What follows belongs to an exercise in optimizing a design on an open flow for small area and a short achievable clock period; a production flow would make more cautious choices. Where RTL was checked, it was by simulation tests only, not by an equivalence proof against the original. Not every run is shown, and edits may drop behaviour that the tests do not exercise. Function not checked in runs 2, 3 and 5 to 7: the RTL went through the layout flow alone.

$ cat design/flow/config.mk
export PLATFORM = sky130hd
export DESIGN_NAME = ULA_LCD
export DESIGN_NICKNAME = ULA_LCD
export VERILOG_FILES = /design/flow/design.v
export SDC_FILE = /design/flow/constraint.sdc
export NUM_CORES = 4
export LEC_CHECK = 0
export CAP_MARGIN = 20
export CORE_MARGIN = 2
export CORE_UTILIZATION = 40
export SLEW_MARGIN = 20
$ cat design/flow/constraint.sdc
create_clock -name core_clock -period 120.0 [get_ports {clk}]
set_input_delay 24.0000 -clock core_clock [delete_from_list [all_inputs] [get_ports {clk}]]
set_output_delay 24.0000 -clock core_clock [all_outputs]
set_load 0.01 [all_outputs]
$ cat design/flow/design.v
module ULA_LCD(clk, rst, rs, rw, en, dados, SOMA, SUBT, MULT, IGUAL, A, B, sinalA, sinalB);
	input [7:0] A;
	input [7:0] B;
	input sinalA;
	input sinalB;
	input SOMA;
	input SUBT;
	input MULT;
	input IGUAL;
	output en;
	output rw;
	output rs;
	output [7:0] dados;
	input clk;
	input rst;
	reg rs;
	reg rw;
	reg en;
	reg [7:0] dados;
	reg [21:0] c45;
	reg [21:0] c5;
	reg [21:0] c25;
	integer c1;
	reg flag45;
	reg flag5;
	reg flag2meio;
	reg [9:0] est2;
	reg flagbt1;
	reg flagbt2;
	reg flagbt3;
	reg flagbt4;
	reg flag_rst;
	reg [31:0] estado;
	reg subest;
	reg [5:0] charPos;
	reg [1:0] operacao;
	reg menos;
	reg [7:0] Alinha;
	reg [7:0] Blinha;
	reg menosA;
	reg menosB;
	reg menosR;
	parameter T45 = 2250, T5 = 250, T25 = 125;
	parameter clear = 1, opSOMA=1, opSUBT=2, opMULT=3, opIGUAL=4, skipLn=192, WAIT=10, WRITE=11, DEFAULT=6;
	reg [21:0] n45, n5, n25;
	reg nf45, nf5, nf25;
	always @(posedge clk) begin
		n45 = c45; n5 = c5; n25 = c25;
		nf45 = flag45; nf5 = flag5; nf25 = flag2meio;
    	if(flag_rst) begin
        	n45 = 0;
        	n25 = 0;
        	n5 = 0;
        	nf5 = 0;
        	nf45 = 0;
        	nf25 = 0;
    	end
    	if(n45 == T45) begin
            	n45 = 0;
            	nf45 = 1;
    	end
    	else if (n45 < T45) begin
        	n45 = n45+1;
    	end
    	if(n5 == T5) begin
        	n5 = 0;
        	nf5 = 1;
    	end
    	else if (n5 < T5) begin
        	n5 = n5 + 1;
    	end
    	if(n25 == T25) begin
			n25 = 0;
			nf25 = 1;
		end
		else if(n25 < T25) begin
			n25 = n25 + 1;
		end
		if(rst) begin
			c45 <= 0; c5 <= 0; c25 <= 0;
			flag45 <= 0; flag5 <= 0; flag2meio <= 0;
		end
		else begin
			c45 <= n45; c5 <= n5; c25 <= n25;
			flag45 <= nf45; flag5 <= nf5; flag2meio <= nf25;
		end
	end
	always @(posedge clk) begin
	if(rst) begin
		rs <= 0;
		rw <= 0;
		en <= 0;
		dados <= 0;
		c1 = 0;
		est2 <= 0;
		flagbt1 = 0;
		flagbt2 = 0;
		flagbt3 = 0;
		flagbt4 = 0;
		flag_rst <= 0;
		estado <= 0;
		subest = 0;
		charPos <= 0;
		operacao = 0;
		menos = 0;
		Alinha = 0;
		Blinha = 0;
		menosA <= 0;
		menosB <= 0;
	end
	else begin
    	case(estado)
			0: begin
				if(flag45) begin
					estado <= 1;
					subest <= 0;
				end
				else begin
					rs <= 0;
					rw <= 0;
					en <= 0;
				end
			end
        	1: begin
   			 if(subest == 0) begin
   				 en <= 0;
   				 subest <= 1;
   				 flag_rst <= 1;
   			 end
   			 else if(subest == 1) begin
   				 if(flag5) begin
   					 c1 = c1+1;
   					 rs <= 0;
   					 rw <= 0;
   					 en <= 1;
   					 dados <= 8'b00111000;
   					 flag_rst <= 1;
   					 subest = 0;
   					 estado <= 20;
   					 est2 <= 1;
   				 end
   				 else begin
   					 en <= 0;
   					 flag_rst <= 0;
   				 end
   				 if(c1 == 4) begin
   					 flag_rst <= 1;
   					 estado <= 20;
   					 subest <= 0;
   					 est2 <= 2;
   				 end
   			 end
        	end
        	20: begin
				en <= 1;
				if(subest == 0) begin
					subest <= 1;
					flag_rst <= 1;
				end
				else if(subest == 1) begin
					if(flag2meio) begin
						estado <= est2;
						subest <= 0;
					end
					else begin
						flag_rst <= 0;
					end
				end
			end
        	2: begin
   			 if(subest == 0) begin
   				 en <= 0;
   				 subest <= 1;
   				 flag_rst <= 1;
   			 end
   			 else if(subest == 1) begin  	
				if(flag5) begin
					 rs <= 0;
					 rw <= 0;
					 en <= 1;
					 dados <= 8'b00001100;
					 flag_rst <= 1;
					 subest <= 0;
					 estado <= 20;
					 est2 <= 3;	
				end
				else flag_rst <= 0; 
   			 end
        	end
        	3: begin
   			 if(subest == 0) begin
   				 en <= 0;
   				 subest <= 1;
   				 flag_rst <= 1;
   			 end
   			 if(subest == 1) begin
   				 if(flag5) begin
   					 dados <= 1;
   					 flag_rst <= 1;
   					 subest <= 0;
   					 estado <= 20;
   					 est2 <= 4;
   				 end
   				 else begin
   					 en <= 0;
   					 flag_rst <= 0;
   				 end
   			 end
        	end
        	4: begin
				 if(subest == 0) begin
					 en <= 0;
					 subest <= 1;
					 flag_rst <= 1;
				 end
				 if(subest == 1) begin
					 if(flag5) begin
						 rs <= 1'b0;
						 rw <= 1'b0;
						 en <= 1'b1;
						 dados <= 8'b0000110;
						 flag_rst <= 1;
						 subest <= 0;
						 estado <= 20;
						 est2 <= 5;
					 end
					 else begin
						 en <= 0;
						 flag_rst <= 0;
					 end
				 end
        	end
        	5: begin
				if(subest == 0) begin
					dados <= 0;
					 en <= 0;
					 subest <= 1;
					 flag_rst <= 1;
				 end
				 if(subest == 1) begin
					 if(flag5) begin
						 subest <= 0;
						 estado <= 6; 
					 end
					 else begin
						 en <= 0;
						 flag_rst <= 0;
					 end
				 end
			end
			6: begin
				en <= 0;
				if(!SOMA & !flagbt1) begin
					flagbt1 = 1;
				end
				else if(SOMA & flagbt1) begin
					subest <= 0;
					estado <= 9;
					charPos <= 20;
					flagbt1 <= 0;
					flag_rst <= 1;
					menosA <= 1;
					menosB <= 1;
					operacao = opSOMA;
				end
				if(!SUBT & !flagbt2) begin
					flagbt2 = 1;
				end
				else if(SUBT & flagbt2) begin
					subest <= 0;
					estado <= 17;
					charPos <= 20;
					flag_rst <= 1;
					flagbt2 <= 0;
					menosA <= 1;
					menosB <= 1;
					operacao = opSUBT;
				end
				if(!MULT & !flagbt3) begin
					flagbt3 = 1;
				end
				else if(MULT & flagbt3) begin
					subest <= 0;
					estado <= 25;
					flagbt3 = 0;
					flag_rst <= 1;
					operacao = opMULT;
					menosA <= 1;
					menosB <= 1;
					charPos <= 20;
				end
				if(!IGUAL & !flagbt4) begin
					flagbt4 = 1;
				end
				else if(IGUAL & flagbt4) begin
					charPos <= 0;
					subest <= 0;
					estado <= 15;
					flagbt4 = 0;
				end
			end
			9: begin
				if(subest == 0) begin
					subest <= 1;
					flag_rst <= 1;
				end
				else if(subest == 1) begin
					if(flag5) begin
						rs <= 0;
						rw <= 0;
						en <= 1;
						dados <= 1;
						subest <= 0;
						flag_rst <= 1;
						estado <= 20;
						est2 <= 10;
					end
					else begin
						flag_rst <= 0;
						en <= 0;
					end
				end
			end
        	10: begin
				en <= 0;
				if(subest == 0) begin
					subest <= 1;
					flag_rst <= 1;
				end
				else if(subest == 1) begin
					if(flag5) begin
						subest <= 0;
						flag_rst <= 1;
						estado <= 11;
					end
					else begin
						flag_rst <= 0;
					end
				end
   			end
   			11: begin
				if (charPos == 20) begin
					rs <= 0;
					rw <= 0;
					en <= 1;
					dados <= 1;
					charPos <= 0;
					estado <= 20;
					est2 <= 10;
					subest <= 0;
				end	
				else if(charPos == 0) begin
					if(sinalA & menosA) begin
						rs <= 1;
						rw <= 0;
						en <= 1;
						dados <= 45;
						estado <= 20;
						est2 <= 10;
						subest <= 0;
						menosA <= 0;
					end
					else begin 
						rs <= 1;
						rw <= 0;
						en <= 1;
						dados <= ((A/100) + 48);
						charPos <= 1;
						estado <= 20;
						est2 <= 10;
						subest <= 0;
					end
				end
				else if(charPos == 1) begin
					rs <= 1;
					rw <= 0;
					en <= 1;
					dados <= (((A/10)%10) + 48);
					charPos <= 2;
					estado <= 20;
					est2 <= 10;
					subest <= 0;
				end
				else if(charPos == 2) begin
					rs <= 1;
					rw <= 0;
					en <= 1;
					dados <= ((A%10) + 48);
					charPos <= 3;
					estado <= 20;
					est2 <= 10;
					subest <= 0;
				end
				else if(charPos == 3) begin
					rs <= 1;
					rw <= 0;
					en <= 1;
					dados <= 32;
					charPos <= 4;
					estado <= 20;
					est2 <= 10;
					subest <= 0;
				end
				else if(charPos == 4) begin
					rs <= 1;
					rw <= 0;
					en <= 1;
					dados <= 43;
					charPos <= 5;
					estado <= 20;
					est2 <= 10;
					subest <= 0;
				end
				else if(charPos == 5) begin
					rs <= 1;
					rw <= 0;
					en <= 1;
					dados <= 32;
					charPos <= 6;
					estado <= 20;
					est2 <= 10;
					subest <= 0;
				end
				else if(charPos == 6) begin
					if(sinalB & menosB) begin
						rs <= 1;
						rw <= 0;
						en <= 1;
						dados <= 45;
						estado <= 20;
						est2 <= 10;
						subest <= 0;
						menosB <= 0;
					end
					else begin
						rs <= 1;
						rw <= 0;
						en <= 1;
						dados <= ((B/100) + 48);
						charPos <= 7;
						estado <= 20;
						est2 <= 10;
						subest <= 0;
					end
				end
				else if(charPos == 7) begin
					rs <= 1;
					rw <= 0;
					en <= 1;
					dados <= ((B/10)%10 + 48);
					charPos <= 8;
					estado <= 20;
					est2 <= 10;
					subest <= 0;
				end
				else if(charPos == 8) begin
					rs <= 1;
					rw <= 0;
					en <= 1;
					dados <= ((B%10) + 48);
					charPos <= 9;
					estado <= 20;
					est2 <= 10;
					subest <= 0;
				end
				else if(charPos == 9) begin
					rs <= 1;
					rw <= 0;
					en <= 1;
					dados <= 32;
					charPos <= 10;
					estado <= 20;
					est2 <= 10;
					subest <= 0;
				end
				else if(charPos == 10) begin
					rs <= 1;
					rw <= 0;
					en <= 1;
					dados <= 32;
					charPos <= 11;
					estado <= 20;
					est2 <= 10;
					subest <= 0;
				end
				else if(charPos == 11) begin
					rs <= 1;
					rw <= 0;
					en <= 1;
					dados <= 32;
					charPos <= 12;
					estado <= 20;
					est2 <= 10;
					subest <= 0;
				end
				else if(charPos == 12) begin
					rs <= 1;
					rw <= 0;
					en <= 1;
					dados <= 32;
					charPos <= 13;
					estado <= 20;
					est2 <= 10;
					subest <= 0;
				end
				else if(charPos == 13) begin
					rs <= 1;
					rw <= 0;
					en <= 1;
					dados <= 32;
					charPos <= 14;
					estado <= 20;
					est2 <= 10;
					subest <= 0;
				end
				else if(charPos == 14) begin
					rs <= 1;
					rw <= 0;
					en <= 1;
					dados <= 32;
					charPos <= 15;
					estado <= 20;
					est2 <= 10;
					subest <= 0;
				end
				else if(charPos == 15) begin
					rs <= 1;
					rw <= 0;
					en <= 1;
					dados <= 32;
					charPos <= 17;
					estado <= 20;
					est2 <= 10;
					subest <= 0;
				end
				else if(charPos == 17) begin
					en <= 0;
					estado <= 20;
					est2 <= 10;
					charPos <= 18;
					subest <= 0;
				end
				else if(charPos == 18) begin
					estado <= 6;
					subest <= 0;
				end
			end
   			15: begin
				Alinha = A;
				Blinha = B;
				if(operacao == opSOMA) begin
					if(sinalA & !sinalB) begin
						operacao = opSUBT;
						if(A > B) begin
							menos = 1;
						end
						else begin
							menos = 0;
							Alinha = B;
							Blinha = A;
						end
					end
					else if(!sinalA & sinalB) begin
						operacao = opSUBT;
						if(B > A) begin
							menos = 1;
							Alinha = B;
							Blinha = A;
						end
						else menos = 0;
					end
					else if(sinalA & sinalB) begin
						if(A>0 & B>0) menos = 1;
						else menos = 0;
					end
					else menos = 0;
				end
				else if(operacao == opSUBT) begin
					if(sinalA & !sinalB) begin
						operacao = opSOMA;
						if(A>0 & B>0) menos = 1;
						else menos = 0;
					end
					else if(!sinalA & sinalB) begin
						operacao = opSOMA;
						menos = 0;
					end
					else if(sinalA & sinalB) begin
						if(A > B) begin
							menos = 1;
						end
						else begin
							menos = 0;
							Alinha = B;
							Blinha = A;
						end
					end
					else begin
						if(B > A) begin
							menos = 1;
							Alinha = B;
							Blinha = A;
						end
						else menos = 0;
					end
				end
				case(operacao) 
					opSOMA: begin
						if(subest == 0) begin
							en <= 0;
							subest <= 1;
							flag_rst <= 1;
						end
						else if(subest == 1) begin
							if(flag5) begin
								rs <= 0;
								rw <= 0;
								en <= 1;
								subest <= 0;
								estado <= 20;
								est2 <= 13;
								dados <= 8'b11000000;
							end
							else begin
								flag_rst <= 0;
								en <= 0;
							end
						end
					end
					opSUBT: begin
						if(subest == 0) begin
							en <= 0;
							subest <= 1;
							flag_rst <= 1;
						end
						else if(subest == 1) begin
							if(flag5) begin
								rs <= 0;
								rw <= 0;
								en <= 1;
								subest <= 0;
								estado <= 20;
								est2 <= 18;
								dados <= 8'b11000000;
							end
							else begin
								flag_rst <= 0;
								en <= 0;
							end
						end
					end
					opMULT: begin
						if(subest == 0) begin
							en <= 0;
							subest <= 1;
							flag_rst <= 1;
						end
						else if(subest == 1) begin
							if(flag5) begin
								rs <= 0;
								rw <= 0;
								en <= 1;
								subest <= 0;
								estado <= 20;
								est2 <= 21;
								dados <= 8'b11000000;
								if(sinalA & !sinalB || !sinalA & sinalB) begin
									if(A>0 & B>0) menos = 1;
									else menos = 0;
								end
								else begin
									menos = 0;
								end
							end
							else begin
								flag_rst <= 0;
								en <= 0;
							end
						end
					end
				endcase		
			end
			13: begin
				if(subest == 0) begin
					en <= 0;
					subest <= 1;
					flag_rst <= 1;
				end
				else if(subest == 1) begin
					if(flag5) begin
						subest <= 0;
						estado <= 14;
					end
					else begin
						flag_rst <= 0;
						en <= 0;
					end
				end
			end
			14: begin
				if(subest == 0) begin
					en <= 0;
					subest <= 1;
					flag_rst <= 1;
				end
				else if(subest == 1) begin
					if(flag5) begin
						if(charPos == 0) begin
							subest <= 0;
							estado <= 20;
							est2 <= 13;
							charPos <= 1;
						end
						else if(charPos == 1) begin
							if(menos) begin
								menos = 0;
								rs <= 1;
								rw <= 0;
								en <= 1;
								dados <= 45;
								estado <= 20;
								est2 <= 13;
								subest <= 0;
							end
							else begin
								rs <= 1;
								rw <= 0;
								en <= 1;
								dados <= ((A+B)/100 + 48);
								subest <= 0;
								charPos <= 2;
								estado <= 20;
								est2 <= 13;
							end
						end
						else if(charPos == 2) begin
							rs <= 1;
							rw <= 0;
							en <= 1;
							dados <= ((((A+B)/10)%10) + 48);
							subest <= 0;
							charPos <= 3;
							estado <= 20;
							est2 <= 13;
						end
						else if(charPos == 3) begin
							rs <= 1;
							rw <= 0;
							en <= 1;
							dados <= (((A+B)%10) + 48);
							subest <= 0;
							charPos <= 4;
							estado <= 20;
							est2 <= 13;
						end
						else if(charPos == 4) begin
							rs <= 1;
							rw <= 0;
							en <= 1;
							dados <= 32;
							subest <= 0;
							charPos <= 5;
							estado <= 20;
							est2 <= 13;
						end
						else if(charPos == 5) begin
							subest <= 0;
							estado <= 20;
							est2 <= 6;
						end
					end
					else begin
						flag_rst <= 0;
						en <= 0;
					end
				end
			end
			16: begin
				en <= 0;
				if(subest == 0) begin
					subest <= 1;
					flag_rst <= 1;
				end
				else if(subest == 1) begin
					if(flag5) begin
						subest <= 0;
						flag_rst <= 1;
						estado <= 17;
					end
					else begin
						flag_rst <= 0;
					end
				end
			end
			17: begin
				if (charPos == 20) begin
					rs <= 0;
					rw <= 0;
					en <= 1;
					dados <= 1;
					charPos <= 0;
					estado <= 20;
					est2 <= 16;
					subest <= 0;
				end	
				else if(charPos == 0) begin
					if(sinalA & menosA) begin
						rs <= 1;
						rw <= 0;
						en <= 1;
						dados <= 45;
						estado <= 20;
						est2 <= 16;
						subest <= 0;
						menosA <= 0;
					end
					else begin 
						rs <= 1;
						rw <= 0;
						en <= 1;
						dados <= ((A/100) + 48);
						charPos <= 1;
						estado <= 20;
						est2 <= 16;
						subest <= 0;
					end
				end
				else if(charPos == 1) begin
					rs <= 1;
					rw <= 0;
					en <= 1;
					dados <= (((A/10)%10) + 48);
					charPos <= 2;
					estado <= 20;
					est2 <= 16;
					subest <= 0;
				end
				else if(charPos == 2) begin
					rs <= 1;
					rw <= 0;
					en <= 1;
					dados <= ((A%10) + 48);
					charPos <= 3;
					estado <= 20;
					est2 <= 16;
					subest <= 0;
				end
				else if(charPos == 3) begin
					rs <= 1;
					rw <= 0;
					en <= 1;
					dados <= 32;
					charPos <= 4;
					estado <= 20;
					est2 <= 16;
					subest <= 0;
				end
				else if(charPos == 4) begin
					rs <= 1;
					rw <= 0;
					en <= 1;
					dados <= 45;
					charPos <= 5;
					estado <= 20;
					est2 <= 16;
					subest <= 0;
				end
				else if(charPos == 5) begin
					rs <= 1;
					rw <= 0;
					en <= 1;
					dados <= 32;
					charPos <= 6;
					estado <= 20;
					est2 <= 16;
					subest <= 0;
				end
				else if(charPos == 6) begin
					if(sinalB & menosB) begin
						rs <= 1;
						rw <= 0;
						en <= 1;
						dados <= 45;
						estado <= 20;
						est2 <= 16;
						subest <= 0;
						menosB <= 0;
					end
					else begin 
						rs <= 1;
						rw <= 0;
						en <= 1;
						dados <= ((B/100) + 48);
						charPos <= 7;
						estado <= 20;
						est2 <= 16;
						subest <= 0;
					end
				end
				else if(charPos == 7) begin
					rs <= 1;
					rw <= 0;
					en <= 1;
					dados <= ((B/10)%10 + 48);
					charPos <= 8;
					estado <= 20;
					est2 <= 16;
					subest <= 0;
				end
				else if(charPos == 8) begin
					rs <= 1;
					rw <= 0;
					en <= 1;
					dados <= ((B%10) + 48);
					charPos <= 9;
					estado <= 20;
					est2 <= 16;
					subest <= 0;
				end
				else if(charPos == 9) begin
					rs <= 1;
					rw <= 0;
					en <= 1;
					dados <= 32;
					charPos <= 10;
					estado <= 20;
					est2 <= 16;
					subest <= 0;
				end
				else if(charPos == 10) begin
					rs <= 1;
					rw <= 0;
					en <= 1;
					dados <= 32;
					charPos <= 11;
					estado <= 20;
					est2 <= 16;
					subest <= 0;
				end
				else if(charPos == 11) begin
					rs <= 1;
					rw <= 0;
					en <= 1;
					dados <= 32;
					charPos <= 12;
					estado <= 20;
					est2 <= 16;
					subest <= 0;
				end
				else if(charPos == 12) begin
					rs <= 1;
					rw <= 0;
					en <= 1;
					dados <= 32;
					charPos <= 13;
					estado <= 20;
					est2 <= 16;
					subest <= 0;
				end
				else if(charPos == 13) begin
					rs <= 1;
					rw <= 0;
					en <= 1;
					dados <= 32;
					charPos <= 14;
					estado <= 20;
					est2 <= 16;
					subest <= 0;
				end
				else if(charPos == 14) begin
					rs <= 1;
					rw <= 0;
					en <= 1;
					dados <= 32;
					charPos <= 15;
					estado <= 20;
					est2 <= 16;
					subest <= 0;
				end
				else if(charPos == 15) begin
					rs <= 1;
					rw <= 0;
					en <= 1;
					dados <= 32;
					charPos <= 16;
					estado <= 20;
					est2 <= 16;
					subest <= 0;
				end
				else if(charPos == 16) begin
					en <= 0;
					estado <= 20;
					est2 <= 16;
					charPos <= 17;
					subest <= 0;
				end
				else if(charPos == 17) begin
					estado <= 6;
					subest <= 0;
				end
			end
			18: begin
				if(subest == 0) begin
					en <= 0;
					subest <= 1;
					flag_rst <= 1;
				end
				else if(subest == 1) begin
					if(flag5) begin
						subest <= 0;
						estado <= 19;
					end
					else begin
						flag_rst <= 0;
						en <= 0;
					end
				end
			end
			19: begin
				if(subest == 0) begin
					en <= 0;
					subest <= 1;
					flag_rst <= 1;
				end
				else if(subest == 1) begin
					if(flag5) begin
						if(charPos == 0) begin
							subest <= 0;
							estado <= 20;
							est2 <= 18;
							charPos <= 1;
						end
						else if(charPos == 1) begin
							if(menos) begin
								menos = 0;
								rs <= 1;
								rw <= 0;
								en <= 1;
								dados <= 45;
								estado <= 20;
								est2 <= 18;
								subest <= 0;
							end
							else begin
								rs <= 1;
								rw <= 0;
								en <= 1;
								dados <= ((Alinha-Blinha)/100 + 48);
								subest <= 0;
								charPos <= 2;
								estado <= 20;
								est2 <= 18;
							end
						end
						else if(charPos == 2) begin
							rs <= 1;
							rw <= 0;
							en <= 1;
							dados <= ((((Alinha-Blinha)/10)%10) + 48);
							subest <= 0;
							charPos <= 3;
							estado <= 20;
							est2 <= 18;
						end
						else if(charPos == 3) begin
							rs <= 1;
							rw <= 0;
							en <= 1;
							dados <= (((Alinha-Blinha)%10) + 48);
							subest <= 0;
							charPos <= 4;
							estado <= 20;
							est2 <= 18;
						end
						else if(charPos == 4) begin
							rs <= 1;
							rw <= 0;
							en <= 1;
							dados <= 32;
							subest <= 0;
							charPos <= 5;
							estado <= 20;
							est2 <= 18;
						end
						else if(charPos == 5) begin
							subest <= 0;
							estado <= 20;
							est2 <= 6;
						end
					end
					else begin
						flag_rst <= 0;
						en <= 0;
					end
				end
			end
			21: begin
				if(subest == 0) begin
					en <= 0;
					subest <= 1;
					flag_rst <= 1;
				end
				else if(subest == 1) begin
					if(flag5) begin
						subest <= 0;
						estado <= 22;
					end
					else begin
						flag_rst <= 0;
						en <= 0;
					end
				end
			end
			22: begin
				if(subest == 0) begin
					en <= 0;
					subest <= 1;
					flag_rst <= 1;
				end
				else if(subest == 1) begin
					if(flag5) begin
						if(charPos == 0) begin
							subest <= 0;
							estado <= 20;
							est2 <= 21;
							charPos <= 1;
						end
						else if(charPos == 1) begin
							if(menos) begin
								menos = 0;
								rs <= 1;
								rw <= 0;
								en <= 1;
								dados <= 45;
								estado <= 20;
								est2 <= 21;
								subest <= 0;
							end
							else begin
								rs <= 1;
								rw <= 0;
								en <= 1;
								dados <= ((A*B)/10000 + 48);
								subest <= 0;
								charPos <= 2;
								estado <= 20;
								est2 <= 21;
							end
						end
						else if(charPos == 2) begin
							rs <= 1;
							rw <= 0;
							en <= 1;
							dados <= ((((A*B)/1000)%10) + 48);
							subest <= 0;
							charPos <= 3;
							estado <= 20;
							est2 <= 21;
						end
						else if(charPos == 3) begin
							rs <= 1;
							rw <= 0;
							en <= 1;
							dados <= (((A*B/100)%10) + 48);
							subest <= 0;
							charPos <= 4;
							estado <= 20;
							est2 <= 21;
						end
						else if(charPos == 4) begin
							rs <= 1;
							rw <= 0;
							en <= 1;
							dados <= (((A*B/10)%10) + 48);
							subest <= 0;
							charPos <= 5;
							estado <= 20;
							est2 <= 21;
						end
						else if(charPos == 5) begin
							rs <= 1;
							rw <= 0;
							en <= 1;
							dados <= ((A*B)%10) + 48;
							subest <= 0;
							charPos <= 6;
							estado <= 20;
							est2 <= 21;
						end
						else if(charPos == 6) begin
							rs <= 1;
							rw <= 0;
							en <= 1;
							dados <= 32;
							subest <= 0;
							charPos <= 7;
							estado <= 20;
							est2 <= 21;
						end
						else if(charPos == 7) begin
							subest <= 0;
							estado <= 20;
							est2 <= 6;
						end
					end
					else begin
						flag_rst <= 0;
						en <= 0;
					end
				end
			end
			24: begin
				en <= 0;
				if(subest == 0) begin
					subest <= 1;
					flag_rst <= 1;
				end
				else if(subest == 1) begin
					if(flag5) begin
						subest <= 0;
						flag_rst <= 1;
						estado <= 25;
					end
					else begin
						flag_rst <= 0;
					end
				end
			end
			25: begin
				if (charPos == 20) begin
					rs <= 0;
					rw <= 0;
					en <= 1;
					dados <= 1;
					charPos <= 0;
					estado <= 20;
					est2 <= 24;
					subest <= 0;
				end	
				else if(charPos == 0) begin
					if(sinalA & menosA) begin
						rs <= 1;
						rw <= 0;
						en <= 1;
						dados <= 45;
						estado <= 20;
						est2 <= 24;
						subest <= 0;
						menosA <= 0;
					end
					else begin 
						rs <= 1;
						rw <= 0;
						en <= 1;
						dados <= ((A/100) + 48);
						charPos <= 1;
						estado <= 20;
						est2 <= 24;
						subest <= 0;
					end
				end
				else if(charPos == 1) begin
					rs <= 1;
					rw <= 0;
					en <= 1;
					dados <= (((A/10)%10) + 48);
					charPos <= 2;
					estado <= 20;
					est2 <= 24;
					subest <= 0;
				end
				else if(charPos == 2) begin
					rs <= 1;
					rw <= 0;
					en <= 1;
					dados <= ((A%10) + 48);
					charPos <= 3;
					estado <= 20;
					est2 <=24;
					subest <= 0;
				end
				else if(charPos == 3) begin
					rs <= 1;
					rw <= 0;
					en <= 1;
					dados <= 32;
					charPos <= 4;
					estado <= 20;
					est2 <= 24;
					subest <= 0;
				end
				else if(charPos == 4) begin
					rs <= 1;
					rw <= 0;
					en <= 1;
					dados <= 42;
					charPos <= 5;
					estado <= 20;
					est2 <= 24;
					subest <= 0;
				end
				else if(charPos == 5) begin
					rs <= 1;
					rw <= 0;
					en <= 1;
					dados <= 32;
					charPos <= 6;
					estado <= 20;
					est2 <= 24;
					subest <= 0;
				end
				else if(charPos == 6) begin
					if(sinalB & menosB) begin
						rs <= 1;
						rw <= 0;
						en <= 1;
						dados <= 45;
						estado <= 20;
						est2 <= 24;
						subest <= 0;
						menosB <= 0;
					end
					else begin 
						rs <= 1;
						rw <= 0;
						en <= 1;
						dados <= ((B/100) + 48);
						charPos <= 7;
						estado <= 20;
						est2 <= 24;
						subest <= 0;
					end
				end
				else if(charPos == 7) begin
					rs <= 1;
					rw <= 0;
					en <= 1;
					dados <= ((B/10)%10 + 48);
					charPos <= 8;
					estado <= 20;
					est2 <= 24;
					subest <= 0;
				end
				else if(charPos == 8) begin
					rs <= 1;
					rw <= 0;
					en <= 1;
					dados <= ((B%10) + 48);
					charPos <= 9;
					estado <= 20;
					est2 <= 24;
					subest <= 0;
				end
				else if(charPos == 9) begin
					rs <= 1;
					rw <= 0;
					en <= 1;
					dados <= 32;
					charPos <= 10;
					estado <= 20;
					est2 <= 24;
					subest <= 0;
				end
				else if(charPos == 10) begin
					rs <= 1;
					rw <= 0;
					en <= 1;
					dados <= 32;
					charPos <= 11;
					estado <= 20;
					est2 <= 24;
					subest <= 0;
				end
				else if(charPos == 11) begin
					rs <= 1;
					rw <= 0;
					en <= 1;
					dados <= 32;
					charPos <= 12;
					estado <= 20;
					est2 <= 24;
					subest <= 0;
				end
				else if(charPos == 12) begin
					rs <= 1;
					rw <= 0;
					en <= 1;
					dados <= 32;
					charPos <= 13;
					estado <= 20;
					est2 <= 24;
					subest <= 0;
				end
				else if(charPos == 13) begin
					rs <= 1;
					rw <= 0;
					en <= 1;
					dados <= 32;
					charPos <= 14;
					estado <= 20;
					est2 <= 24;
					subest <= 0;
				end
				else if(charPos == 14) begin
					rs <= 1;
					rw <= 0;
					en <= 1;
					dados <= 32;
					charPos <= 15;
					estado <= 20;
					est2 <= 24;
					subest <= 0;
				end
				else if(charPos == 15) begin
					rs <= 1;
					rw <= 0;
					en <= 1;
					dados <= 32;
					charPos <= 16;
					estado <= 20;
					est2 <= 24;
					subest <= 0;
				end
				else if(charPos == 16) begin
					en <= 0;
					estado <= 20;
					est2 <= 24;
					charPos <= 17;
					subest <= 0;
				end
				else if(charPos == 17) begin
					estado <= 6;
					subest <= 0;
				end
			end
    	endcase
	end
	end
endmodule
$ cat design/flow/run.sh
#!/bin/bash
# synth_recipe.tcl (not shown) runs the flow's synth.tcl, then flattens the netlist and writes it again
# the make line also repeats each setting of config.mk as NAME=value (left out here)
make -C /OpenROAD-flow-scripts/flow DESIGN_CONFIG=/design/flow/config.mk WORK_HOME=/design/flow/orfs CLKGATE_MAP_FILE= SYNTH_SCRIPT=/design/flow/synth_recipe.tcl finish
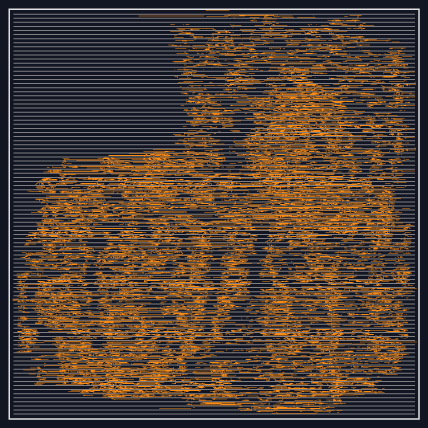
Run 1: metal 1
Scale: 1.5 px per um. Supply wires on this layer in gray.
main direction = horizontal
wire length on this layer = 43.2 mm
share of all routed wire = 45%
Post-Route WL: 95500 um
met1 Usage GRT: 34.7%
Via Count: 31500

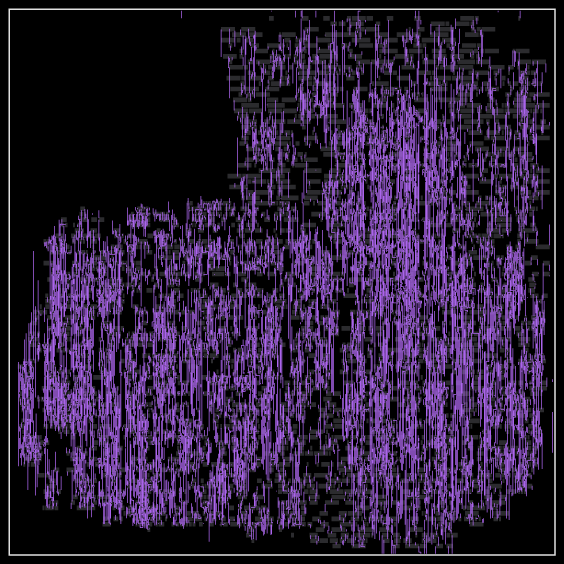
Run 1: metal 2
Scale: 2 px per um. Cells faint in the background.
share of all routed wire = 46%
nets with wire on the layer = 3509
wire length on this layer = 43.5 mm
longest straight run = 84.0 um
GR Layer Usage met2: 40.9%

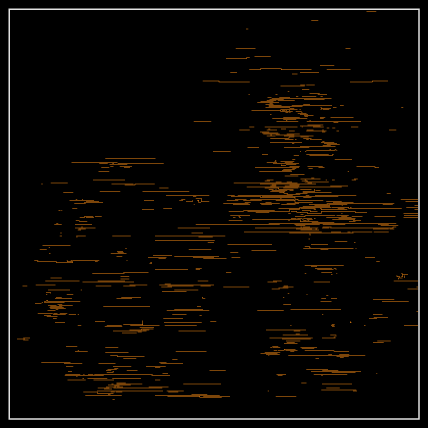
Run 1: met3 routing
Scale: 1.5 px per um.
wire length on this layer = 6360 um
nets with wire on the layer = 426
longest straight run = 84.6 um
met3 usage: 2.35%

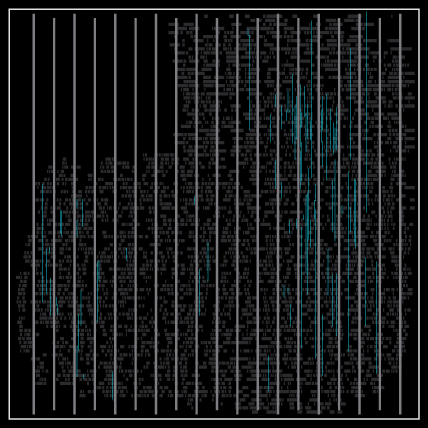
Run 1: the metal 4 layer
Scale: 1.5 px per um. Supply wires on this layer in gray. Cells faint in the background.
share of all routed wire = 2.6%
longest straight run = 134 um
wire length on this layer = 2450 um

==> results.py, run 1 <==
metrics = {
    "run_status": {
        "status": "complete, no violations",
    },
    "final_layout": {
        "fillCellCount": 7573,
        "stdcell_area_mm2": 0.0304,
        "final_core_util_pct": 42.6,
        "nNonClkBuffers": 89,
        "num-multi-input-gates": 3621,
        "final_cell_mix": "471 x nor2_1, 439 x nand2_1, 314 x a21oi_1",
        "layout_commonest_cell": "nor2_1",
        "nonClkBufAreaFrac_pct": 2.46,
        "largestClassByArea": "multi-input gates",
        "areaGrowthSynthToFinish_pct": 5.74,
        "clock_buffers": 18,
        "drive_gt1_share_pct": 5.32,
        "regArea_mm2": 0.00372,
        "seq_cells": 186,
        "multi_input_comb_area_mm2": 0.0234,
        "multi_input_area_share_pct": 77.1,
        "layoutNonFillerInstCount": 5064,
        "nNetsFinal": 4303,
    },
    "drt": {
        "ant_nets": 0,
        "top_layer": "met4",
        "drt_iter0_drc": 3260,
        "drc_errors": 0,
        "met2_length_um": 43500,
        "firstDrtPassIters": 7,
        "avgRoutedWirePerCell_um": 18.9,
        "met1_length_um": 43200,
        "vias_per_cell": 6.22,
        "route.met3.wl_um": 6360,
    },
    "logic_synthesis": {
        "synth_area_leader_cell": "dfxtp_1",
        "synthTopCellsByArea": "dfxtp_1 13%, nor2_1 6.2%, ha_1 6.1%",
        "yosys_warnings": 1,
        "synth_compound_area_share_pct": 31.1,
        "synth_seq_cells": 186,
        "yosys.area_share.adder_pct": 9.87,
        "synth-simple-area-share_pct": 29.5,
        "synth_mux_area_share_pct": 2.44,
        "synth_top_family_by_area": "compound AO/OA/AOI/OAI gates",
        "synthArstFlopShare_pct": 0,
        "synthDistinctLibCells": 125,
    },
    "clocking": {
        "clkSinkCount": 186,
        "post_cts_resized": 0,
        "cts_tree": "done",
        "cts.path.max_buffers": 2,
        "cts_hold_buf": 0,
        "path_clk_slew_ns": 0.08,
    },
    "worst_setup_path": {
        "end_kind": "register",
        "cp_data_arrival_time_ns": 42.02,
        "worstPathRequired_ns": 120.40,
        "critPathMaxStageDelay_ns": 1.02,
        "reg2reg_to": "est2[5]",
        "endpoint": "dados[5]",
        "cp.depth": 53,
        "critPathMaxFanout": 20,
        "reg2reg_slack_ns": 113.99,
        "reg2regPathDepth": 21,
        "start_kind": "input port",
        "cpLargestDelayFamily": "compound AO/OA/AOI/OAI gates",
        "startpoint": "A[4]",
    },
    "placement": {
        "place.gp.congestion": 0.986,
        "portBuffers": 33,
        "pre_cts_slack_ns": 78.26,
    },
    "timing": {
        "setup_slack_ns": 78.38,
        "clock_skew_ns": 0.0148,
        "rsz0062_at_grt": "false",
        "finalCriticalPeriod_ns": 41.62,
        "whs_ns": 0.459,
        "slew_viol_final": 0,
        "finalCritPeriodShare_pct": 34.7,
        "max_slew_margin_pct": 22.3,
        "fin_setup_tns_ns": 0,
        "fmax_ghz": 0.0240,
        "final_hold_viol_count": 0,
    },
    "global_routing": {
        "grt-busiest-layer": "met2",
        "grt_max_degree": 91,
        "grt_usage_pct": 24.9,
        "grt_first_pass_wirelength_um": 154000,
        "overflow": 0,
    },
    "die": {
        "dieArea_mm2": 0.0740,
        "rows": 98,
        "die_y_um": 272,
        "ios": 35,
        "core_mm2": 0.0714,
    },
    "worst_hold_path": {
        "hold_depth": 1,
        "worstHoldStart": "c5[13]",
    },
}
## Run 2: files that changed since run 1, shown whole
==> design/flow/design.v <==
module ULA_LCD(clk, rst, rs, rw, en, dados, SOMA, SUBT, MULT, IGUAL, A, B, sinalA, sinalB);
	input [7:0] A;
	input [7:0] B;
	input sinalA;
	input sinalB;
	input SOMA;
	input SUBT;
	input MULT;
	input IGUAL;
	output en;
	output rw;
	output rs;
	output [7:0] dados;
	input clk;
	input rst;
	reg rs;
	reg en;
	reg [7:0] dados;
	parameter T45 = 2250, T5 = 250, T25 = 125;
	assign rw = 1'b0;
	reg [11:0] cnt;
	reg flag_rst;
	wire flag45    = (cnt == T45 + 1);
	wire flag5     = (cnt > T5);
	wire flag2meio = (cnt > T25);
	always @(posedge clk) begin
		if (rst)
			cnt <= 0;
		else if (flag_rst)
			cnt <= 1;
		else if (cnt != T45 + 1)
			cnt <= cnt + 1'b1;
	end
	localparam E0 = 4'd0,      
	           E1 = 4'd1,      
	           E2 = 4'd2,      
	           E3 = 4'd3,      
	           E4 = 4'd4,      
	           E5 = 4'd5,      
	           E6 = 4'd6,      
	           E9 = 4'd7,      
	           L1W = 4'd8,     
	           L1 = 4'd9,      
	           E15 = 4'd10,    
	           L2W = 4'd11,    
	           L2 = 4'd12;     
	reg [3:0] estado;    
	reg in20;            
	reg subest;
	reg [4:0] charPos;   
	reg [1:0] operacao;
	reg menos;
	reg menosA;
	reg menosB;
	reg flagbt1, flagbt2, flagbt3, flagbt4;
	reg [7:0] D;         
	wire sL2 = (estado == L2);
	wire opMul = (operacao == 2'd3);
	wire opSub = (operacao == 2'd2);
	wire selB = charPos[3] | (charPos[2] & charPos[1]);    
	wire mulsel = sL2 & opMul;
	wire xa = sL2 ? (operacao == 2'd1) : ~selB;
	wire [7:0] X = mulsel ? B : {7'd0, xa};
	wire [7:0] Y = (sL2 ? (opSub ? D : (operacao == 2'd1) ? B : 8'd0) : (selB ? B : 8'd0));
	reg [15:0] V;
	reg [7:0] s, c, ns, nc, pp;
	reg cy;
	integer r, k;
	always @(*) begin
		pp = A & {8{X[0]}};
		s = pp ^ Y;
		c = pp & Y;
		V[0] = s[0];
		for (r = 1; r < 8; r = r + 1) begin
			pp = A & {8{X[r]}};
			for (k = 0; k < 8; k = k + 1) begin
				ns[k] = pp[k] ^ (k < 7 ? s[k+1] : 1'b0) ^ c[k];
				nc[k] = pp[k] & (k < 7 ? s[k+1] : 1'b0) | c[k] & (pp[k] ^ (k < 7 ? s[k+1] : 1'b0));
			end
			s = ns;
			c = nc;
			V[r] = s[0];
		end
		cy = 1'b0;
		for (k = 0; k < 8; k = k + 1) begin
			V[8+k] = (k < 7 ? s[k+1] : 1'b0) ^ c[k] ^ cy;
			cy = (k < 7 ? s[k+1] : 1'b0) & c[k] | cy & ((k < 7 ? s[k+1] : 1'b0) ^ c[k]);
		end
	end
	function [3:0] add3(input [3:0] x);
		add3 = {x[3] | x[2]&x[0] | x[2]&x[1],
		        x[3]&x[0] | x[2]&~x[1]&~x[0],
		        x[3]&~x[0] | ~x[2]&x[1] | x[1]&x[0],
		        x[3]&~x[0] | ~x[3]&~x[2]&x[0] | x[2]&x[1]&~x[0]};
	endfunction
	reg [19:0] bcd;
	integer i;
	always @(*) begin
		bcd = 0;
		for (i = 15; i >= 0; i = i - 1) begin
			bcd[3:0] = add3(bcd[3:0]);
			bcd[7:4] = add3(bcd[7:4]);
			bcd[11:8] = add3(bcd[11:8]);
			bcd[15:12] = add3(bcd[15:12]);
			bcd = {bcd[18:0], V[i]};
		end
	end
	reg [3:0] dig;
	always @(*) begin
		if (sL2) begin
			case (charPos[2:0])
				3'd1: dig = opMul ? bcd[19:16] : bcd[11:8];
				3'd2: dig = opMul ? bcd[15:12] : bcd[7:4];
				3'd3: dig = opMul ? bcd[11:8] : bcd[3:0];
				3'd4: dig = bcd[7:4];
				default: dig = bcd[3:0];
			endcase
		end
		else begin
			case (charPos[3:0])
				4'd0, 4'd6: dig = bcd[11:8];
				4'd1, 4'd7: dig = bcd[7:4];
				default: dig = bcd[3:0];
			endcase
		end
	end
	wire [7:0] dch = {4'b0011, dig};
	wire [8:0] dif = {1'b0, A} - {1'b0, B};
	wire AgtB = ~dif[8] & (dif[7:0] != 0);
	wire BgtA = dif[8];
	wire [7:0] absd = dif[8] ? (~dif[7:0] + 1'b1) : dif[7:0];
	wire nz = (A != 0) & (B != 0);
	reg [1:0] opn;
	reg menosn;
	reg [2:0] c1n;
	task go20(input [3:0] st);
		begin
			in20 <= 1;
			estado <= st;
			subest <= 0;
		end
	endtask
	always @(posedge clk) begin
	if (rst) begin
		rs <= 0;
		en <= 0;
		dados <= 0;
		flagbt1 <= 0;
		flagbt2 <= 0;
		flagbt3 <= 0;
		flagbt4 <= 0;
		flag_rst <= 0;
		estado <= E0;
		in20 <= 0;
		subest <= 0;
		charPos <= 0;
		operacao <= 0;
		menos <= 0;
		D <= 0;
		menosA <= 0;
		menosB <= 0;
	end
	else if (in20) begin
		en <= 1;
		if (subest == 0) begin
			subest <= 1;
			flag_rst <= 1;
		end
		else if (flag2meio) begin
			in20 <= 0;
			subest <= 0;
		end
		else
			flag_rst <= 0;
	end
	else case (estado)
		E0: begin
			if (flag45) begin
				estado <= E1;
				subest <= 0;
			end
		end
		E6: begin
			en <= 0;
			opn = operacao;
			if (!SOMA & !flagbt1) flagbt1 <= 1;
			else if (SOMA & flagbt1) begin
				subest <= 0;
				estado <= E9;
				charPos <= 31;
				flagbt1 <= 0;
				flag_rst <= 1;
				menosA <= 1;
				menosB <= 1;
				opn = 1;
			end
			if (!SUBT & !flagbt2) flagbt2 <= 1;
			else if (SUBT & flagbt2) begin
				subest <= 0;
				estado <= L1;
				charPos <= 31;
				flag_rst <= 1;
				flagbt2 <= 0;
				menosA <= 1;
				menosB <= 1;
				opn = 2;
			end
			if (!MULT & !flagbt3) flagbt3 <= 1;
			else if (MULT & flagbt3) begin
				subest <= 0;
				estado <= L1;
				flagbt3 <= 0;
				flag_rst <= 1;
				opn = 3;
				menosA <= 1;
				menosB <= 1;
				charPos <= 31;
			end
			if (!IGUAL & !flagbt4) flagbt4 <= 1;
			else if (IGUAL & flagbt4) begin
				charPos <= 0;
				subest <= 0;
				estado <= E15;
				flagbt4 <= 0;
			end
			operacao <= opn;
		end
		L1: begin
			if (charPos == 17) begin
				estado <= E6;
				subest <= 0;
			end
			else if (charPos == 16) begin
				en <= 0;
				go20(L1W);
				charPos <= 17;
			end
			else if (charPos <= 15 || charPos == 31) begin
				rs <= 1;
				en <= 1;
				go20(L1W);
				charPos <= charPos + 1'b1;
				case (charPos)
				31: begin
					rs <= 0;
					dados <= 1;
				end
				0: begin
					if (sinalA & menosA) begin
						dados <= 45;
						menosA <= 0;
						charPos <= 0;
					end
					else dados <= dch;
				end
				1, 2, 7, 8: dados <= dch;
				4: dados <= (operacao == 2'd1) ? 8'd43 : (operacao == 2'd2) ? 8'd45 : 8'd42;
				6: begin
					if (sinalB & menosB) begin
						dados <= 45;
						menosB <= 0;
						charPos <= 6;
					end
					else dados <= dch;
				end
				default: dados <= 32;
				endcase
			end
		end
		default: begin
			opn = operacao;
			menosn = menos;
			if (estado == E15) begin
				if (operacao == 1) begin
					if (sinalA & !sinalB) begin
						opn = 2;
						menosn = AgtB;
					end
					else if (!sinalA & sinalB) begin
						opn = 2;
						menosn = BgtA;
					end
					else if (sinalA & sinalB) menosn = nz;
					else menosn = 0;
				end
				else if (operacao == 2) begin
					if (sinalA & !sinalB) begin
						opn = 1;
						menosn = nz;
					end
					else if (!sinalA & sinalB) begin
						opn = 1;
						menosn = 0;
					end
					else if (sinalA & sinalB) menosn = AgtB;
					else menosn = BgtA;
				end
				D <= absd;
				operacao <= opn;
			end
			if (estado != E15 || opn != 0) begin
				if (subest == 0) begin
					en <= 0;
					subest <= 1;
					flag_rst <= 1;
					if (estado == E5) dados <= 0;
				end
				else if (!flag5) begin
					en <= 0;
					flag_rst <= 0;
				end
				else case (estado)
					E1: begin
						c1n = charPos[2:0] + 1'b1;
						charPos <= c1n;
						rs <= 0;
						en <= 1;
						dados <= 8'h38;
						flag_rst <= 1;
						go20((c1n == 4) ? E2 : E1);
					end
					E2: begin
						rs <= 0;
						en <= 1;
						dados <= 8'h0C;
						flag_rst <= 1;
						go20(E3);
					end
					E3: begin
						dados <= 1;
						flag_rst <= 1;
						go20(E4);
					end
					E4: begin
						rs <= 0;
						en <= 1;
						dados <= 8'h06;
						flag_rst <= 1;
						go20(E5);
					end
					E5: begin
						subest <= 0;
						estado <= E6;
					end
					E9: begin
						rs <= 0;
						en <= 1;
						dados <= 1;
						flag_rst <= 1;
						go20(L1W);
					end
					L1W: begin
						en <= 0;
						subest <= 0;
						flag_rst <= 1;
						estado <= L1;
					end
					E15: begin
						rs <= 0;
						en <= 1;
						dados <= 8'hC0;
						go20(L2W);
						if (opn == 3) menosn = (sinalA ^ sinalB) & nz;
					end
					L2W: begin
						subest <= 0;
						estado <= L2;
					end
					L2: begin
						if (charPos == 0) begin
							go20(L2W);
							charPos <= 1;
						end
						else if (charPos == 1 && menos) begin
							menosn = 0;
							rs <= 1;
							en <= 1;
							dados <= 45;
							go20(L2W);
						end
						else if (opMul ? (charPos == 7) : (charPos == 5)) begin
							go20(E6);
						end
						else if (opMul ? (charPos <= 6) : (charPos <= 4)) begin
							rs <= 1;
							en <= 1;
							dados <= (opMul ? (charPos == 6) : (charPos == 4)) ? 8'd32 : dch;
							charPos <= charPos + 1'b1;
							go20(L2W);
						end
					end
					default: ;
				endcase
			end
			menos <= menosn;
		end
	endcase
	end
endmodule
==> design/flow/config.mk <==
export PLATFORM = sky130hd
export DESIGN_NAME = ULA_LCD
export DESIGN_NICKNAME = ULA_LCD
export VERILOG_FILES = /design/flow/design.v
export SDC_FILE = /design/flow/constraint.sdc
export NUM_CORES = 4
export LEC_CHECK = 0
export ABC_AREA = 1
export CAP_MARGIN = 20
export CORE_MARGIN = 2
export CORE_UTILIZATION = 40
export SLEW_MARGIN = 20
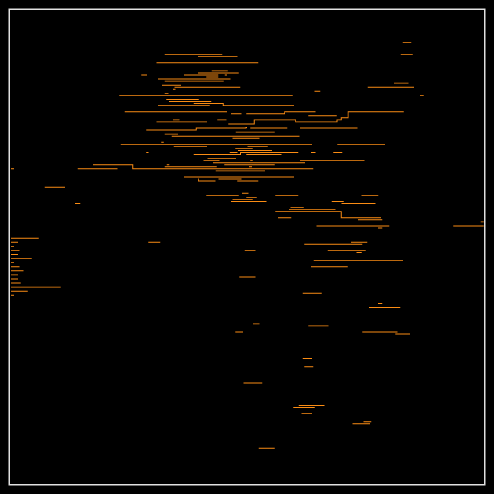
Run 2: met3 routing
Scale: 3 px per um.
main direction = horizontal
wire length on this layer = 1460 um
longest straight run = 63.5 um
nets with wire on the layer = 103
share of all routed wire = 5.6%

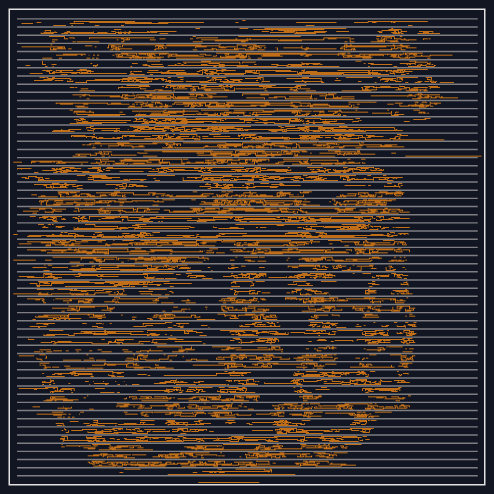
Run 2: metal 1
Scale: 3 px per um. Supply wires on this layer in gray.
longest straight run = 57.7 um
main direction = horizontal
wire length on this layer = 13200 um
met1 Usage GRT: 32.3%
Post-Route WL: 26000 um
Via Count: 10000

==> run 2 against run 1 <==
Fmax grew 17%. Utilization grew 1.5 points. Sequential cell count shrank 136. Largest cell class unchanged. Via count shrank 68%. Critical endpoint is now dados[0].
==> results.py, run 2 <==
metrics = {
    "logic_synthesis": {
        "yosys_warnings": 1,
        "synth_seq_cells": 50,
        "synthDistinctLibCells": 56,
        "synth_mux_area_share_pct": 0,
        "synth_xor_area_share_pct": 1.02,
        "synthTopCellsByArea": "nand2_1 14%, fa_1 12%, dfxtp_1 11%",
        "synth_compound_area_share_pct": 17.8,
        "synth_top_family_by_area": "simple AND/OR/NAND/NOR gates",
        "yosys.area_share.adder_pct": 18.8,
        "synthArstFlopShare_pct": 0,
        "synth_area_leader_cell": "nand2_1",
        "synth-simple-area-share_pct": 41.4,
    },
    "job": {
        "maxCapViolations": 0,
    },
    "clocking": {
        "cts_hold_buf": 0,
        "clkSinkCount": 50,
        "cts_buffers": 5,
        "clkLatencyLatePin_ns": 0.30,
        "postCtsSetupBuffers": 0,
        "post_cts_resized": 0,
        "cts.path.max_buffers": 2,
        "path_clk_slew_ns": 0.07,
        "cts_tree": "done",
    },
    "placement": {
        "placed_cells": 1916,
        "hpwlAfterDp_um": 21300,
        "postPlaceCellArea_mm2": 0.0102,
        "portBuffers": 33,
        "place.gp.congestion": 0.960,
        "pre_cts_slack_ns": 84.01,
    },
    "final_layout": {
        "layoutNonFillerInstCount": 1924,
        "num_antenna_cells": 0,
        "fillCellCount": 2539,
        "final_cell_mix": "362 x nand2_1, 227 x nor2_1, 217 x inv_1",
        "nonClkBufAreaFrac_pct": 3.49,
        "multi_input_area_share_pct": 72.6,
        "seq_cells": 50,
        "nNonClkBuffers": 37,
        "clock_buffers": 5,
        "final_core_util_pct": 44.1,
        "areaGrowthSynthToFinish_pct": 8.81,
        "regMostFlops": "cnt",
        "drive_gt1_share_pct": 8.91,
        "seq_share_pct": 9.70,
        "inverters": 240,
        "multi_input_comb_area_mm2": 0.00750,
        "num-multi-input-gates": 1270,
        "regArea_mm2": 0.00100,
        "nNetsFinal": 1737,
        "largestClassByArea": "multi-input gates",
        "layout_commonest_cell": "nand2_1",
        "clock_area_share_pct": 1.60,
        "stdcell_area_mm2": 0.0103,
    },
    "worst_setup_path": {
        "reg2reg_to": "dados[0]",
        "reg2reg_slack_ns": 106.29,
        "critPathMaxStageDelay_ns": 0.60,
        "end_kind": "register",
        "start_kind": "input port",
        "worstPathRequired_ns": 120.20,
        "startpoint": "B[0]",
        "critPathMaxFanout": 8,
        "reg2regPathDepth": 65,
        "endpoint": "dados[0]",
        "cp.depth": 62,
        "cp_data_arrival_time_ns": 35.83,
        "cpMostUsedCell": "nand2_1",
        "cpLargestDelayFamily": "adder cells",
    },
    "timing": {
        "fmax_ghz": 0.0281,
        "clock_skew_ns": 0.00692,
        "fin_setup_tns_ns": 0,
        "setup_slack_ns": 84.37,
        "whs_ns": 0.439,
        "worstMarginPinSlew_ns": 0.855,
        "rsz0062_at_grt": "false",
        "max_slew_margin_pct": 43.0,
        "slew_viol_final": 0,
        "finalCritPeriodShare_pct": 29.7,
        "finalCriticalPeriod_ns": 35.63,
        "final_hold_viol_count": 0,
    },
    "drt": {
        "vias_per_cell": 5.21,
        "ant_nets": 0,
        "met1_length_um": 13200,
        "route.met3.wl_um": 1460,
        "drc_errors": 0,
        "avgRoutedWirePerCell_um": 13.5,
        "drt_iter0_drc": 737,
        "firstDrtPassIters": 5,
        "met2_length_um": 11100,
        "top_layer": "met4",
    },
    "die": {
        "core_mm2": 0.0234,
        "dieArea_mm2": 0.0250,
        "ios": 35,
        "rows": 56,
        "die_y_um": 158,
    },
    "global_routing": {
        "grtUsageMet2_pct": 32.9,
        "grt-busiest-layer": "met2",
        "grt_first_pass_wirelength_um": 43900,
        "grt_max_degree": 26,
        "grtUsageMet3_pct": 2.55,
        "grt_usage_pct": 21.2,
        "overflow": 0,
    },
    "worst_hold_path": {
        "worstHoldStart": "cnt[10]",
        "hold_depth": 1,
    },
    "run_status": {
        "status": "complete, no violations",
    },
}
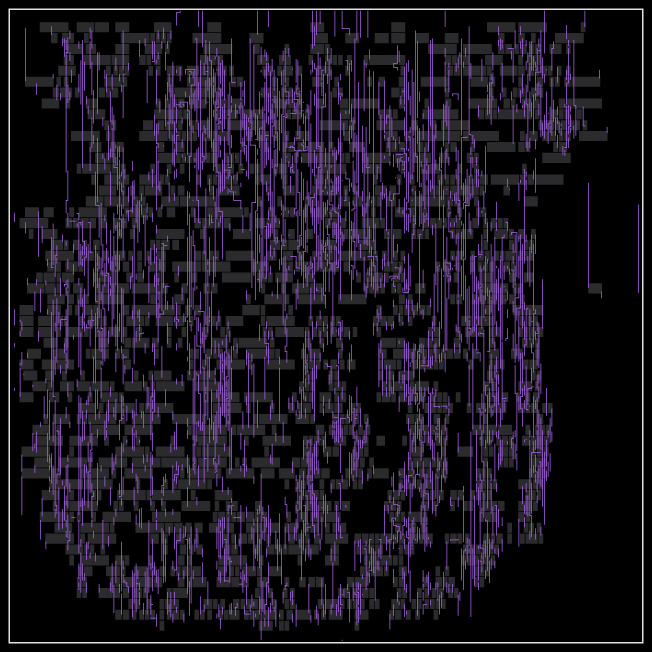
Run 2: metal 2
Scale: 4 px per um. Cells faint in the background.
longest straight run = 46.2 um
wire length on this layer = 11100 um
main direction = vertical

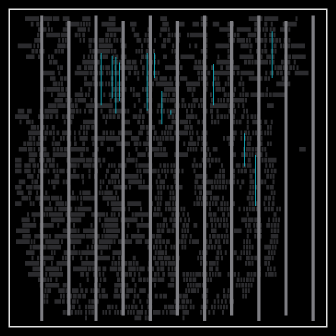
Run 2: the metal 4 layer
Scale: 2 px per um. Supply wires on this layer in gray. Cells faint in the background.
share of all routed wire = 0.92%
wire length on this layer = 238 um
nets with wire on the layer = 11

--- run 3 (changed files replaced; the others as in run 2) ---
==> design/flow/design.v <==
module ULA_LCD(clk, rst, rs, rw, en, dados, SOMA, SUBT, MULT, IGUAL, A, B, sinalA, sinalB);
	input [7:0] A;
	input [7:0] B;
	input sinalA;
	input sinalB;
	input SOMA;
	input SUBT;
	input MULT;
	input IGUAL;
	output en;
	output rw;
	output rs;
	output [7:0] dados;
	input clk;
	input rst;
	reg rs;
	reg en;
	reg [7:0] dados_r;   
	reg [15:0] Vr;       
	reg dsel;            
	parameter T45 = 2250, T5 = 250, T25 = 125;
	assign rw = 1'b0;
	localparam E0 = 4'd0,      
	           E1 = 4'd1,      
	           E2 = 4'd2,      
	           E3 = 4'd3,      
	           E4 = 4'd4,      
	           E5 = 4'd5,      
	           E6 = 4'd6,      
	           E9 = 4'd7,      
	           L1W = 4'd8,     
	           L1 = 4'd9,      
	           E15 = 4'd10,    
	           L2W = 4'd11,    
	           L2 = 4'd12;     
	reg [3:0] estado;    
	reg in20;            
	reg subest;
	reg [4:0] charPos;   
	reg flag_rst;
	reg [1:0] operacao;
	reg menos;
	reg menosA;
	reg menosB;
	reg flagbt1, flagbt2, flagbt3, flagbt4;
	reg [7:0] S;         
	reg sgn;             
	wire sE0 = (estado == E0);
	wire sE1 = (estado == E1);
	wire sE2 = (estado == E2);
	wire sE3 = (estado == E3);
	wire sE4 = (estado == E4);
	wire sE5 = (estado == E5);
	wire sE6 = (estado == E6);
	wire sE9 = (estado == E9);
	wire sL1W = (estado == L1W);
	wire sL1 = (estado == L1);
	wire sE15 = (estado == E15);
	wire sL2W = (estado == L2W);
	wire sL2 = (estado == L2);
	reg [7:0] cnt;
	wire flag45    = charPos[3] & (cnt == 8'd203);
	wire flag5     = (cnt > T5) | (sE1 & (charPos == 0));
	wire flag2meio = (cnt > T25);
	always @(posedge clk) begin
		if (rst)
			cnt <= 0;
		else if (flag_rst)
			cnt <= 1;
		else if (cnt != 8'd255 || sE0)
			cnt <= cnt + 1'b1;
	end
	wire opSom = (operacao == 2'd1);
	wire opSub = (operacao == 2'd2);
	wire opMul = (operacao == 2'd3);
	wire selB = charPos[3] | (charPos[2] & charPos[1]);    
	wire mulsel = sL2 & opMul;
	wire xa = sE15 | (sL2 ? opSom : ~selB);
	wire [7:0] X = mulsel ? B : {7'd0, xa};
	wire cin = sE15 | (sL2 & opSub & sgn);
	wire [7:0] Y = sE15 ? ~B :
	               sL2 ? (opSub ? (S ^ {8{sgn}}) : opSom ? B : 8'd0) :
	               (selB ? B : 8'd0);
	reg [15:0] V;
	reg [7:0] s, c, ns, nc, pp;
	reg cy;
	integer r, k;
	always @(*) begin
		pp = A & {8{X[0]}};
		s = pp ^ Y ^ {7'd0, cin};
		c = (pp & Y) | ({7'd0, cin} & (pp ^ Y));
		V[0] = s[0];
		for (r = 1; r < 8; r = r + 1) begin
			pp = A & {8{X[r]}};
			for (k = 0; k < 8; k = k + 1) begin
				ns[k] = pp[k] ^ (k < 7 ? s[k+1] : 1'b0) ^ c[k];
				nc[k] = pp[k] & (k < 7 ? s[k+1] : 1'b0) | c[k] & (pp[k] ^ (k < 7 ? s[k+1] : 1'b0));
			end
			s = ns;
			c = nc;
			V[r] = s[0];
		end
		cy = 1'b0;
		for (k = 0; k < 8; k = k + 1) begin
			V[8+k] = (k < 7 ? s[k+1] : 1'b0) ^ c[k] ^ cy;
			cy = (k < 7 ? s[k+1] : 1'b0) & c[k] | cy & ((k < 7 ? s[k+1] : 1'b0) ^ c[k]);
		end
	end
	function [3:0] add3(input [3:0] x);
		case (x)
			4'd5: add3 = 4'd8;
			4'd6: add3 = 4'd9;
			4'd7: add3 = 4'd10;
			4'd8: add3 = 4'd11;
			4'd9: add3 = 4'd12;
			default: add3 = x;
		endcase
	endfunction
	reg [19:0] bcd;
	integer i;
	always @(*) begin
		bcd = 0;
		for (i = 15; i >= 0; i = i - 1) begin
			bcd[3:0] = add3(bcd[3:0]);
			bcd[7:4] = add3(bcd[7:4]);
			bcd[11:8] = add3(bcd[11:8]);
			bcd[15:12] = add3(bcd[15:12]);
			bcd = {bcd[18:0], Vr[i]};
		end
	end
	wire line2 = (estado == L2) | (estado == L2W);
	reg [3:0] dig;
	always @(*) begin
		if (line2) begin
			case (charPos[2:0])
				3'd2: dig = opMul ? bcd[19:16] : bcd[11:8];
				3'd3: dig = opMul ? bcd[15:12] : bcd[7:4];
				3'd4: dig = opMul ? bcd[11:8] : bcd[3:0];
				3'd5: dig = bcd[7:4];
				default: dig = bcd[3:0];
			endcase
		end
		else begin
			case (charPos[3:0])
				4'd1, 4'd7: dig = bcd[11:8];
				4'd2, 4'd8: dig = bcd[7:4];
				default: dig = bcd[3:0];
			endcase
		end
	end
	assign dados = {dados_r[7:4], dsel ? dig : dados_r[3:0]};
	wire AgtB = V[8] & (V[7:0] != 0);
	wire BgtA = ~V[8];
	wire nz = (A != 0) & (B != 0);
	reg [1:0] opn;       
	reg menosn;
	always @(*) begin
		opn = operacao;
		menosn = menos;
		if (opSom) begin
			if (sinalA & !sinalB) begin
				opn = 2;
				menosn = AgtB;
			end
			else if (!sinalA & sinalB) begin
				opn = 2;
				menosn = BgtA;
			end
			else if (sinalA & sinalB) menosn = nz;
			else menosn = 0;
		end
		else if (opSub) begin
			if (sinalA & !sinalB) begin
				opn = 1;
				menosn = nz;
			end
			else if (!sinalA & sinalB) begin
				opn = 1;
				menosn = 0;
			end
			else if (sinalA & sinalB) menosn = AgtB;
			else menosn = BgtA;
		end
	end
	wire inW = sE1 | sE2 | sE3 | sE4 | sE5 | sE9 | sL1W | sL2W | sL2 | (sE15 & (operacao != 0));
	wire fire = !in20 & inW & subest & flag5;
	wire relS = sE6 & !in20 & SOMA & flagbt1;
	wire relU = sE6 & !in20 & SUBT & flagbt2;
	wire relM = sE6 & !in20 & MULT & flagbt3;
	wire relI = sE6 & !in20 & IGUAL & flagbt4;
	wire relOp = relS | relU | relM;
	wire l1 = !in20 & sL1;
	wire l1clr = charPos == 31;
	wire l1end = charPos == 17;
	wire l1off = charPos == 16;
	wire l1chr = !charPos[4];                
	wire l1signA = (charPos == 0) & sinalA & menosA;
	wire l1signB = (charPos == 6) & sinalB & menosB;
	wire l1dig = (charPos[3:0] == 0) | (charPos[3:0] == 1) | (charPos[3:0] == 2) |
	             (charPos[3:0] == 6) | (charPos[3:0] == 7) | (charPos[3:0] == 8);
	wire l1op = charPos[3:0] == 4;
	wire l2 = fire & sL2;
	wire l2last = opMul ? (charPos == 7) : (charPos == 5);
	wire l2sp = opMul ? (charPos == 6) : (charPos == 4);
	wire l2minus = (charPos == 1) & menos;
	wire l2skip = (charPos == 0);
	wire wr1 = l1 & (l1clr | l1chr);
	wire wr2 = l2 & !l2skip & !l2last;
	wire wrC = fire & (sE1 | sE2 | sE4 | sE9 | sE15);    
	wire wr = wr1 | wr2 | wrC;
	always @(posedge clk) begin
		if (rst) begin
			estado <= E0;
			in20 <= 0;
			subest <= 0;
			flag_rst <= 0;
			charPos <= 0;
			rs <= 0;
			en <= 0;
			dados_r <= 0;
			Vr <= 0;
			dsel <= 0;
			operacao <= 0;
			menos <= 0;
			menosA <= 0;
			menosB <= 0;
			flagbt1 <= 0;
			flagbt2 <= 0;
			flagbt3 <= 0;
			flagbt4 <= 0;
			S <= 0;
			sgn <= 0;
		end
		else begin
			if (in20) subest <= !(subest & flag2meio);
			else subest <= inW & !(subest & flag5);
			if (in20 | inW) begin
				if (!subest) flag_rst <= 1;
				else if (!(in20 ? flag2meio : flag5)) flag_rst <= 0;
				else if (!in20 & (sE1 | sE2 | sE3 | sE4 | sE9 | sL1W)) flag_rst <= 1;
			end
			else if (relOp) flag_rst <= 1;
			en <= in20 | wr;
			if (in20) begin
				if (subest & flag2meio) in20 <= 0;
			end
			else if (sE0) begin
				if (flag45) estado <= E1;
			end
			else if (sE6) begin
				if (relI) estado <= E15;
				else if (relM | relU) estado <= L1;
				else if (relS) estado <= E9;
			end
			else if (l1) begin
				if (l1end) estado <= E6;
				else if (l1off | l1clr | l1chr) in20 <= 1;
				if (l1off | l1clr | l1chr) estado <= L1W;
			end
			else if (fire) begin
				if (!sE5 & !sL1W & !sL2W) in20 <= 1;
				case (estado)
					E1: estado <= (charPos == 3) ? E2 : E1;
					E2: estado <= E3;
					E3: estado <= E4;
					E4: estado <= E5;
					E5: estado <= E6;
					E9: estado <= L1W;
					L1W: estado <= L1;
					E15: estado <= L2W;
					L2W: estado <= L2;
					L2: estado <= l2last ? E6 : L2W;
					default: ;
				endcase
			end
			if (sE0 & !in20) begin
				if (flag45) charPos <= 0;
				else if (cnt == 8'd255) charPos <= charPos + 1'b1;
			end
			else if (sE6 & !in20) begin
				if (relI) charPos <= 0;
				else if (relOp) charPos <= 31;
			end
			else if ((fire & sE1) | (l1 & (l1clr | l1off | (l1chr & !l1signA & !l1signB))) |
			         (l2 & !l2minus & !l2last))
				charPos <= charPos + 1'b1;
			if (wr) rs <= wr1 ? !l1clr : wr2;
			if (wr) begin
				dsel <= 0;
				if (wrC) begin
					dados_r <= sE1 ? 8'h38 : sE2 ? 8'h0C : sE4 ? 8'h06 : sE15 ? 8'hC0 : 8'h01;
				end
				else if (wr1) begin
					if (l1clr) dados_r <= 8'h01;
					else if (l1signA | l1signB) dados_r <= 45;
					else if (l1dig) begin
						dados_r <= 8'h30;
						dsel <= 1;
					end
					else if (l1op) dados_r <= opSom ? 8'd43 : opSub ? 8'd45 : 8'd42;
					else dados_r <= 32;
				end
				else begin
					if (l2minus) dados_r <= 45;
					else if (l2sp) dados_r <= 32;
					else begin
						dados_r <= 8'h30;
						dsel <= 1;
					end
				end
			end
			else if (fire & sE3) begin
				dados_r <= 8'h01;
				dsel <= 0;
			end
			else if (!in20 & sE5 & !subest) begin
				dados_r <= 0;
				dsel <= 0;
			end
			if (wr & ((wr1 & !l1clr & !l1signA & !l1signB & l1dig) | (wr2 & !l2minus & !l2sp))) Vr <= V;
			if (sE6 & !in20) begin
				if (relM) operacao <= 3;
				else if (relU) operacao <= 2;
				else if (relS) operacao <= 1;
			end
			else if (sE15 & !in20) operacao <= opn;
			if (sE15 & !in20) begin
				if (fire & (opn == 3)) menos <= (sinalA ^ sinalB) & nz;
				else menos <= menosn;
				S <= V[7:0];
				sgn <= ~V[8];
			end
			else if (l2 & l2minus) menos <= 0;
			if (relOp) begin
				menosA <= 1;
				menosB <= 1;
			end
			else if (l1 & l1signA) menosA <= 0;
			else if (l1 & l1signB) menosB <= 0;
			if (sE6 & !in20) begin
				if (!SOMA & !flagbt1) flagbt1 <= 1;
				else if (SOMA & flagbt1) flagbt1 <= 0;
				if (!SUBT & !flagbt2) flagbt2 <= 1;
				else if (SUBT & flagbt2) flagbt2 <= 0;
				if (!MULT & !flagbt3) flagbt3 <= 1;
				else if (MULT & flagbt3) flagbt3 <= 0;
				if (!IGUAL & !flagbt4) flagbt4 <= 1;
				else if (IGUAL & flagbt4) flagbt4 <= 0;
			end
		end
	end
endmodule
==> run 3 against run 2 <==
Global-route usage fell by 1.1 points. Critical path type unchanged. Register-to-register slack better by 4.9 ns. Count of clock-buffer cells in the layout up 4. Sequential cell count up 14. Hold slack better by 0.021 ns. Highest routed layer unchanged. Design area down 8.8%. Largest cell class unchanged. Utilization rose by 0.65 points. Critical path depth is 37 lower. Area after synthesis decreased by 9.7%.
==> results.py, run 3 <==
metrics = {
    "drt": {
        "vias_per_cell": 5.17,
        "met2_length_um": 9690,
        "avgRoutedWirePerCell_um": 12.9,
        "drc_errors": 0,
        "top_layer": "met4",
        "route.met3.wl_um": 746,
    },
    "final_layout": {
        "layout_commonest_cell": "nand2_1",
        "nNonClkBuffers": 36,
        "nNetsFinal": 1533,
        "num-multi-input-gates": 1063,
        "multi_input_comb_area_mm2": 0.00626,
        "num_antenna_cells": 0,
        "regArea_mm2": 0.00128,
        "final_core_util_pct": 44.8,
        "nonClkBufAreaFrac_pct": 3.75,
        "drive_gt1_share_pct": 7.05,
        "stdcell_area_mm2": 0.00941,
        "areaGrowthSynthToFinish_pct": 9.81,
    },
    "placement": {
        "portBuffers": 33,
        "pre_cts_slack_ns": 88.25,
        "placed_cells": 1678,
        "hpwlAfterDp_um": 17700,
    },
    "global_routing": {
        "use_met1_pct": 28.5,
        "overflow": 0,
        "grt_max_degree": 36,
        "grt_first_pass_wirelength_um": 37600,
        "grtUsageMet3_pct": 2.21,
        "grt-busiest-layer": "met2",
    },
    "die": {
        "rows": 53,
        "dieArea_mm2": 0.0226,
    },
    "timing": {
        "slew_viol_final": 0,
        "whs_ns": 0.461,
        "final_hold_viol_count": 0,
        "setup_slack_ns": 88.69,
        "rsz0062_at_grt": "false",
        "clock_skew_ns": 0.00802,
    },
    "clocking": {
        "cts_tree": "done",
        "postCtsSetupBuffers": 0,
        "clkSinkCount": 64,
        "post_cts_resized": 0,
        "cts_buffers": 9,
    },
    "logic_synthesis": {
        "synth_top_family_by_area": "simple AND/OR/NAND/NOR gates",
        "synth-simple-area-share_pct": 34.8,
        "synth_compound_area_share_pct": 18.9,
        "synth_mux_area_share_pct": 0,
        "synthArstFlopShare_pct": 0,
    },
    "run_status": {
        "status": "complete, no violations",
    },
    "worst_setup_path": {
        "worstPathRequired_ns": 120.21,
        "cpMostUsedCell": "fa_1",
        "reg2regPathDepth": 31,
        "endpoint": "Vr[15]",
    },
}
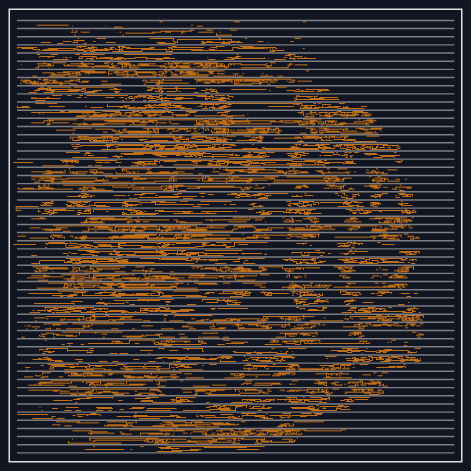
Run 3: metal 1
Scale: 3 px per um. Supply wires on this layer in gray.
nets with wire on the layer = 1427
wire length on this layer = 11200 um
main direction = horizontal

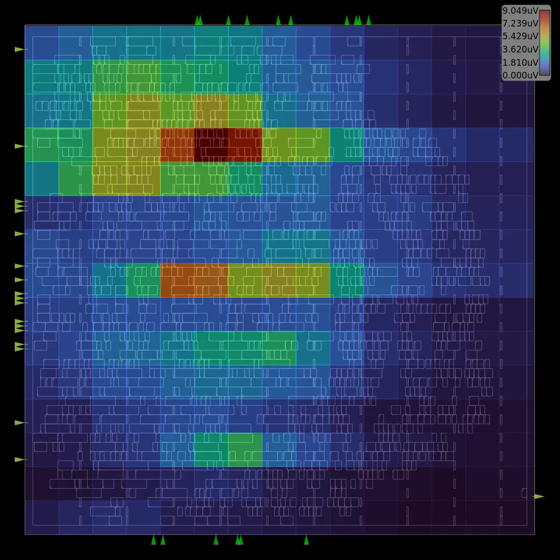
Run 3: supply voltage drop heat map

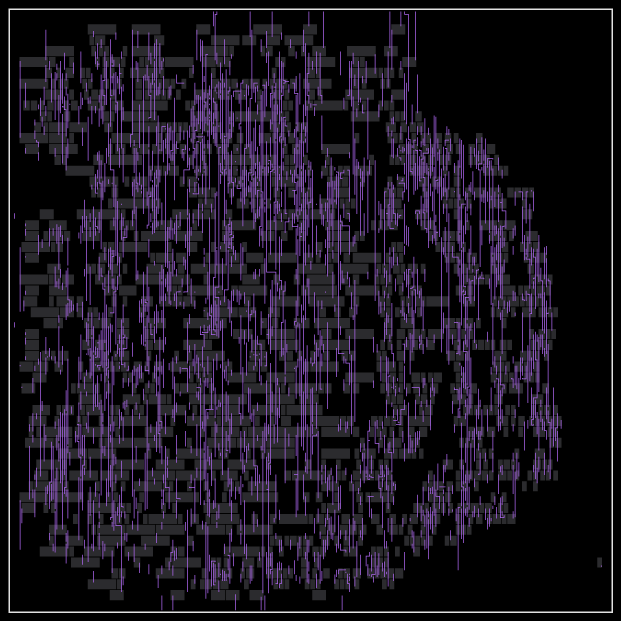
Run 3: metal 2
Scale: 4 px per um. Cells faint in the background.
nets with wire on the layer = 1227
share of all routed wire = 44%
main direction = vertical
Via Count: 8756
GR Layer Usage met2: 33.1%
Post-Route WL: 21900 um

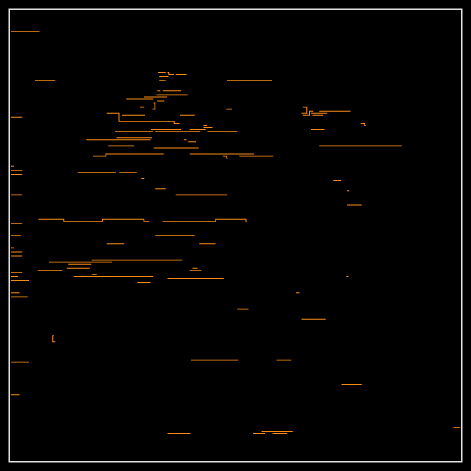
Run 3: met3 routing
Scale: 3 px per um.
share of all routed wire = 3.4%
longest straight run = 29.9 um
main direction = horizontal
wire length on this layer = 746 um

## Run 4: what changed since run 3
--- a/design/flow/design.v
+++ b/design/flow/design.v
@@ -17,5 +17,3 @@
 	reg en;
-	reg [7:0] dados_r;   
-	reg [15:0] Vr;       
-	reg dsel;            
+	reg [7:0] dados;
 	parameter T45 = 2250, T5 = 250, T25 = 125;
@@ -127,14 +125,13 @@
 			bcd[15:12] = add3(bcd[15:12]);
-			bcd = {bcd[18:0], Vr[i]};
+			bcd = {bcd[18:0], V[i]};
 		end
 	end
-	wire line2 = (estado == L2) | (estado == L2W);
 	reg [3:0] dig;
 	always @(*) begin
-		if (line2) begin
+		if (sL2) begin
 			case (charPos[2:0])
-				3'd2: dig = opMul ? bcd[19:16] : bcd[11:8];
-				3'd3: dig = opMul ? bcd[15:12] : bcd[7:4];
-				3'd4: dig = opMul ? bcd[11:8] : bcd[3:0];
-				3'd5: dig = bcd[7:4];
+				3'd1: dig = opMul ? bcd[19:16] : bcd[11:8];
+				3'd2: dig = opMul ? bcd[15:12] : bcd[7:4];
+				3'd3: dig = opMul ? bcd[11:8] : bcd[3:0];
+				3'd4: dig = bcd[7:4];
 				default: dig = bcd[3:0];
@@ -144,4 +141,4 @@
 			case (charPos[3:0])
-				4'd1, 4'd7: dig = bcd[11:8];
-				4'd2, 4'd8: dig = bcd[7:4];
+				4'd0, 4'd6: dig = bcd[11:8];
+				4'd1, 4'd7: dig = bcd[7:4];
 				default: dig = bcd[3:0];
@@ -150,3 +147,3 @@
 	end
-	assign dados = {dados_r[7:4], dsel ? dig : dados_r[3:0]};
+	wire [7:0] dch = {4'b0011, dig};
 	wire AgtB = V[8] & (V[7:0] != 0);
@@ -219,5 +216,3 @@
 			en <= 0;
-			dados_r <= 0;
-			Vr <= 0;
-			dsel <= 0;
+			dados <= 0;
 			operacao <= 0;
@@ -288,34 +283,20 @@
 			if (wr) begin
-				dsel <= 0;
 				if (wrC) begin
-					dados_r <= sE1 ? 8'h38 : sE2 ? 8'h0C : sE4 ? 8'h06 : sE15 ? 8'hC0 : 8'h01;
+					dados <= sE1 ? 8'h38 : sE2 ? 8'h0C : sE4 ? 8'h06 : sE15 ? 8'hC0 : 8'h01;
 				end
 				else if (wr1) begin
-					if (l1clr) dados_r <= 8'h01;
-					else if (l1signA | l1signB) dados_r <= 45;
-					else if (l1dig) begin
-						dados_r <= 8'h30;
-						dsel <= 1;
-					end
-					else if (l1op) dados_r <= opSom ? 8'd43 : opSub ? 8'd45 : 8'd42;
-					else dados_r <= 32;
+					if (l1clr) dados <= 8'h01;
+					else if (l1signA | l1signB) dados <= 45;
+					else if (l1dig) dados <= dch;
+					else if (l1op) dados <= opSom ? 8'd43 : opSub ? 8'd45 : 8'd42;
+					else dados <= 32;
 				end
 				else begin
-					if (l2minus) dados_r <= 45;
-					else if (l2sp) dados_r <= 32;
-					else begin
-						dados_r <= 8'h30;
-						dsel <= 1;
-					end
+					if (l2minus) dados <= 45;
+					else if (l2sp) dados <= 32;
+					else dados <= dch;
 				end
 			end
-			else if (fire & sE3) begin
-				dados_r <= 8'h01;
-				dsel <= 0;
-			end
-			else if (!in20 & sE5 & !subest) begin
-				dados_r <= 0;
-				dsel <= 0;
-			end
-			if (wr & ((wr1 & !l1clr & !l1signA & !l1signB & l1dig) | (wr2 & !l2minus & !l2sp))) Vr <= V;
+			else if (fire & sE3) dados <= 8'h01;
+			else if (!in20 & sE5 & !subest) dados <= 0;
 			if (sE6 & !in20) begin
==> run 4 against run 3 <==
Critical path depth grew 32. Hold slack gained 0.0083 ns. Routed wire length shrank 5.6%. Design area shrank 6.4%. Largest cell class unchanged. Setup slack lost 4.5 ns.
==> results.py, run 4 <==
metrics = {
    "run_status": {
        "status": "complete, no violations",
    },
    "worst_hold_path": {
        "worstHoldStart": "dados[2]",
    },
    "logic_synthesis": {
        "synthTopCellsByArea": "nand2_1 15%, fa_1 14%, dfxtp_1 12%",
        "synth_compound_area_share_pct": 18.8,
        "synthDistinctLibCells": 55,
        "yosys_warnings": 1,
        "synth_top_family_by_area": "simple AND/OR/NAND/NOR gates",
        "synth_mux_area_share_pct": 0,
    },
    "worst_setup_path": {
        "cp_data_arrival_time_ns": 36.01,
        "cpLargestDelayFamily": "adder cells",
        "reg2regPathDepth": 62,
        "end_kind": "register",
        "critPathMaxStageDelay_ns": 0.58,
        "startpoint": "B[0]",
        "cpMostUsedCell": "fa_1",
        "start_kind": "input port",
        "worstPathRequired_ns": 120.21,
    },
    "clocking": {
        "cts_tree": "done",
        "path_clk_slew_ns": 0.07,
    },
    "timing": {
        "fin_setup_tns_ns": 0,
        "worstMarginPinSlew_ns": 0.850,
        "setup_slack_ns": 84.21,
        "fmax_ghz": 0.0279,
        "clock_skew_ns": 0.00616,
    },
    "placement": {
        "hpwlAfterDp_um": 17000,
        "placed_cells": 1588,
    },
    "final_layout": {
        "areaGrowthSynthToFinish_pct": 9.61,
        "drive_gt1_share_pct": 8.19,
        "largestClassByArea": "multi-input gates",
        "clock_area_share_pct": 1.97,
        "inverters": 235,
        "stdcell_area_mm2": 0.00881,
        "nNonClkBuffers": 35,
        "layoutNonFillerInstCount": 1596,
        "multi_input_comb_area_mm2": 0.00613,
        "final_cell_mix": "316 x nand2_1, 208 x inv_1, 136 x nor2_1",
        "nNetsFinal": 1449,
        "num-multi-input-gates": 1006,
    },
    "global_routing": {
        "grt_max_degree": 22,
        "grt_usage_pct": 19.7,
        "grtUsageMet3_pct": 2.79,
    },
    "drt": {
        "drt_iter0_drc": 548,
        "top_layer": "met4",
        "met1_length_um": 10600,
    },
    "die": {
        "rows": 51,
    },
}
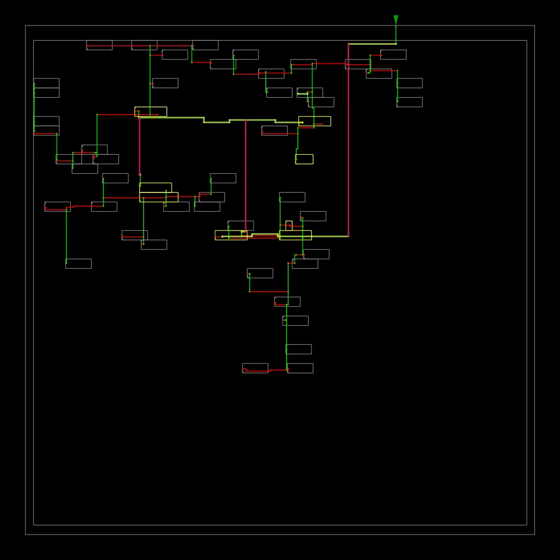
Run 4: the clock network
FFs & Latches: 47
Sinks on Clock Net: 47
worst skew pair latency: 0.29 ns

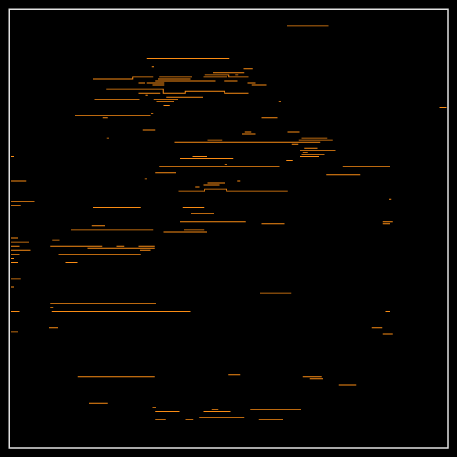
Run 4: met3 routing
Scale: 3 px per um.
main direction = horizontal
nets with wire on the layer = 94
longest straight run = 48.3 um

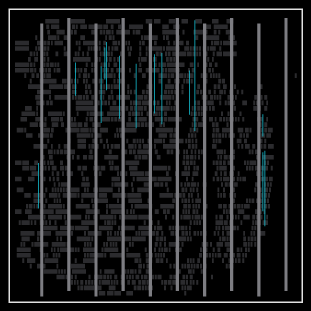
Run 4: the metal 4 layer
Scale: 2 px per um. Supply wires on this layer in gray. Cells faint in the background.
share of all routed wire = 1.9%
wire length on this layer = 388 um
nets with wire on the layer = 13
main direction = vertical
longest straight run = 55.1 um

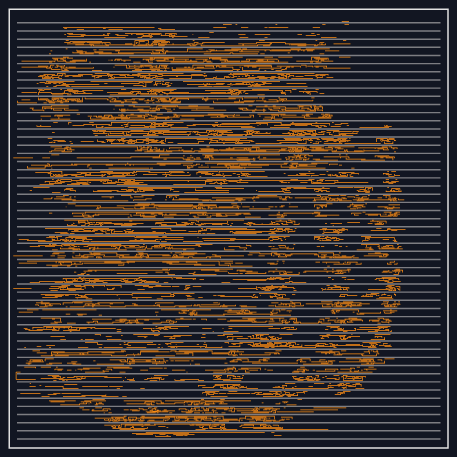
Run 4: metal 1
Scale: 3 px per um. Supply wires on this layer in gray.
share of all routed wire = 51%
longest straight run = 40.5 um
main direction = horizontal

## Run 5: what changed since run 4
--- a/design/flow/design.v
+++ b/design/flow/design.v
@@ -17,3 +17,5 @@
 	reg en;
-	reg [7:0] dados;
+	reg [7:0] dados_r;   
+	reg [15:0] Vr;       
+	reg dsel;            
 	parameter T45 = 2250, T5 = 250, T25 = 125;
@@ -125,13 +127,14 @@
 			bcd[15:12] = add3(bcd[15:12]);
-			bcd = {bcd[18:0], V[i]};
+			bcd = {bcd[18:0], Vr[i]};
 		end
 	end
+	wire line2 = (estado == L2) | (estado == L2W);
 	reg [3:0] dig;
 	always @(*) begin
-		if (sL2) begin
+		if (line2) begin
 			case (charPos[2:0])
-				3'd1: dig = opMul ? bcd[19:16] : bcd[11:8];
-				3'd2: dig = opMul ? bcd[15:12] : bcd[7:4];
-				3'd3: dig = opMul ? bcd[11:8] : bcd[3:0];
-				3'd4: dig = bcd[7:4];
+				3'd2: dig = opMul ? bcd[19:16] : bcd[11:8];
+				3'd3: dig = opMul ? bcd[15:12] : bcd[7:4];
+				3'd4: dig = opMul ? bcd[11:8] : bcd[3:0];
+				3'd5: dig = bcd[7:4];
 				default: dig = bcd[3:0];
@@ -141,4 +144,4 @@
 			case (charPos[3:0])
-				4'd0, 4'd6: dig = bcd[11:8];
-				4'd1, 4'd7: dig = bcd[7:4];
+				4'd1, 4'd7: dig = bcd[11:8];
+				4'd2, 4'd8: dig = bcd[7:4];
 				default: dig = bcd[3:0];
@@ -147,3 +150,3 @@
 	end
-	wire [7:0] dch = {4'b0011, dig};
+	assign dados = {dados_r[7:4], dsel ? dig : dados_r[3:0]};
 	wire AgtB = V[8] & (V[7:0] != 0);
@@ -216,3 +219,5 @@
 			en <= 0;
-			dados <= 0;
+			dados_r <= 0;
+			Vr <= 0;
+			dsel <= 0;
 			operacao <= 0;
@@ -283,20 +288,34 @@
 			if (wr) begin
+				dsel <= 0;
 				if (wrC) begin
-					dados <= sE1 ? 8'h38 : sE2 ? 8'h0C : sE4 ? 8'h06 : sE15 ? 8'hC0 : 8'h01;
+					dados_r <= sE1 ? 8'h38 : sE2 ? 8'h0C : sE4 ? 8'h06 : sE15 ? 8'hC0 : 8'h01;
 				end
 				else if (wr1) begin
-					if (l1clr) dados <= 8'h01;
-					else if (l1signA | l1signB) dados <= 45;
-					else if (l1dig) dados <= dch;
-					else if (l1op) dados <= opSom ? 8'd43 : opSub ? 8'd45 : 8'd42;
-					else dados <= 32;
+					if (l1clr) dados_r <= 8'h01;
+					else if (l1signA | l1signB) dados_r <= 45;
+					else if (l1dig) begin
+						dados_r <= 8'h30;
+						dsel <= 1;
+					end
+					else if (l1op) dados_r <= opSom ? 8'd43 : opSub ? 8'd45 : 8'd42;
+					else dados_r <= 32;
 				end
 				else begin
-					if (l2minus) dados <= 45;
-					else if (l2sp) dados <= 32;
-					else dados <= dch;
+					if (l2minus) dados_r <= 45;
+					else if (l2sp) dados_r <= 32;
+					else begin
+						dados_r <= 8'h30;
+						dsel <= 1;
+					end
 				end
 			end
-			else if (fire & sE3) dados <= 8'h01;
-			else if (!in20 & sE5 & !subest) dados <= 0;
+			else if (fire & sE3) begin
+				dados_r <= 8'h01;
+				dsel <= 0;
+			end
+			else if (!in20 & sE5 & !subest) begin
+				dados_r <= 0;
+				dsel <= 0;
+			end
+			if (wr & ((wr1 & !l1clr & !l1signA & !l1signB & l1dig) | (wr2 & !l2minus & !l2sp))) Vr <= V;
 			if (sE6 & !in20) begin
==> design/flow/flow/run.sh (new file) <==
#!/bin/bash
# Standard ORFS layout, except that after the standard synthesis the
# combinational logic is mapped again by ABC for area (flow/remap.abc);
# the flip-flops of the standard synthesis are kept as they are, with their
# names and cells.
set -euo pipefail
HERE=$(pwd)
R=$HERE/orfs/results/sky130hd/ULA_LCD/base
LIB=$FLOW_HOME/platforms/sky130hd/lib/sky130_fd_sc_hd__tt_025C_1v80.lib

bash standard.sh synth > $HERE/synth_std.log 2>&1

cp $R/1_2_yosys.v $HERE/netlist_std.v
cat > $HERE/remap.ys <<EOY
read_liberty -ignore_miss_func $LIB
read_verilog $HERE/netlist_std.v
hierarchy -top ULA_LCD
setattr -mod -set blackbox 1 sky130_fd_sc_hd__dfxtp_1
flatten
opt -full
techmap
opt -fast
abc -liberty $LIB $(cat $HERE/flow/dontuse.txt) -script $HERE/flow/remap.abc
opt_clean -purge
hilomap -singleton -hicell sky130_fd_sc_hd__conb_1 HI -locell sky130_fd_sc_hd__conb_1 LO
insbuf -buf sky130_fd_sc_hd__buf_4 A X
splitnets
opt_clean -purge
tee -o $HERE/remap_stat.log stat -liberty $LIB
write_verilog -noattr -nohex -nodec $HERE/netlist_remap.v
EOY
yosys -s $HERE/remap.ys > $HERE/remap.log 2>&1

cat > $HERE/remap_equiv.ys <<EOY
read_liberty -ignore_miss_func $LIB
read_verilog $HERE/netlist_std.v
rename ULA_LCD gold
read_verilog $HERE/netlist_remap.v
rename ULA_LCD gate
flatten gold gate
hierarchy -check
setattr -mod -set blackbox 1 sky130_fd_sc_hd__dfxtp_1
opt_clean
equiv_make gold gate eq
hierarchy -top eq
equiv_simple -seq 1
equiv_status -assert
EOY
yosys -s $HERE/remap_equiv.ys > $HERE/remap_equiv.log 2>&1

cp $HERE/netlist_remap.v $R/1_2_yosys.v
touch $R/1_2_yosys.v
bash standard.sh finish > $HERE/finish.log 2>&1
==> design/flow/flow/dontuse.txt (new file) <==
-dont_use sky130_fd_sc_hd__lpflow_bleeder_1 -dont_use sky130_fd_sc_hd__lpflow_clkbufkapwr_1 -dont_use sky130_fd_sc_hd__lpflow_clkbufkapwr_16 -dont_use sky130_fd_sc_hd__lpflow_clkbufkapwr_2 -dont_use sky130_fd_sc_hd__lpflow_clkbufkapwr_4 -dont_use sky130_fd_sc_hd__lpflow_clkbufkapwr_8 -dont_use sky130_fd_sc_hd__lpflow_clkinvkapwr_1 -dont_use sky130_fd_sc_hd__lpflow_clkinvkapwr_16 -dont_use sky130_fd_sc_hd__lpflow_clkinvkapwr_2 -dont_use sky130_fd_sc_hd__lpflow_clkinvkapwr_4 -dont_use sky130_fd_sc_hd__lpflow_clkinvkapwr_8 -dont_use sky130_fd_sc_hd__lpflow_decapkapwr_12 -dont_use sky130_fd_sc_hd__lpflow_decapkapwr_3 -dont_use sky130_fd_sc_hd__lpflow_decapkapwr_4 -dont_use sky130_fd_sc_hd__lpflow_decapkapwr_6 -dont_use sky130_fd_sc_hd__lpflow_decapkapwr_8 -dont_use sky130_fd_sc_hd__lpflow_inputiso0n_1 -dont_use sky130_fd_sc_hd__lpflow_inputiso0p_1 -dont_use sky130_fd_sc_hd__lpflow_inputiso1n_1 -dont_use sky130_fd_sc_hd__lpflow_inputiso1p_1 -dont_use sky130_fd_sc_hd__lpflow_inputisolatch_1 -dont_use sky130_fd_sc_hd__lpflow_isobufsrc_1 -dont_use sky130_fd_sc_hd__lpflow_isobufsrc_16 -dont_use sky130_fd_sc_hd__lpflow_isobufsrc_2 -dont_use sky130_fd_sc_hd__lpflow_isobufsrc_4 -dont_use sky130_fd_sc_hd__lpflow_isobufsrc_8 -dont_use sky130_fd_sc_hd__lpflow_isobufsrckapwr_16 -dont_use sky130_fd_sc_hd__lpflow_lsbuf_lh_hl_isowell_tap_1 -dont_use sky130_fd_sc_hd__lpflow_lsbuf_lh_hl_isowell_tap_2 -dont_use sky130_fd_sc_hd__lpflow_lsbuf_lh_hl_isowell_tap_4 -dont_use sky130_fd_sc_hd__lpflow_lsbuf_lh_isowell_4 -dont_use sky130_fd_sc_hd__lpflow_lsbuf_lh_isowell_tap_1 -dont_use sky130_fd_sc_hd__lpflow_lsbuf_lh_isowell_tap_2 -dont_use sky130_fd_sc_hd__lpflow_lsbuf_lh_isowell_tap_4 -dont_use sky130_fd_sc_hd__probe_p_8 -dont_use sky130_fd_sc_hd__probec_p_8 
==> design/flow/flow/remap.abc (new file) <==
strash
dch
amap
topo
==> design/flow/standard.sh (new file) <==
#!/bin/bash
# synth_recipe.tcl (not shown) runs the flow's synth.tcl, then flattens the netlist and writes it again
# the make line also repeats each setting of config.mk as NAME=value (left out here)
make -C /OpenROAD-flow-scripts/flow DESIGN_CONFIG=/design/flow/config.mk WORK_HOME=/design/flow/orfs CLKGATE_MAP_FILE= SYNTH_SCRIPT=/design/flow/synth_recipe.tcl "${@:-finish}"
removed: design/flow/run.sh
==> run 5 against run 4 <==
Critical path type is now reg -> out. Area after synthesis fell by 8.2%. Count of clock-buffer cells in the layout rose by 3. Setup slack improved by 2.7 ns. Sequential share of layout area rose by 4.8 points.
==> results.py, run 5 <==
metrics = {
    "worst_setup_path": {
        "startpoint": "Vr[13]",
        "cpMostUsedCell": "nor2_1",
        "worstPathRequired_ns": 96.00,
        "start_kind": "register",
        "critPathMaxFanout": 6,
        "reg2reg_to": "Vr[14]",
        "reg2reg_slack_ns": 111.86,
        "critPathBufInv": 7,
        "end_kind": "output pin",
        "endpoint": "dados[1]",
        "cpLargestDelayFamily": "compound AO/OA/AOI/OAI gates",
        "reg2regPathDepth": 46,
        "cp.depth": 42,
        "critPathMaxStageDelay_ns": 0.59,
    },
    "clocking": {
        "cts_buffers": 9,
        "postCtsSetupBuffers": 0,
        "cts_tree": "done",
        "cts_hold_buf": 0,
        "post_cts_resized": 0,
        "cts.path.max_buffers": 2,
        "root_buffer": "clkbuf_16",
        "path_clk_slew_ns": 0.06,
    },
    "placement": {
        "placed_cells": 1569,
        "hpwlAfterDp_um": 17500,
        "postPlaceCellArea_mm2": 0.00800,
        "pre_cts_slack_ns": 87.46,
        "portBuffers": 33,
        "place.gp.congestion": 0.940,
    },
    "job": {
        "maxCapViolations": 0,
    },
    "timing": {
        "finalCriticalPeriod_ns": 33.06,
        "rsz0062_at_grt": "false",
        "max_slew_margin_pct": 34.4,
        "whs_ns": 0.463,
        "final_hold_viol_count": 0,
        "worstMarginPinSlew_ns": 0.972,
        "setup_slack_ns": 86.94,
        "finalCritPeriodShare_pct": 27.6,
        "slew_viol_final": 0,
    },
    "final_layout": {
        "final_core_util_pct": 45.9,
        "nNetsFinal": 1375,
        "final_cell_mix": "349 x nor2_1, 146 x clkinv_1, 136 x nand2_1",
        "largest_register_ffs": 16,
        "layout_commonest_cell": "nor2_1",
        "multi_input_area_share_pct": 66.6,
        "largestClassByArea": "multi-input gates",
        "stdcell_area_mm2": 0.00828,
        "inverters": 146,
        "nNonClkBuffers": 39,
        "fillCellCount": 1966,
        "multi_input_comb_area_mm2": 0.00552,
        "regMostFlops": "Vr",
        "drive_gt1_share_pct": 1.70,
        "regArea_mm2": 0.00128,
        "num-multi-input-gates": 1091,
        "clock_buffers": 9,
        "layoutNonFillerInstCount": 1585,
        "seq_share_pct": 15.5,
    },
    "global_routing": {
        "grtUsageMet3_pct": 2.44,
        "grt_first_pass_wirelength_um": 37700,
        "overflow": 0,
        "grt-busiest-layer": "met2",
        "grt_usage_pct": 22.7,
    },
    "drt": {
        "top_layer": "met4",
        "ant_nets": 0,
        "drc_errors": 0,
        "firstDrtPassIters": 7,
        "met1_length_um": 11100,
        "drt_iter0_drc": 698,
        "vias_per_cell": 5.68,
        "route.met3.wl_um": 908,
    },
    "logic_synthesis": {
        "yosys_warnings": 1,
    },
    "die": {
        "ios": 35,
        "dieArea_mm2": 0.0195,
        "rows": 49,
        "core_mm2": 0.0180,
    },
    "run_status": {
        "status": "complete, no violations",
    },
    "worst_hold_path": {
        "worstHoldStart": "cnt[3]",
    },
}
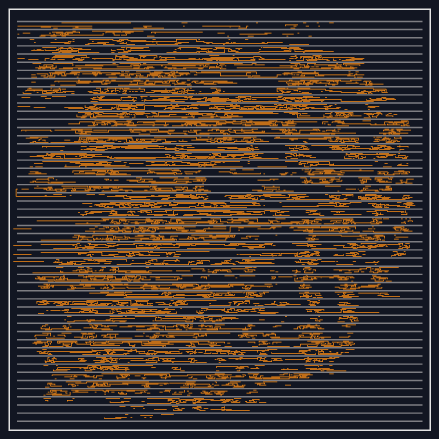
Run 5: metal 1
Scale: 3 px per um. Supply wires on this layer in gray.
nets with wire on the layer = 1328
wire length on this layer = 11100 um
share of all routed wire = 50%
Post-Route WL: 22100 um
met1 Usage GRT: 31.8%
Via Count: 9010

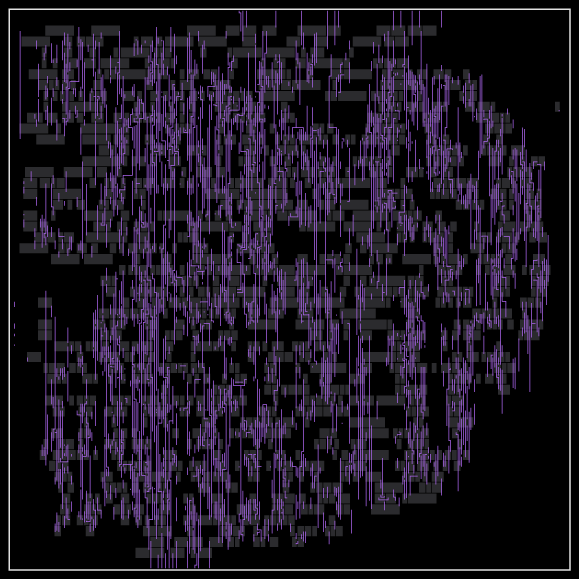
Run 5: metal 2
Scale: 4 px per um. Cells faint in the background.
nets with wire on the layer = 1134
wire length on this layer = 9790 um
main direction = vertical
longest straight run = 49.6 um
GR Layer Usage met2: 36.9%

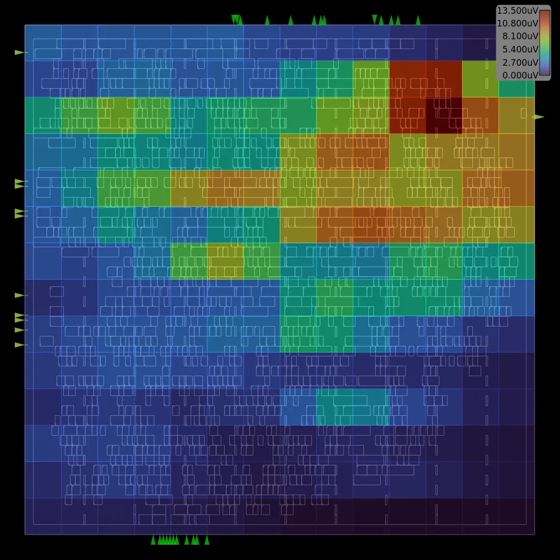
Run 5: supply voltage drop heat map

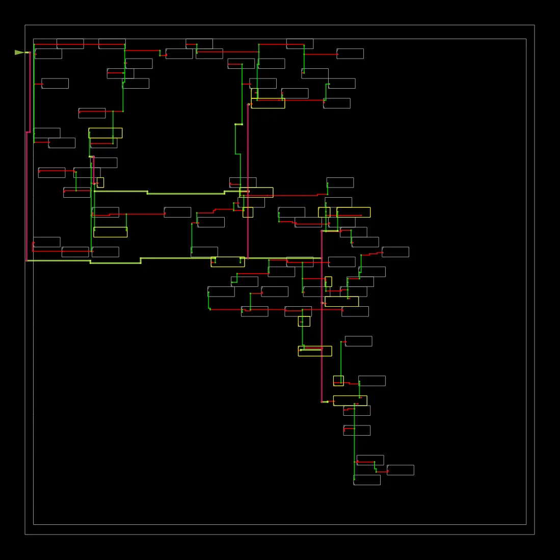
Run 5: the clock network
worst skew pair latency: 0.34 ns
Sinks on Clock Net: 64
Setup Skew: 0.0107 ns
FFs & Latches: 64

Run 5, the metal 4 layer:
Scale: 3 px per um. Supply wires on this layer in gray. Cells faint in the background.
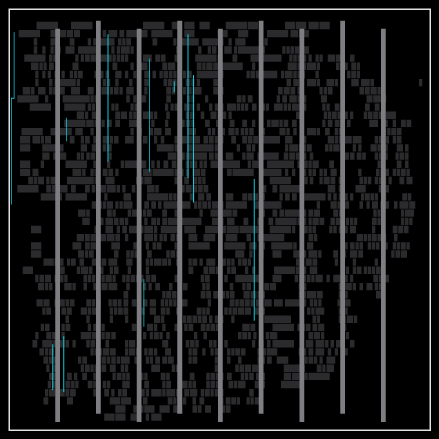

## Run 6: what changed since run 5
--- a/design/flow/design.v
+++ b/design/flow/design.v
@@ -17,3 +17,3 @@
 	reg en;
-	reg [7:0] dados_r;   
+	reg [6:0] dados_r;   
 	reg [15:0] Vr;       
@@ -150,3 +150,3 @@
 	end
-	assign dados = {dados_r[7:4], dsel ? dig : dados_r[3:0]};
+	assign dados = {dados_r[6], dados_r[6:4], dsel ? dig : dados_r[3:0]};
 	wire AgtB = V[8] & (V[7:0] != 0);
@@ -220,8 +220,4 @@
 			dados_r <= 0;
-			Vr <= 0;
 			dsel <= 0;
 			operacao <= 0;
-			menos <= 0;
-			menosA <= 0;
-			menosB <= 0;
 			flagbt1 <= 0;
@@ -230,4 +226,2 @@
 			flagbt4 <= 0;
-			S <= 0;
-			sgn <= 0;
 		end
@@ -290,19 +284,19 @@
 				if (wrC) begin
-					dados_r <= sE1 ? 8'h38 : sE2 ? 8'h0C : sE4 ? 8'h06 : sE15 ? 8'hC0 : 8'h01;
+					dados_r <= sE1 ? 7'h38 : sE2 ? 7'h0C : sE4 ? 7'h06 : sE15 ? 7'h40 : 7'h01;
 				end
 				else if (wr1) begin
-					if (l1clr) dados_r <= 8'h01;
-					else if (l1signA | l1signB) dados_r <= 45;
+					if (l1clr) dados_r <= 7'h01;
+					else if (l1signA | l1signB) dados_r <= 7'd45;
 					else if (l1dig) begin
-						dados_r <= 8'h30;
+						dados_r <= 7'h30;
 						dsel <= 1;
 					end
-					else if (l1op) dados_r <= opSom ? 8'd43 : opSub ? 8'd45 : 8'd42;
-					else dados_r <= 32;
+					else if (l1op) dados_r <= opSom ? 7'd43 : opSub ? 7'd45 : 7'd42;
+					else dados_r <= 7'd32;
 				end
 				else begin
-					if (l2minus) dados_r <= 45;
-					else if (l2sp) dados_r <= 32;
+					if (l2minus) dados_r <= 7'd45;
+					else if (l2sp) dados_r <= 7'd32;
 					else begin
-						dados_r <= 8'h30;
+						dados_r <= 7'h30;
 						dsel <= 1;
@@ -312,3 +306,3 @@
 			else if (fire & sE3) begin
-				dados_r <= 8'h01;
+				dados_r <= 7'h01;
 				dsel <= 0;
@@ -319,3 +313,2 @@
 			end
-			if (wr & ((wr1 & !l1clr & !l1signA & !l1signB & l1dig) | (wr2 & !l2minus & !l2sp))) Vr <= V;
 			if (sE6 & !in20) begin
@@ -326,15 +319,2 @@
 			else if (sE15 & !in20) operacao <= opn;
-			if (sE15 & !in20) begin
-				if (fire & (opn == 3)) menos <= (sinalA ^ sinalB) & nz;
-				else menos <= menosn;
-				S <= V[7:0];
-				sgn <= ~V[8];
-			end
-			else if (l2 & l2minus) menos <= 0;
-			if (relOp) begin
-				menosA <= 1;
-				menosB <= 1;
-			end
-			else if (l1 & l1signA) menosA <= 0;
-			else if (l1 & l1signB) menosB <= 0;
 			if (sE6 & !in20) begin
@@ -351,2 +331,18 @@
 	end
+	always @(posedge clk) begin
+		if (!dsel | wr) Vr <= V;
+		if (sE15 & !in20) begin
+			if (fire & (opn == 3)) menos <= (sinalA ^ sinalB) & nz;
+			else menos <= menosn;
+			S <= V[7:0];
+			sgn <= ~V[8];
+		end
+		else if (l2 & l2minus) menos <= 0;
+		if (relOp) begin
+			menosA <= 1;
+			menosB <= 1;
+		end
+		else if (l1 & l1signA) menosA <= 0;
+		else if (l1 & l1signB) menosB <= 0;
+	end
 endmodule
--- a/design/flow/flow/run.sh
+++ b/design/flow/flow/run.sh
@@ -17,3 +17,3 @@
 hierarchy -top ULA_LCD
-setattr -mod -set blackbox 1 sky130_fd_sc_hd__dfxtp_1
+setattr -mod -set blackbox 1 sky130_fd_sc_hd__*df*
 flatten
@@ -41,3 +41,3 @@
 hierarchy -check
-setattr -mod -set blackbox 1 sky130_fd_sc_hd__dfxtp_1
+setattr -mod -set blackbox 1 sky130_fd_sc_hd__*df*
 opt_clean
@@ -52,2 +52,2 @@
 touch $R/1_2_yosys.v
-bash standard.sh finish > $HERE/finish.log 2>&1
+bash standard.sh finish SETUP_SLACK_MARGIN=90 > $HERE/finish.log 2>&1
==> design/flow/flow/remap.abc (replaced) <==
strash
&get -n
&deepsyn -T 30
&put
dch -f
amap
topo
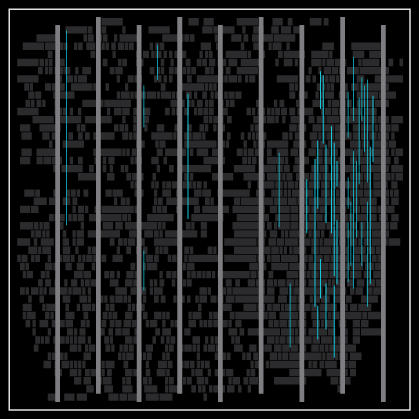
Run 6: the metal 4 layer
Scale: 3 px per um. Supply wires on this layer in gray. Cells faint in the background.
main direction = vertical
share of all routed wire = 3.6%

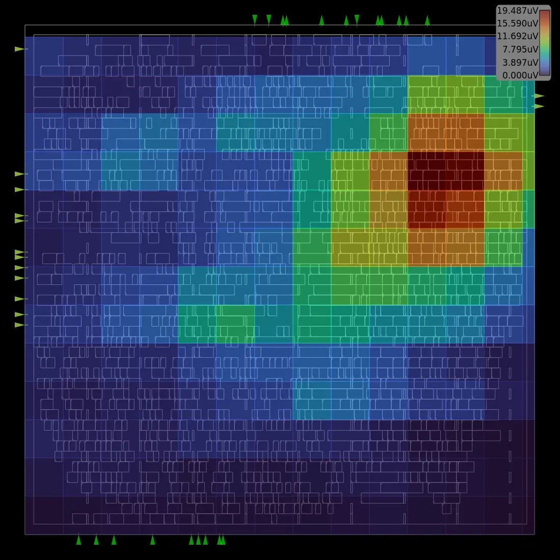
Run 6: supply voltage drop heat map

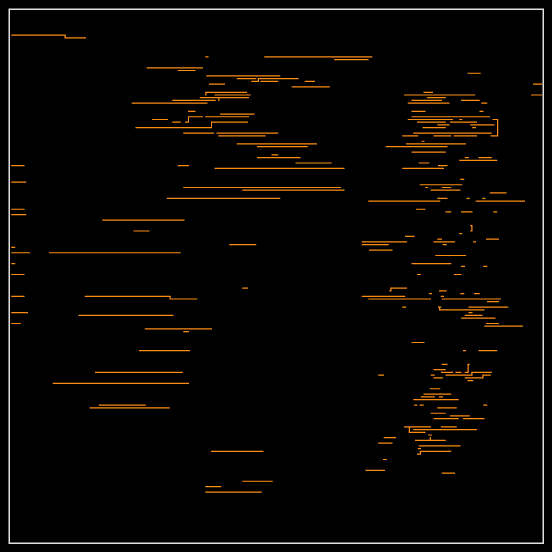
Run 6: met3 routing
Scale: 4 px per um.
wire length on this layer = 1370 um
share of all routed wire = 5.7%
main direction = horizontal
nets with wire on the layer = 145

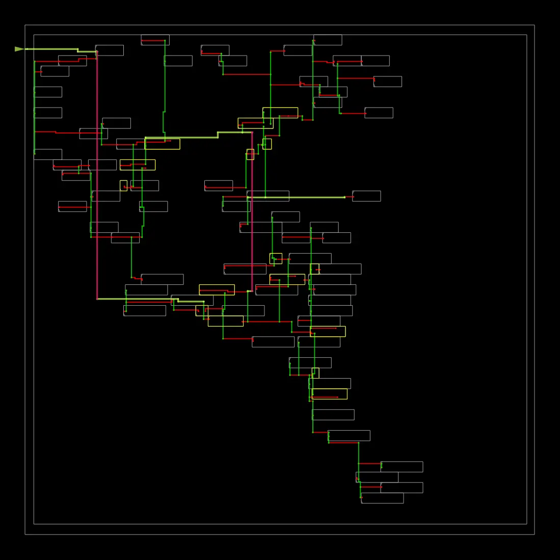
Run 6: the clock network
worst skew pair latency: 0.33 ns
clock buf count: 9
TritonCTS Buffers: 9
Setup Skew: 0.0139 ns

==> run 6 against run 5 <==
Non-clock buffer count is 143 higher. Highest routed layer unchanged. Fmax hardly changed. Sequential share of layout area is 0.29 points higher. Critical endpoint unchanged.
==> results.py, run 6 <==
metrics = {
    "worst_setup_path": {
        "end_kind": "output pin",
        "critPathMaxFanout": 3,
        "cpLargestDelayFamily": "compound AO/OA/AOI/OAI gates",
        "reg2reg_to": "Vr[14]",
        "critPathBufInv": 19,
        "worstPathRequired_ns": 96.00,
        "reg2reg_slack_ns": 112.31,
        "endpoint": "dados[1]",
        "critPathMaxStageDelay_ns": 0.61,
        "start_kind": "register",
        "cp.depth": 58,
        "cp_data_arrival_time_ns": 9.05,
        "startpoint": "Vr[15]",
        "cpMostUsedCell": "nor2_4",
    },
    "drt": {
        "wirelength_um": 24300,
        "top_layer": "met4",
        "route.met3.wl_um": 1370,
        "met2_length_um": 11000,
        "firstDrtPassIters": 5,
        "met1_length_um": 11000,
        "vias": 8707,
        "drc_errors": 0,
        "avgRoutedWirePerCell_um": 15.8,
        "drt_iter0_drc": 688,
        "vias_per_cell": 5.66,
    },
    "final_layout": {
        "areaGrowthSynthToFinish_pct": 46.7,
        "nNonClkBuffers": 182,
        "inverters": 120,
        "stdcell_area_mm2": 0.00978,
        "fillCellCount": 1526,
        "seq_share_pct": 15.8,
        "largestClassByArea": "multi-input gates",
        "regArea_mm2": 0.00154,
        "largest_register_ffs": 16,
        "layoutNonFillerInstCount": 1537,
        "multi_input_area_share_pct": 58.1,
        "nNetsFinal": 1336,
        "nonClkBufAreaFrac_pct": 15.3,
        "drive_gt1_share_pct": 29.2,
        "num-multi-input-gates": 935,
        "num_antenna_cells": 0,
        "layout_commonest_cell": "nor2_1",
        "seq_cells": 64,
    },
    "die": {
        "rows": 47,
        "ios": 35,
        "dieArea_mm2": 0.0177,
        "die_y_um": 133,
        "core_mm2": 0.0165,
    },
    "timing": {
        "whs_ns": 0.460,
        "rsz0062_at_grt": "true",
        "slew_viol_final": 0,
        "max_slew_margin_pct": 36.8,
        "final_hold_viol_count": 0,
        "finalCritPeriodShare_pct": 27.5,
        "finalCriticalPeriod_ns": 33.05,
        "setup_slack_ns": 86.95,
    },
    "clocking": {
        "postCtsSetupBuffers": 84,
        "clkSinkCount": 64,
        "path_clk_slew_ns": 0.06,
        "cts_tree": "done",
        "post_cts_resized": 107,
        "cts.path.max_buffers": 2,
    },
    "global_routing": {
        "grt_first_pass_wirelength_um": 35700,
        "use_met1_pct": 34.0,
        "grt_max_degree": 23,
        "grt_usage_pct": 24.2,
        "grtUsageMet3_pct": 3.01,
        "grt-busiest-layer": "met2",
    },
    "job": {
        "maxCapViolations": 0,
    },
    "placement": {
        "placed_cells": 1375,
        "pre_cts_slack_ns": 86.08,
        "place.gp.congestion": 0.935,
        "postPlaceCellArea_mm2": 0.00751,
        "portBuffers": 33,
    },
    "run_status": {
        "status": "complete, no violations",
    },
    "logic_synthesis": {
        "yosys_warnings": 1,
        "netlist_area_mm2": 0.00667,
    },
}
## Run 7: what changed since run 6
--- a/design/flow/flow/run.sh
+++ b/design/flow/flow/run.sh
@@ -52,2 +52,2 @@
 touch $R/1_2_yosys.v
-bash standard.sh finish SETUP_SLACK_MARGIN=90 > $HERE/finish.log 2>&1
+bash standard.sh finish SETUP_SLACK_MARGIN=88 > $HERE/finish.log 2>&1
==> run 7 against run 6 <==
Sequential cell count is the same. Critical path type unchanged. Area after synthesis is the same. Design area shrank 2.7%. Utilization shrank 1.6 points. Count of clock-buffer cells in the layout grew 1. Die area is the same. Non-clock buffer count shrank 13. Cell count shrank 0.85%. Critical path depth grew 5. Clock skew shrank 0.0029 ns. Highest routed layer unchanged.
==> results.py, run 7 <==
metrics = {
    "drt": {
        "ant_nets": 0,
        "route.met3.wl_um": 1200,
        "met1_length_um": 10900,
        "drt_iter0_drc": 673,
        "vias_per_cell": 5.63,
        "drc_errors": 0,
        "met2_length_um": 10900,
        "top_layer": "met4",
        "avgRoutedWirePerCell_um": 15.7,
        "firstDrtPassIters": 6,
    },
    "die": {
        "core_mm2": 0.0165,
        "die_y_um": 133,
        "ios": 35,
        "dieArea_mm2": 0.0177,
        "tapCellCount": 220,
        "rows": 47,
    },
    "final_layout": {
        "largestClassByArea": "multi-input gates",
        "regArea_mm2": 0.00154,
        "final_core_util_pct": 57.8,
        "num_antenna_cells": 0,
        "multi_input_comb_area_mm2": 0.00554,
        "final_cell_mix": "237 x nor2_1, 143 x nand2_1, 122 x buf_4",
        "nNonClkBuffers": 169,
        "seq_cells": 64,
        "stdcell_area_mm2": 0.00952,
        "nNetsFinal": 1323,
        "nonClkBufAreaFrac_pct": 14.5,
        "layout_commonest_cell": "nor2_1",
        "clock_buffers": 10,
        "clock_area_share_pct": 2.93,
        "layoutNonFillerInstCount": 1524,
        "areaGrowthSynthToFinish_pct": 42.8,
        "largest_register_ffs": 16,
        "fillCellCount": 1554,
        "multi_input_area_share_pct": 58.2,
        "num-multi-input-gates": 935,
        "drive_gt1_share_pct": 24.2,
        "inverters": 120,
        "seq_share_pct": 16.2,
    },
    "timing": {
        "slew_viol_final": 0,
        "finalCritPeriodShare_pct": 27.3,
        "final_hold_viol_count": 0,
        "whs_ns": 0.453,
        "rsz0062_at_grt": "true",
        "fin_setup_tns_ns": 0,
        "max_slew_margin_pct": 34.4,
        "clock_skew_ns": 0.0110,
        "worstMarginPinSlew_ns": 0.973,
        "finalCriticalPeriod_ns": 32.73,
        "fmax_ghz": 0.0306,
    },
    "clocking": {
        "clkLatencyLatePin_ns": 0.34,
        "postCtsSetupBuffers": 97,
        "path_clk_slew_ns": 0.06,
        "root_buffer": "clkbuf_16",
        "cts_tree": "done",
        "cts_buffers": 9,
        "clkSinkCount": 64,
        "cts_hold_buf": 0,
    },
    "worst_hold_path": {
        "worstHoldStart": "menosA",
        "hold_depth": 2,
    },
    "run_status": {
        "status": "complete, no violations",
    },
    "placement": {
        "postPlaceCellArea_mm2": 0.00751,
        "pre_cts_slack_ns": 86.01,
        "hpwlAfterDp_um": 15400,
        "placed_cells": 1375,
        "place.gp.congestion": 0.972,
    },
    "global_routing": {
        "grt-busiest-layer": "met2",
        "overflow": 0,
        "grtUsageMet3_pct": 3.08,
        "grt_max_degree": 23,
        "grtUsageMet2_pct": 40.8,
        "grt_usage_pct": 24.5,
        "grt_first_pass_wirelength_um": 36100,
    },
    "job": {
        "maxCapViolations": 0,
    },
    "worst_setup_path": {
        "critPathMaxFanout": 4,
        "worstPathRequired_ns": 96.00,
        "cp_data_arrival_time_ns": 8.73,
        "critPathMaxStageDelay_ns": 0.45,
        "critPathBufInv": 16,
        "cp.depth": 63,
        "end_kind": "output pin",
        "reg2regPathDepth": 53,
        "startpoint": "Vr[13]",
        "cpLargestDelayFamily": "compound AO/OA/AOI/OAI gates",
        "endpoint": "dados[2]",
        "start_kind": "register",
        "reg2reg_slack_ns": 111.97,
        "cpMostUsedCell": "nor2_4",
    },
    "logic_synthesis": {
        "netlist_area_mm2": 0.00667,
    },
}
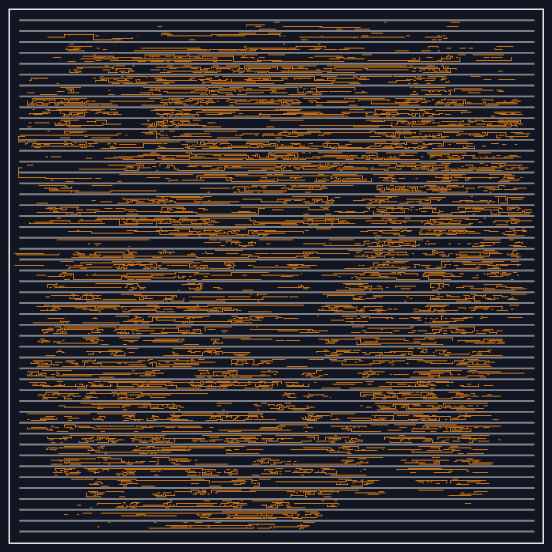
Run 7: metal 1
Scale: 4 px per um. Supply wires on this layer in gray.
nets with wire on the layer = 1279
wire length on this layer = 10900 um
share of all routed wire = 45%
longest straight run = 48.8 um
main direction = horizontal
met1 Usage GRT: 33.1%
Post-Route WL: 24000 um
Via Count: 8586

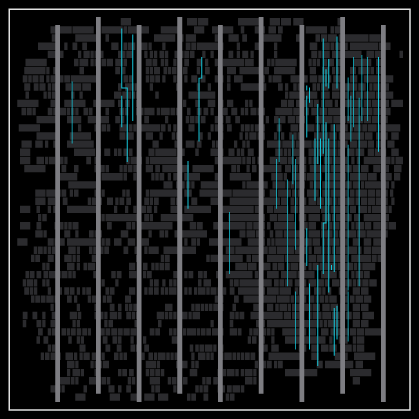
Run 7: the metal 4 layer
Scale: 3 px per um. Supply wires on this layer in gray. Cells faint in the background.
wire length on this layer = 954 um
main direction = vertical
nets with wire on the layer = 37
longest straight run = 62.6 um
share of all routed wire = 4.0%

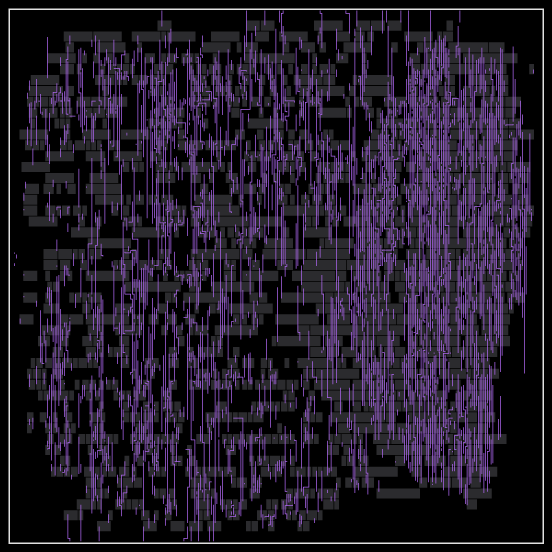
Run 7: metal 2
Scale: 4 px per um. Cells faint in the background.
wire length on this layer = 10900 um
main direction = vertical
longest straight run = 46.2 um
share of all routed wire = 46%
nets with wire on the layer = 1139

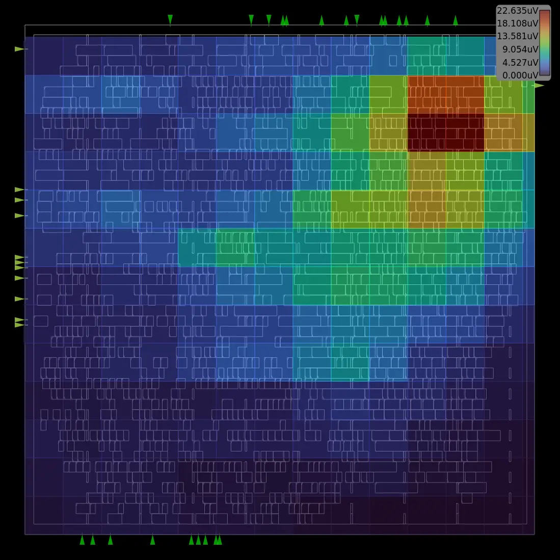
Run 7: supply voltage drop heat map

## Run 8: what changed since run 7
--- a/design/flow/design.v
+++ b/design/flow/design.v
@@ -45,3 +45,2 @@
 	reg flagbt1, flagbt2, flagbt3, flagbt4;
-	reg [7:0] S;         
 	reg sgn;             
@@ -81,3 +80,3 @@
 	wire [7:0] Y = sE15 ? ~B :
-	               sL2 ? (opSub ? (S ^ {8{sgn}}) : opSom ? B : 8'd0) :
+	               sL2 ? (opSub ? (Vr[7:0] ^ {8{sgn}}) : opSom ? B : 8'd0) :
 	               (selB ? B : 8'd0);
@@ -332,3 +331,3 @@
 	always @(posedge clk) begin
-		if (!dsel | wr) Vr <= V;
+		if (wr | (sE15 & !in20)) Vr <= V;
 		if (sE15 & !in20) begin
@@ -336,6 +335,6 @@
 			else menos <= menosn;
-			S <= V[7:0];
 			sgn <= ~V[8];
 		end
-		else if (l2 & l2minus) menos <= 0;
+		else if (wr & sL2 & opSub) sgn <= 0;    
+		if (!(sE15 & !in20) & l2 & l2minus) menos <= 0;
 		if (relOp) begin
--- a/design/flow/flow/run.sh
+++ b/design/flow/flow/run.sh
@@ -52,2 +52,2 @@
 touch $R/1_2_yosys.v
-bash standard.sh finish SETUP_SLACK_MARGIN=88 > $HERE/finish.log 2>&1
+bash standard.sh finish > $HERE/finish.log 2>&1
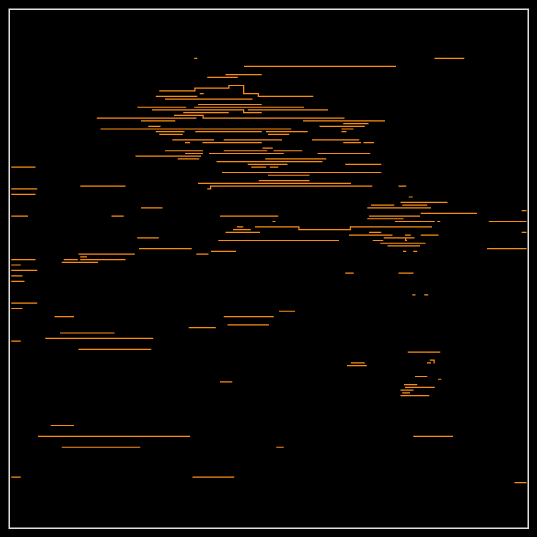
Run 8: met3 routing
Scale: 4 px per um.
longest straight run = 47.4 um
main direction = horizontal
nets with wire on the layer = 122
share of all routed wire = 7.6%

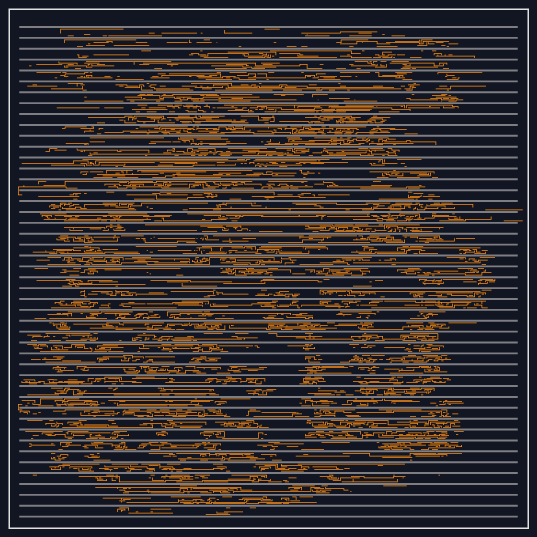
Run 8: metal 1
Scale: 4 px per um. Supply wires on this layer in gray.
share of all routed wire = 51%
nets with wire on the layer = 1077
met1 Usage GRT: 35.5%
Via Count: 7556
Post-Route WL: 19000 um

==> run 8 against run 7 <==
Setup slack got worse by 3.4 ns. Critical path depth down 16. Routed wire length down 21%. Still clean on timing, DRC and antenna. Utilization fell by 12 points.
==> results.py, run 8 <==
metrics = {
    "placement": {
        "place.gp.congestion": 0.994,
        "postPlaceCellArea_mm2": 0.00687,
        "pre_cts_slack_ns": 84.48,
        "placed_cells": 1304,
        "portBuffers": 33,
    },
    "drt": {
        "route.met3.wl_um": 1440,
        "avgRoutedWirePerCell_um": 14.4,
        "top_layer": "met4",
        "met2_length_um": 7540,
        "met1_length_um": 9590,
        "drt_iter0_drc": 772,
        "vias_per_cell": 5.76,
        "ant_nets": 0,
        "firstDrtPassIters": 8,
        "drc_errors": 0,
    },
    "worst_setup_path": {
        "critPathMaxStageDelay_ns": 0.78,
        "cp.depth": 47,
        "critPathBufInv": 9,
        "critPathMaxFanout": 10,
        "startpoint": "Vr[15]",
        "end_kind": "output pin",
        "worstPathRequired_ns": 96.00,
        "reg2reg_to": "Vr[14]",
        "start_kind": "register",
        "cpLargestDelayFamily": "compound AO/OA/AOI/OAI gates",
        "endpoint": "dados[1]",
        "reg2regPathDepth": 42,
        "cp_data_arrival_time_ns": 12.15,
        "reg2reg_slack_ns": 112.35,
    },
    "clocking": {
        "cts_hold_buf": 0,
        "cts_tree": "done",
        "clkLatencyLatePin_ns": 0.31,
        "postCtsSetupBuffers": 0,
        "clkSinkCount": 56,
        "path_clk_slew_ns": 0.07,
        "root_buffer": "clkbuf_16",
        "cts.path.max_buffers": 2,
        "post_cts_resized": 0,
    },
    "logic_synthesis": {
        "synth_area_per_cell_um2": 5.92,
        "yosys_warnings": 1,
        "netlist_area_mm2": 0.00629,
    },
    "final_layout": {
        "nNonClkBuffers": 36,
        "nonClkBufAreaFrac_pct": 5.03,
        "clock_area_share_pct": 2.03,
        "regMostFlops": "Vr",
        "final_core_util_pct": 46.0,
        "layoutNonFillerInstCount": 1312,
        "largest_register_ffs": 16,
        "regArea_mm2": 0.00129,
        "multi_input_area_share_pct": 64.3,
        "multi_input_comb_area_mm2": 0.00451,
        "fillCellCount": 1638,
        "areaGrowthSynthToFinish_pct": 11.6,
        "final_cell_mix": "230 x nor2_1, 155 x o21ai_0, 129 x nand2_1",
        "inverters": 120,
        "layout_commonest_cell": "nor2_1",
        "num-multi-input-gates": 881,
        "seq_cells": 56,
        "largestClassByArea": "multi-input gates",
        "stdcell_area_mm2": 0.00701,
    },
    "timing": {
        "fmax_ghz": 0.0277,
        "fin_setup_tns_ns": 0,
        "rsz0062_at_grt": "false",
        "finalCriticalPeriod_ns": 36.15,
        "slew_viol_final": 0,
        "final_hold_viol_count": 0,
        "finalCritPeriodShare_pct": 30.1,
        "max_slew_margin_pct": 39.4,
    },
    "die": {
        "die_y_um": 129,
        "ios": 35,
        "tapCellCount": 211,
        "core_mm2": 0.0153,
        "rows": 45,
    },
    "run_status": {
        "status": "complete, no violations",
    },
    "worst_hold_path": {
        "worstHoldStart": "flagbt4",
        "hold_depth": 2,
    },
    "global_routing": {
        "overflow": 0,
        "grt_first_pass_wirelength_um": 31800,
        "grtUsageMet3_pct": 3.14,
        "grtUsageMet2_pct": 33.8,
        "grt_max_degree": 24,
        "grt-busiest-layer": "met1",
    },
    "job": {
        "maxCapViolations": 0,
    },
}
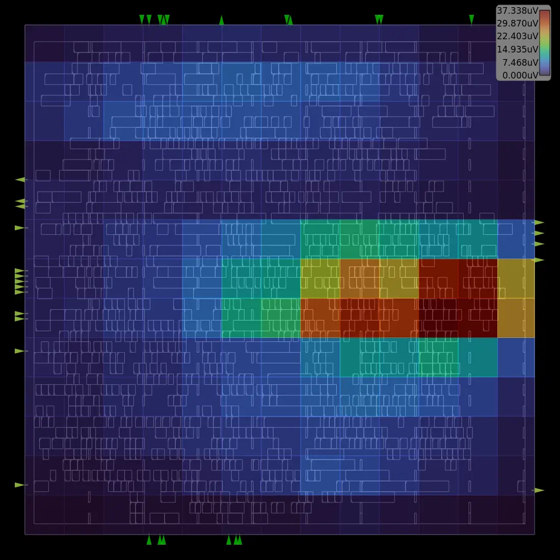
Run 8: supply voltage drop heat map

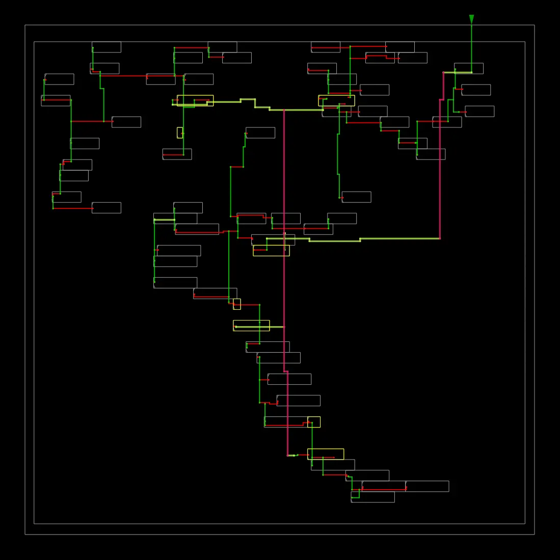
Run 8: the clock network
TritonCTS Buffers: 5
clock buf count: 6


==> gallery <==
The clock network.
panel A
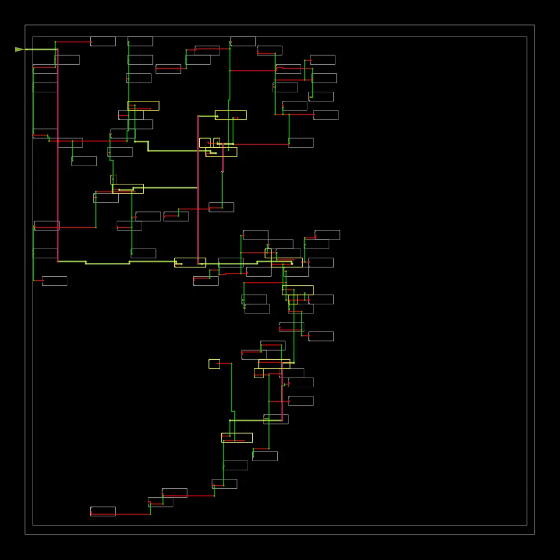
panel B
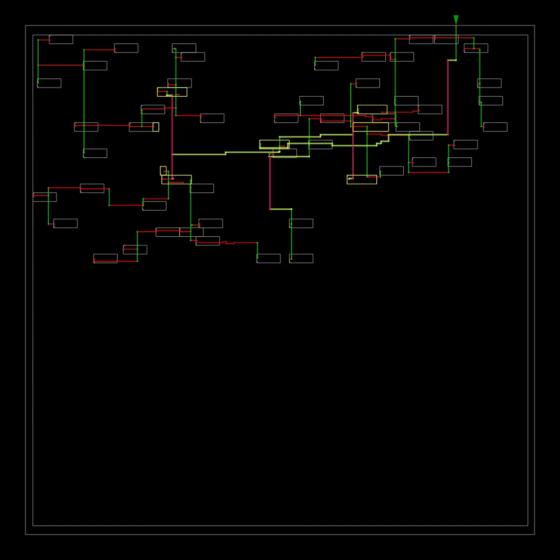
panel C
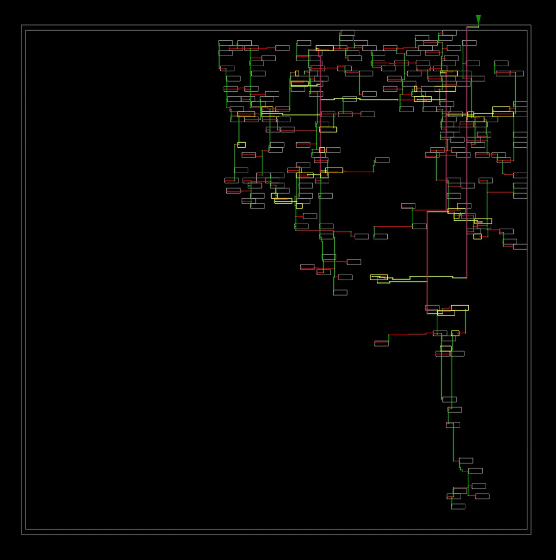
Run 1 is panel C.
Run 3 is panel A.
Run 2 is panel B.


==> screenshots <==
Supply voltage drop heat map.
picture 1
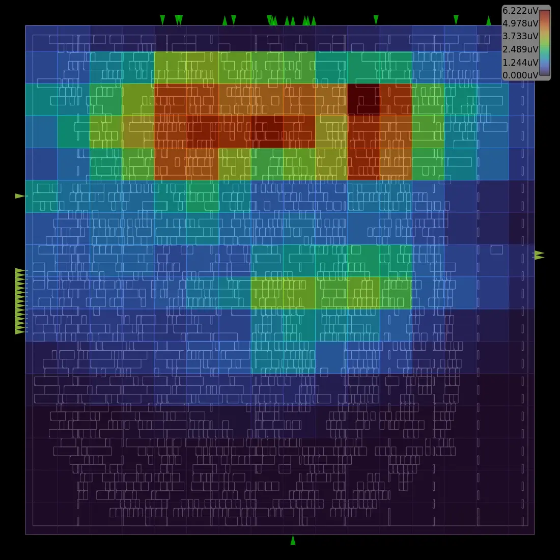
picture 2
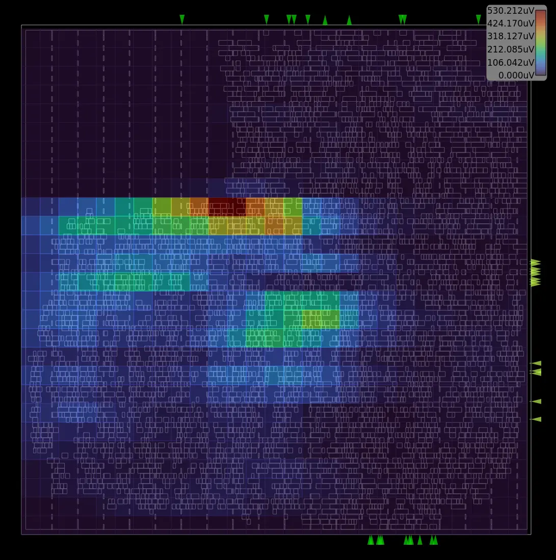
picture 3
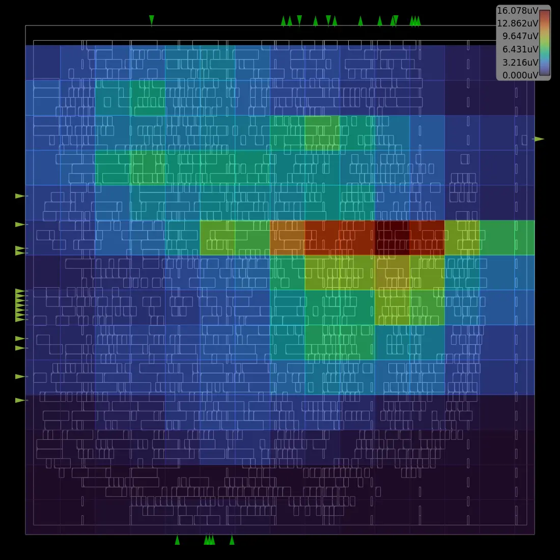
Picture 3 is run 4.
Picture 2 is run 1.
Picture 1 is run 2.

## afterwards: timing with drivers on the ports
No port has a modelled driver above. Below, the same layouts with a new extraction and two added sets of constraints. Step 1 assumes that a clkbuf_16 drives the clock port and a buf_2 every other input. Step 2 moves the port delays by t, midway between the first and last clock arrival at a register: inputs arrive t later, outputs are due t later. That takes back most of the time a late clock gives input paths. Three values: ideal, step 1, step 2; two values: the first two.
run | shift t [ns] | setup WS [ns] | hold slack, ns
run 1 | 0.512 | 78.381 / 78.410 / 77.898 | 0.459 / 0.459 / 0.459
run 2 | 0.341 | 84.367 / 84.383 / 84.043 | 0.439 / 0.439 / 0.439
run 3 | 0.381 | 88.686 / 88.703 / 88.323 | 0.461 / 0.461 / 0.461
run 4 | 0.332 | 84.209 / 84.230 / 83.898 | 0.469 / 0.469 / 0.469
run 5 | 0.371 | 86.936 / 86.898 / 87.269 | 0.463 / 0.463 / 0.463
run 6 | 0.368 | 86.947 / 86.905 / 87.273 | 0.460 / 0.460 / 0.460
run 7 | 0.369 | 87.270 / 87.230 / 87.599 | 0.453 / 0.453 / 0.453
run 8 | 0.345 | 83.852 / 83.810 / 84.155 | 0.460 / 0.460 / 0.460
After both steps every run listed still meets setup and hold. For run 1, which loses most, drivers alone change the setup slack by +0.029 ns; drivers and shift together by -0.483 ns.
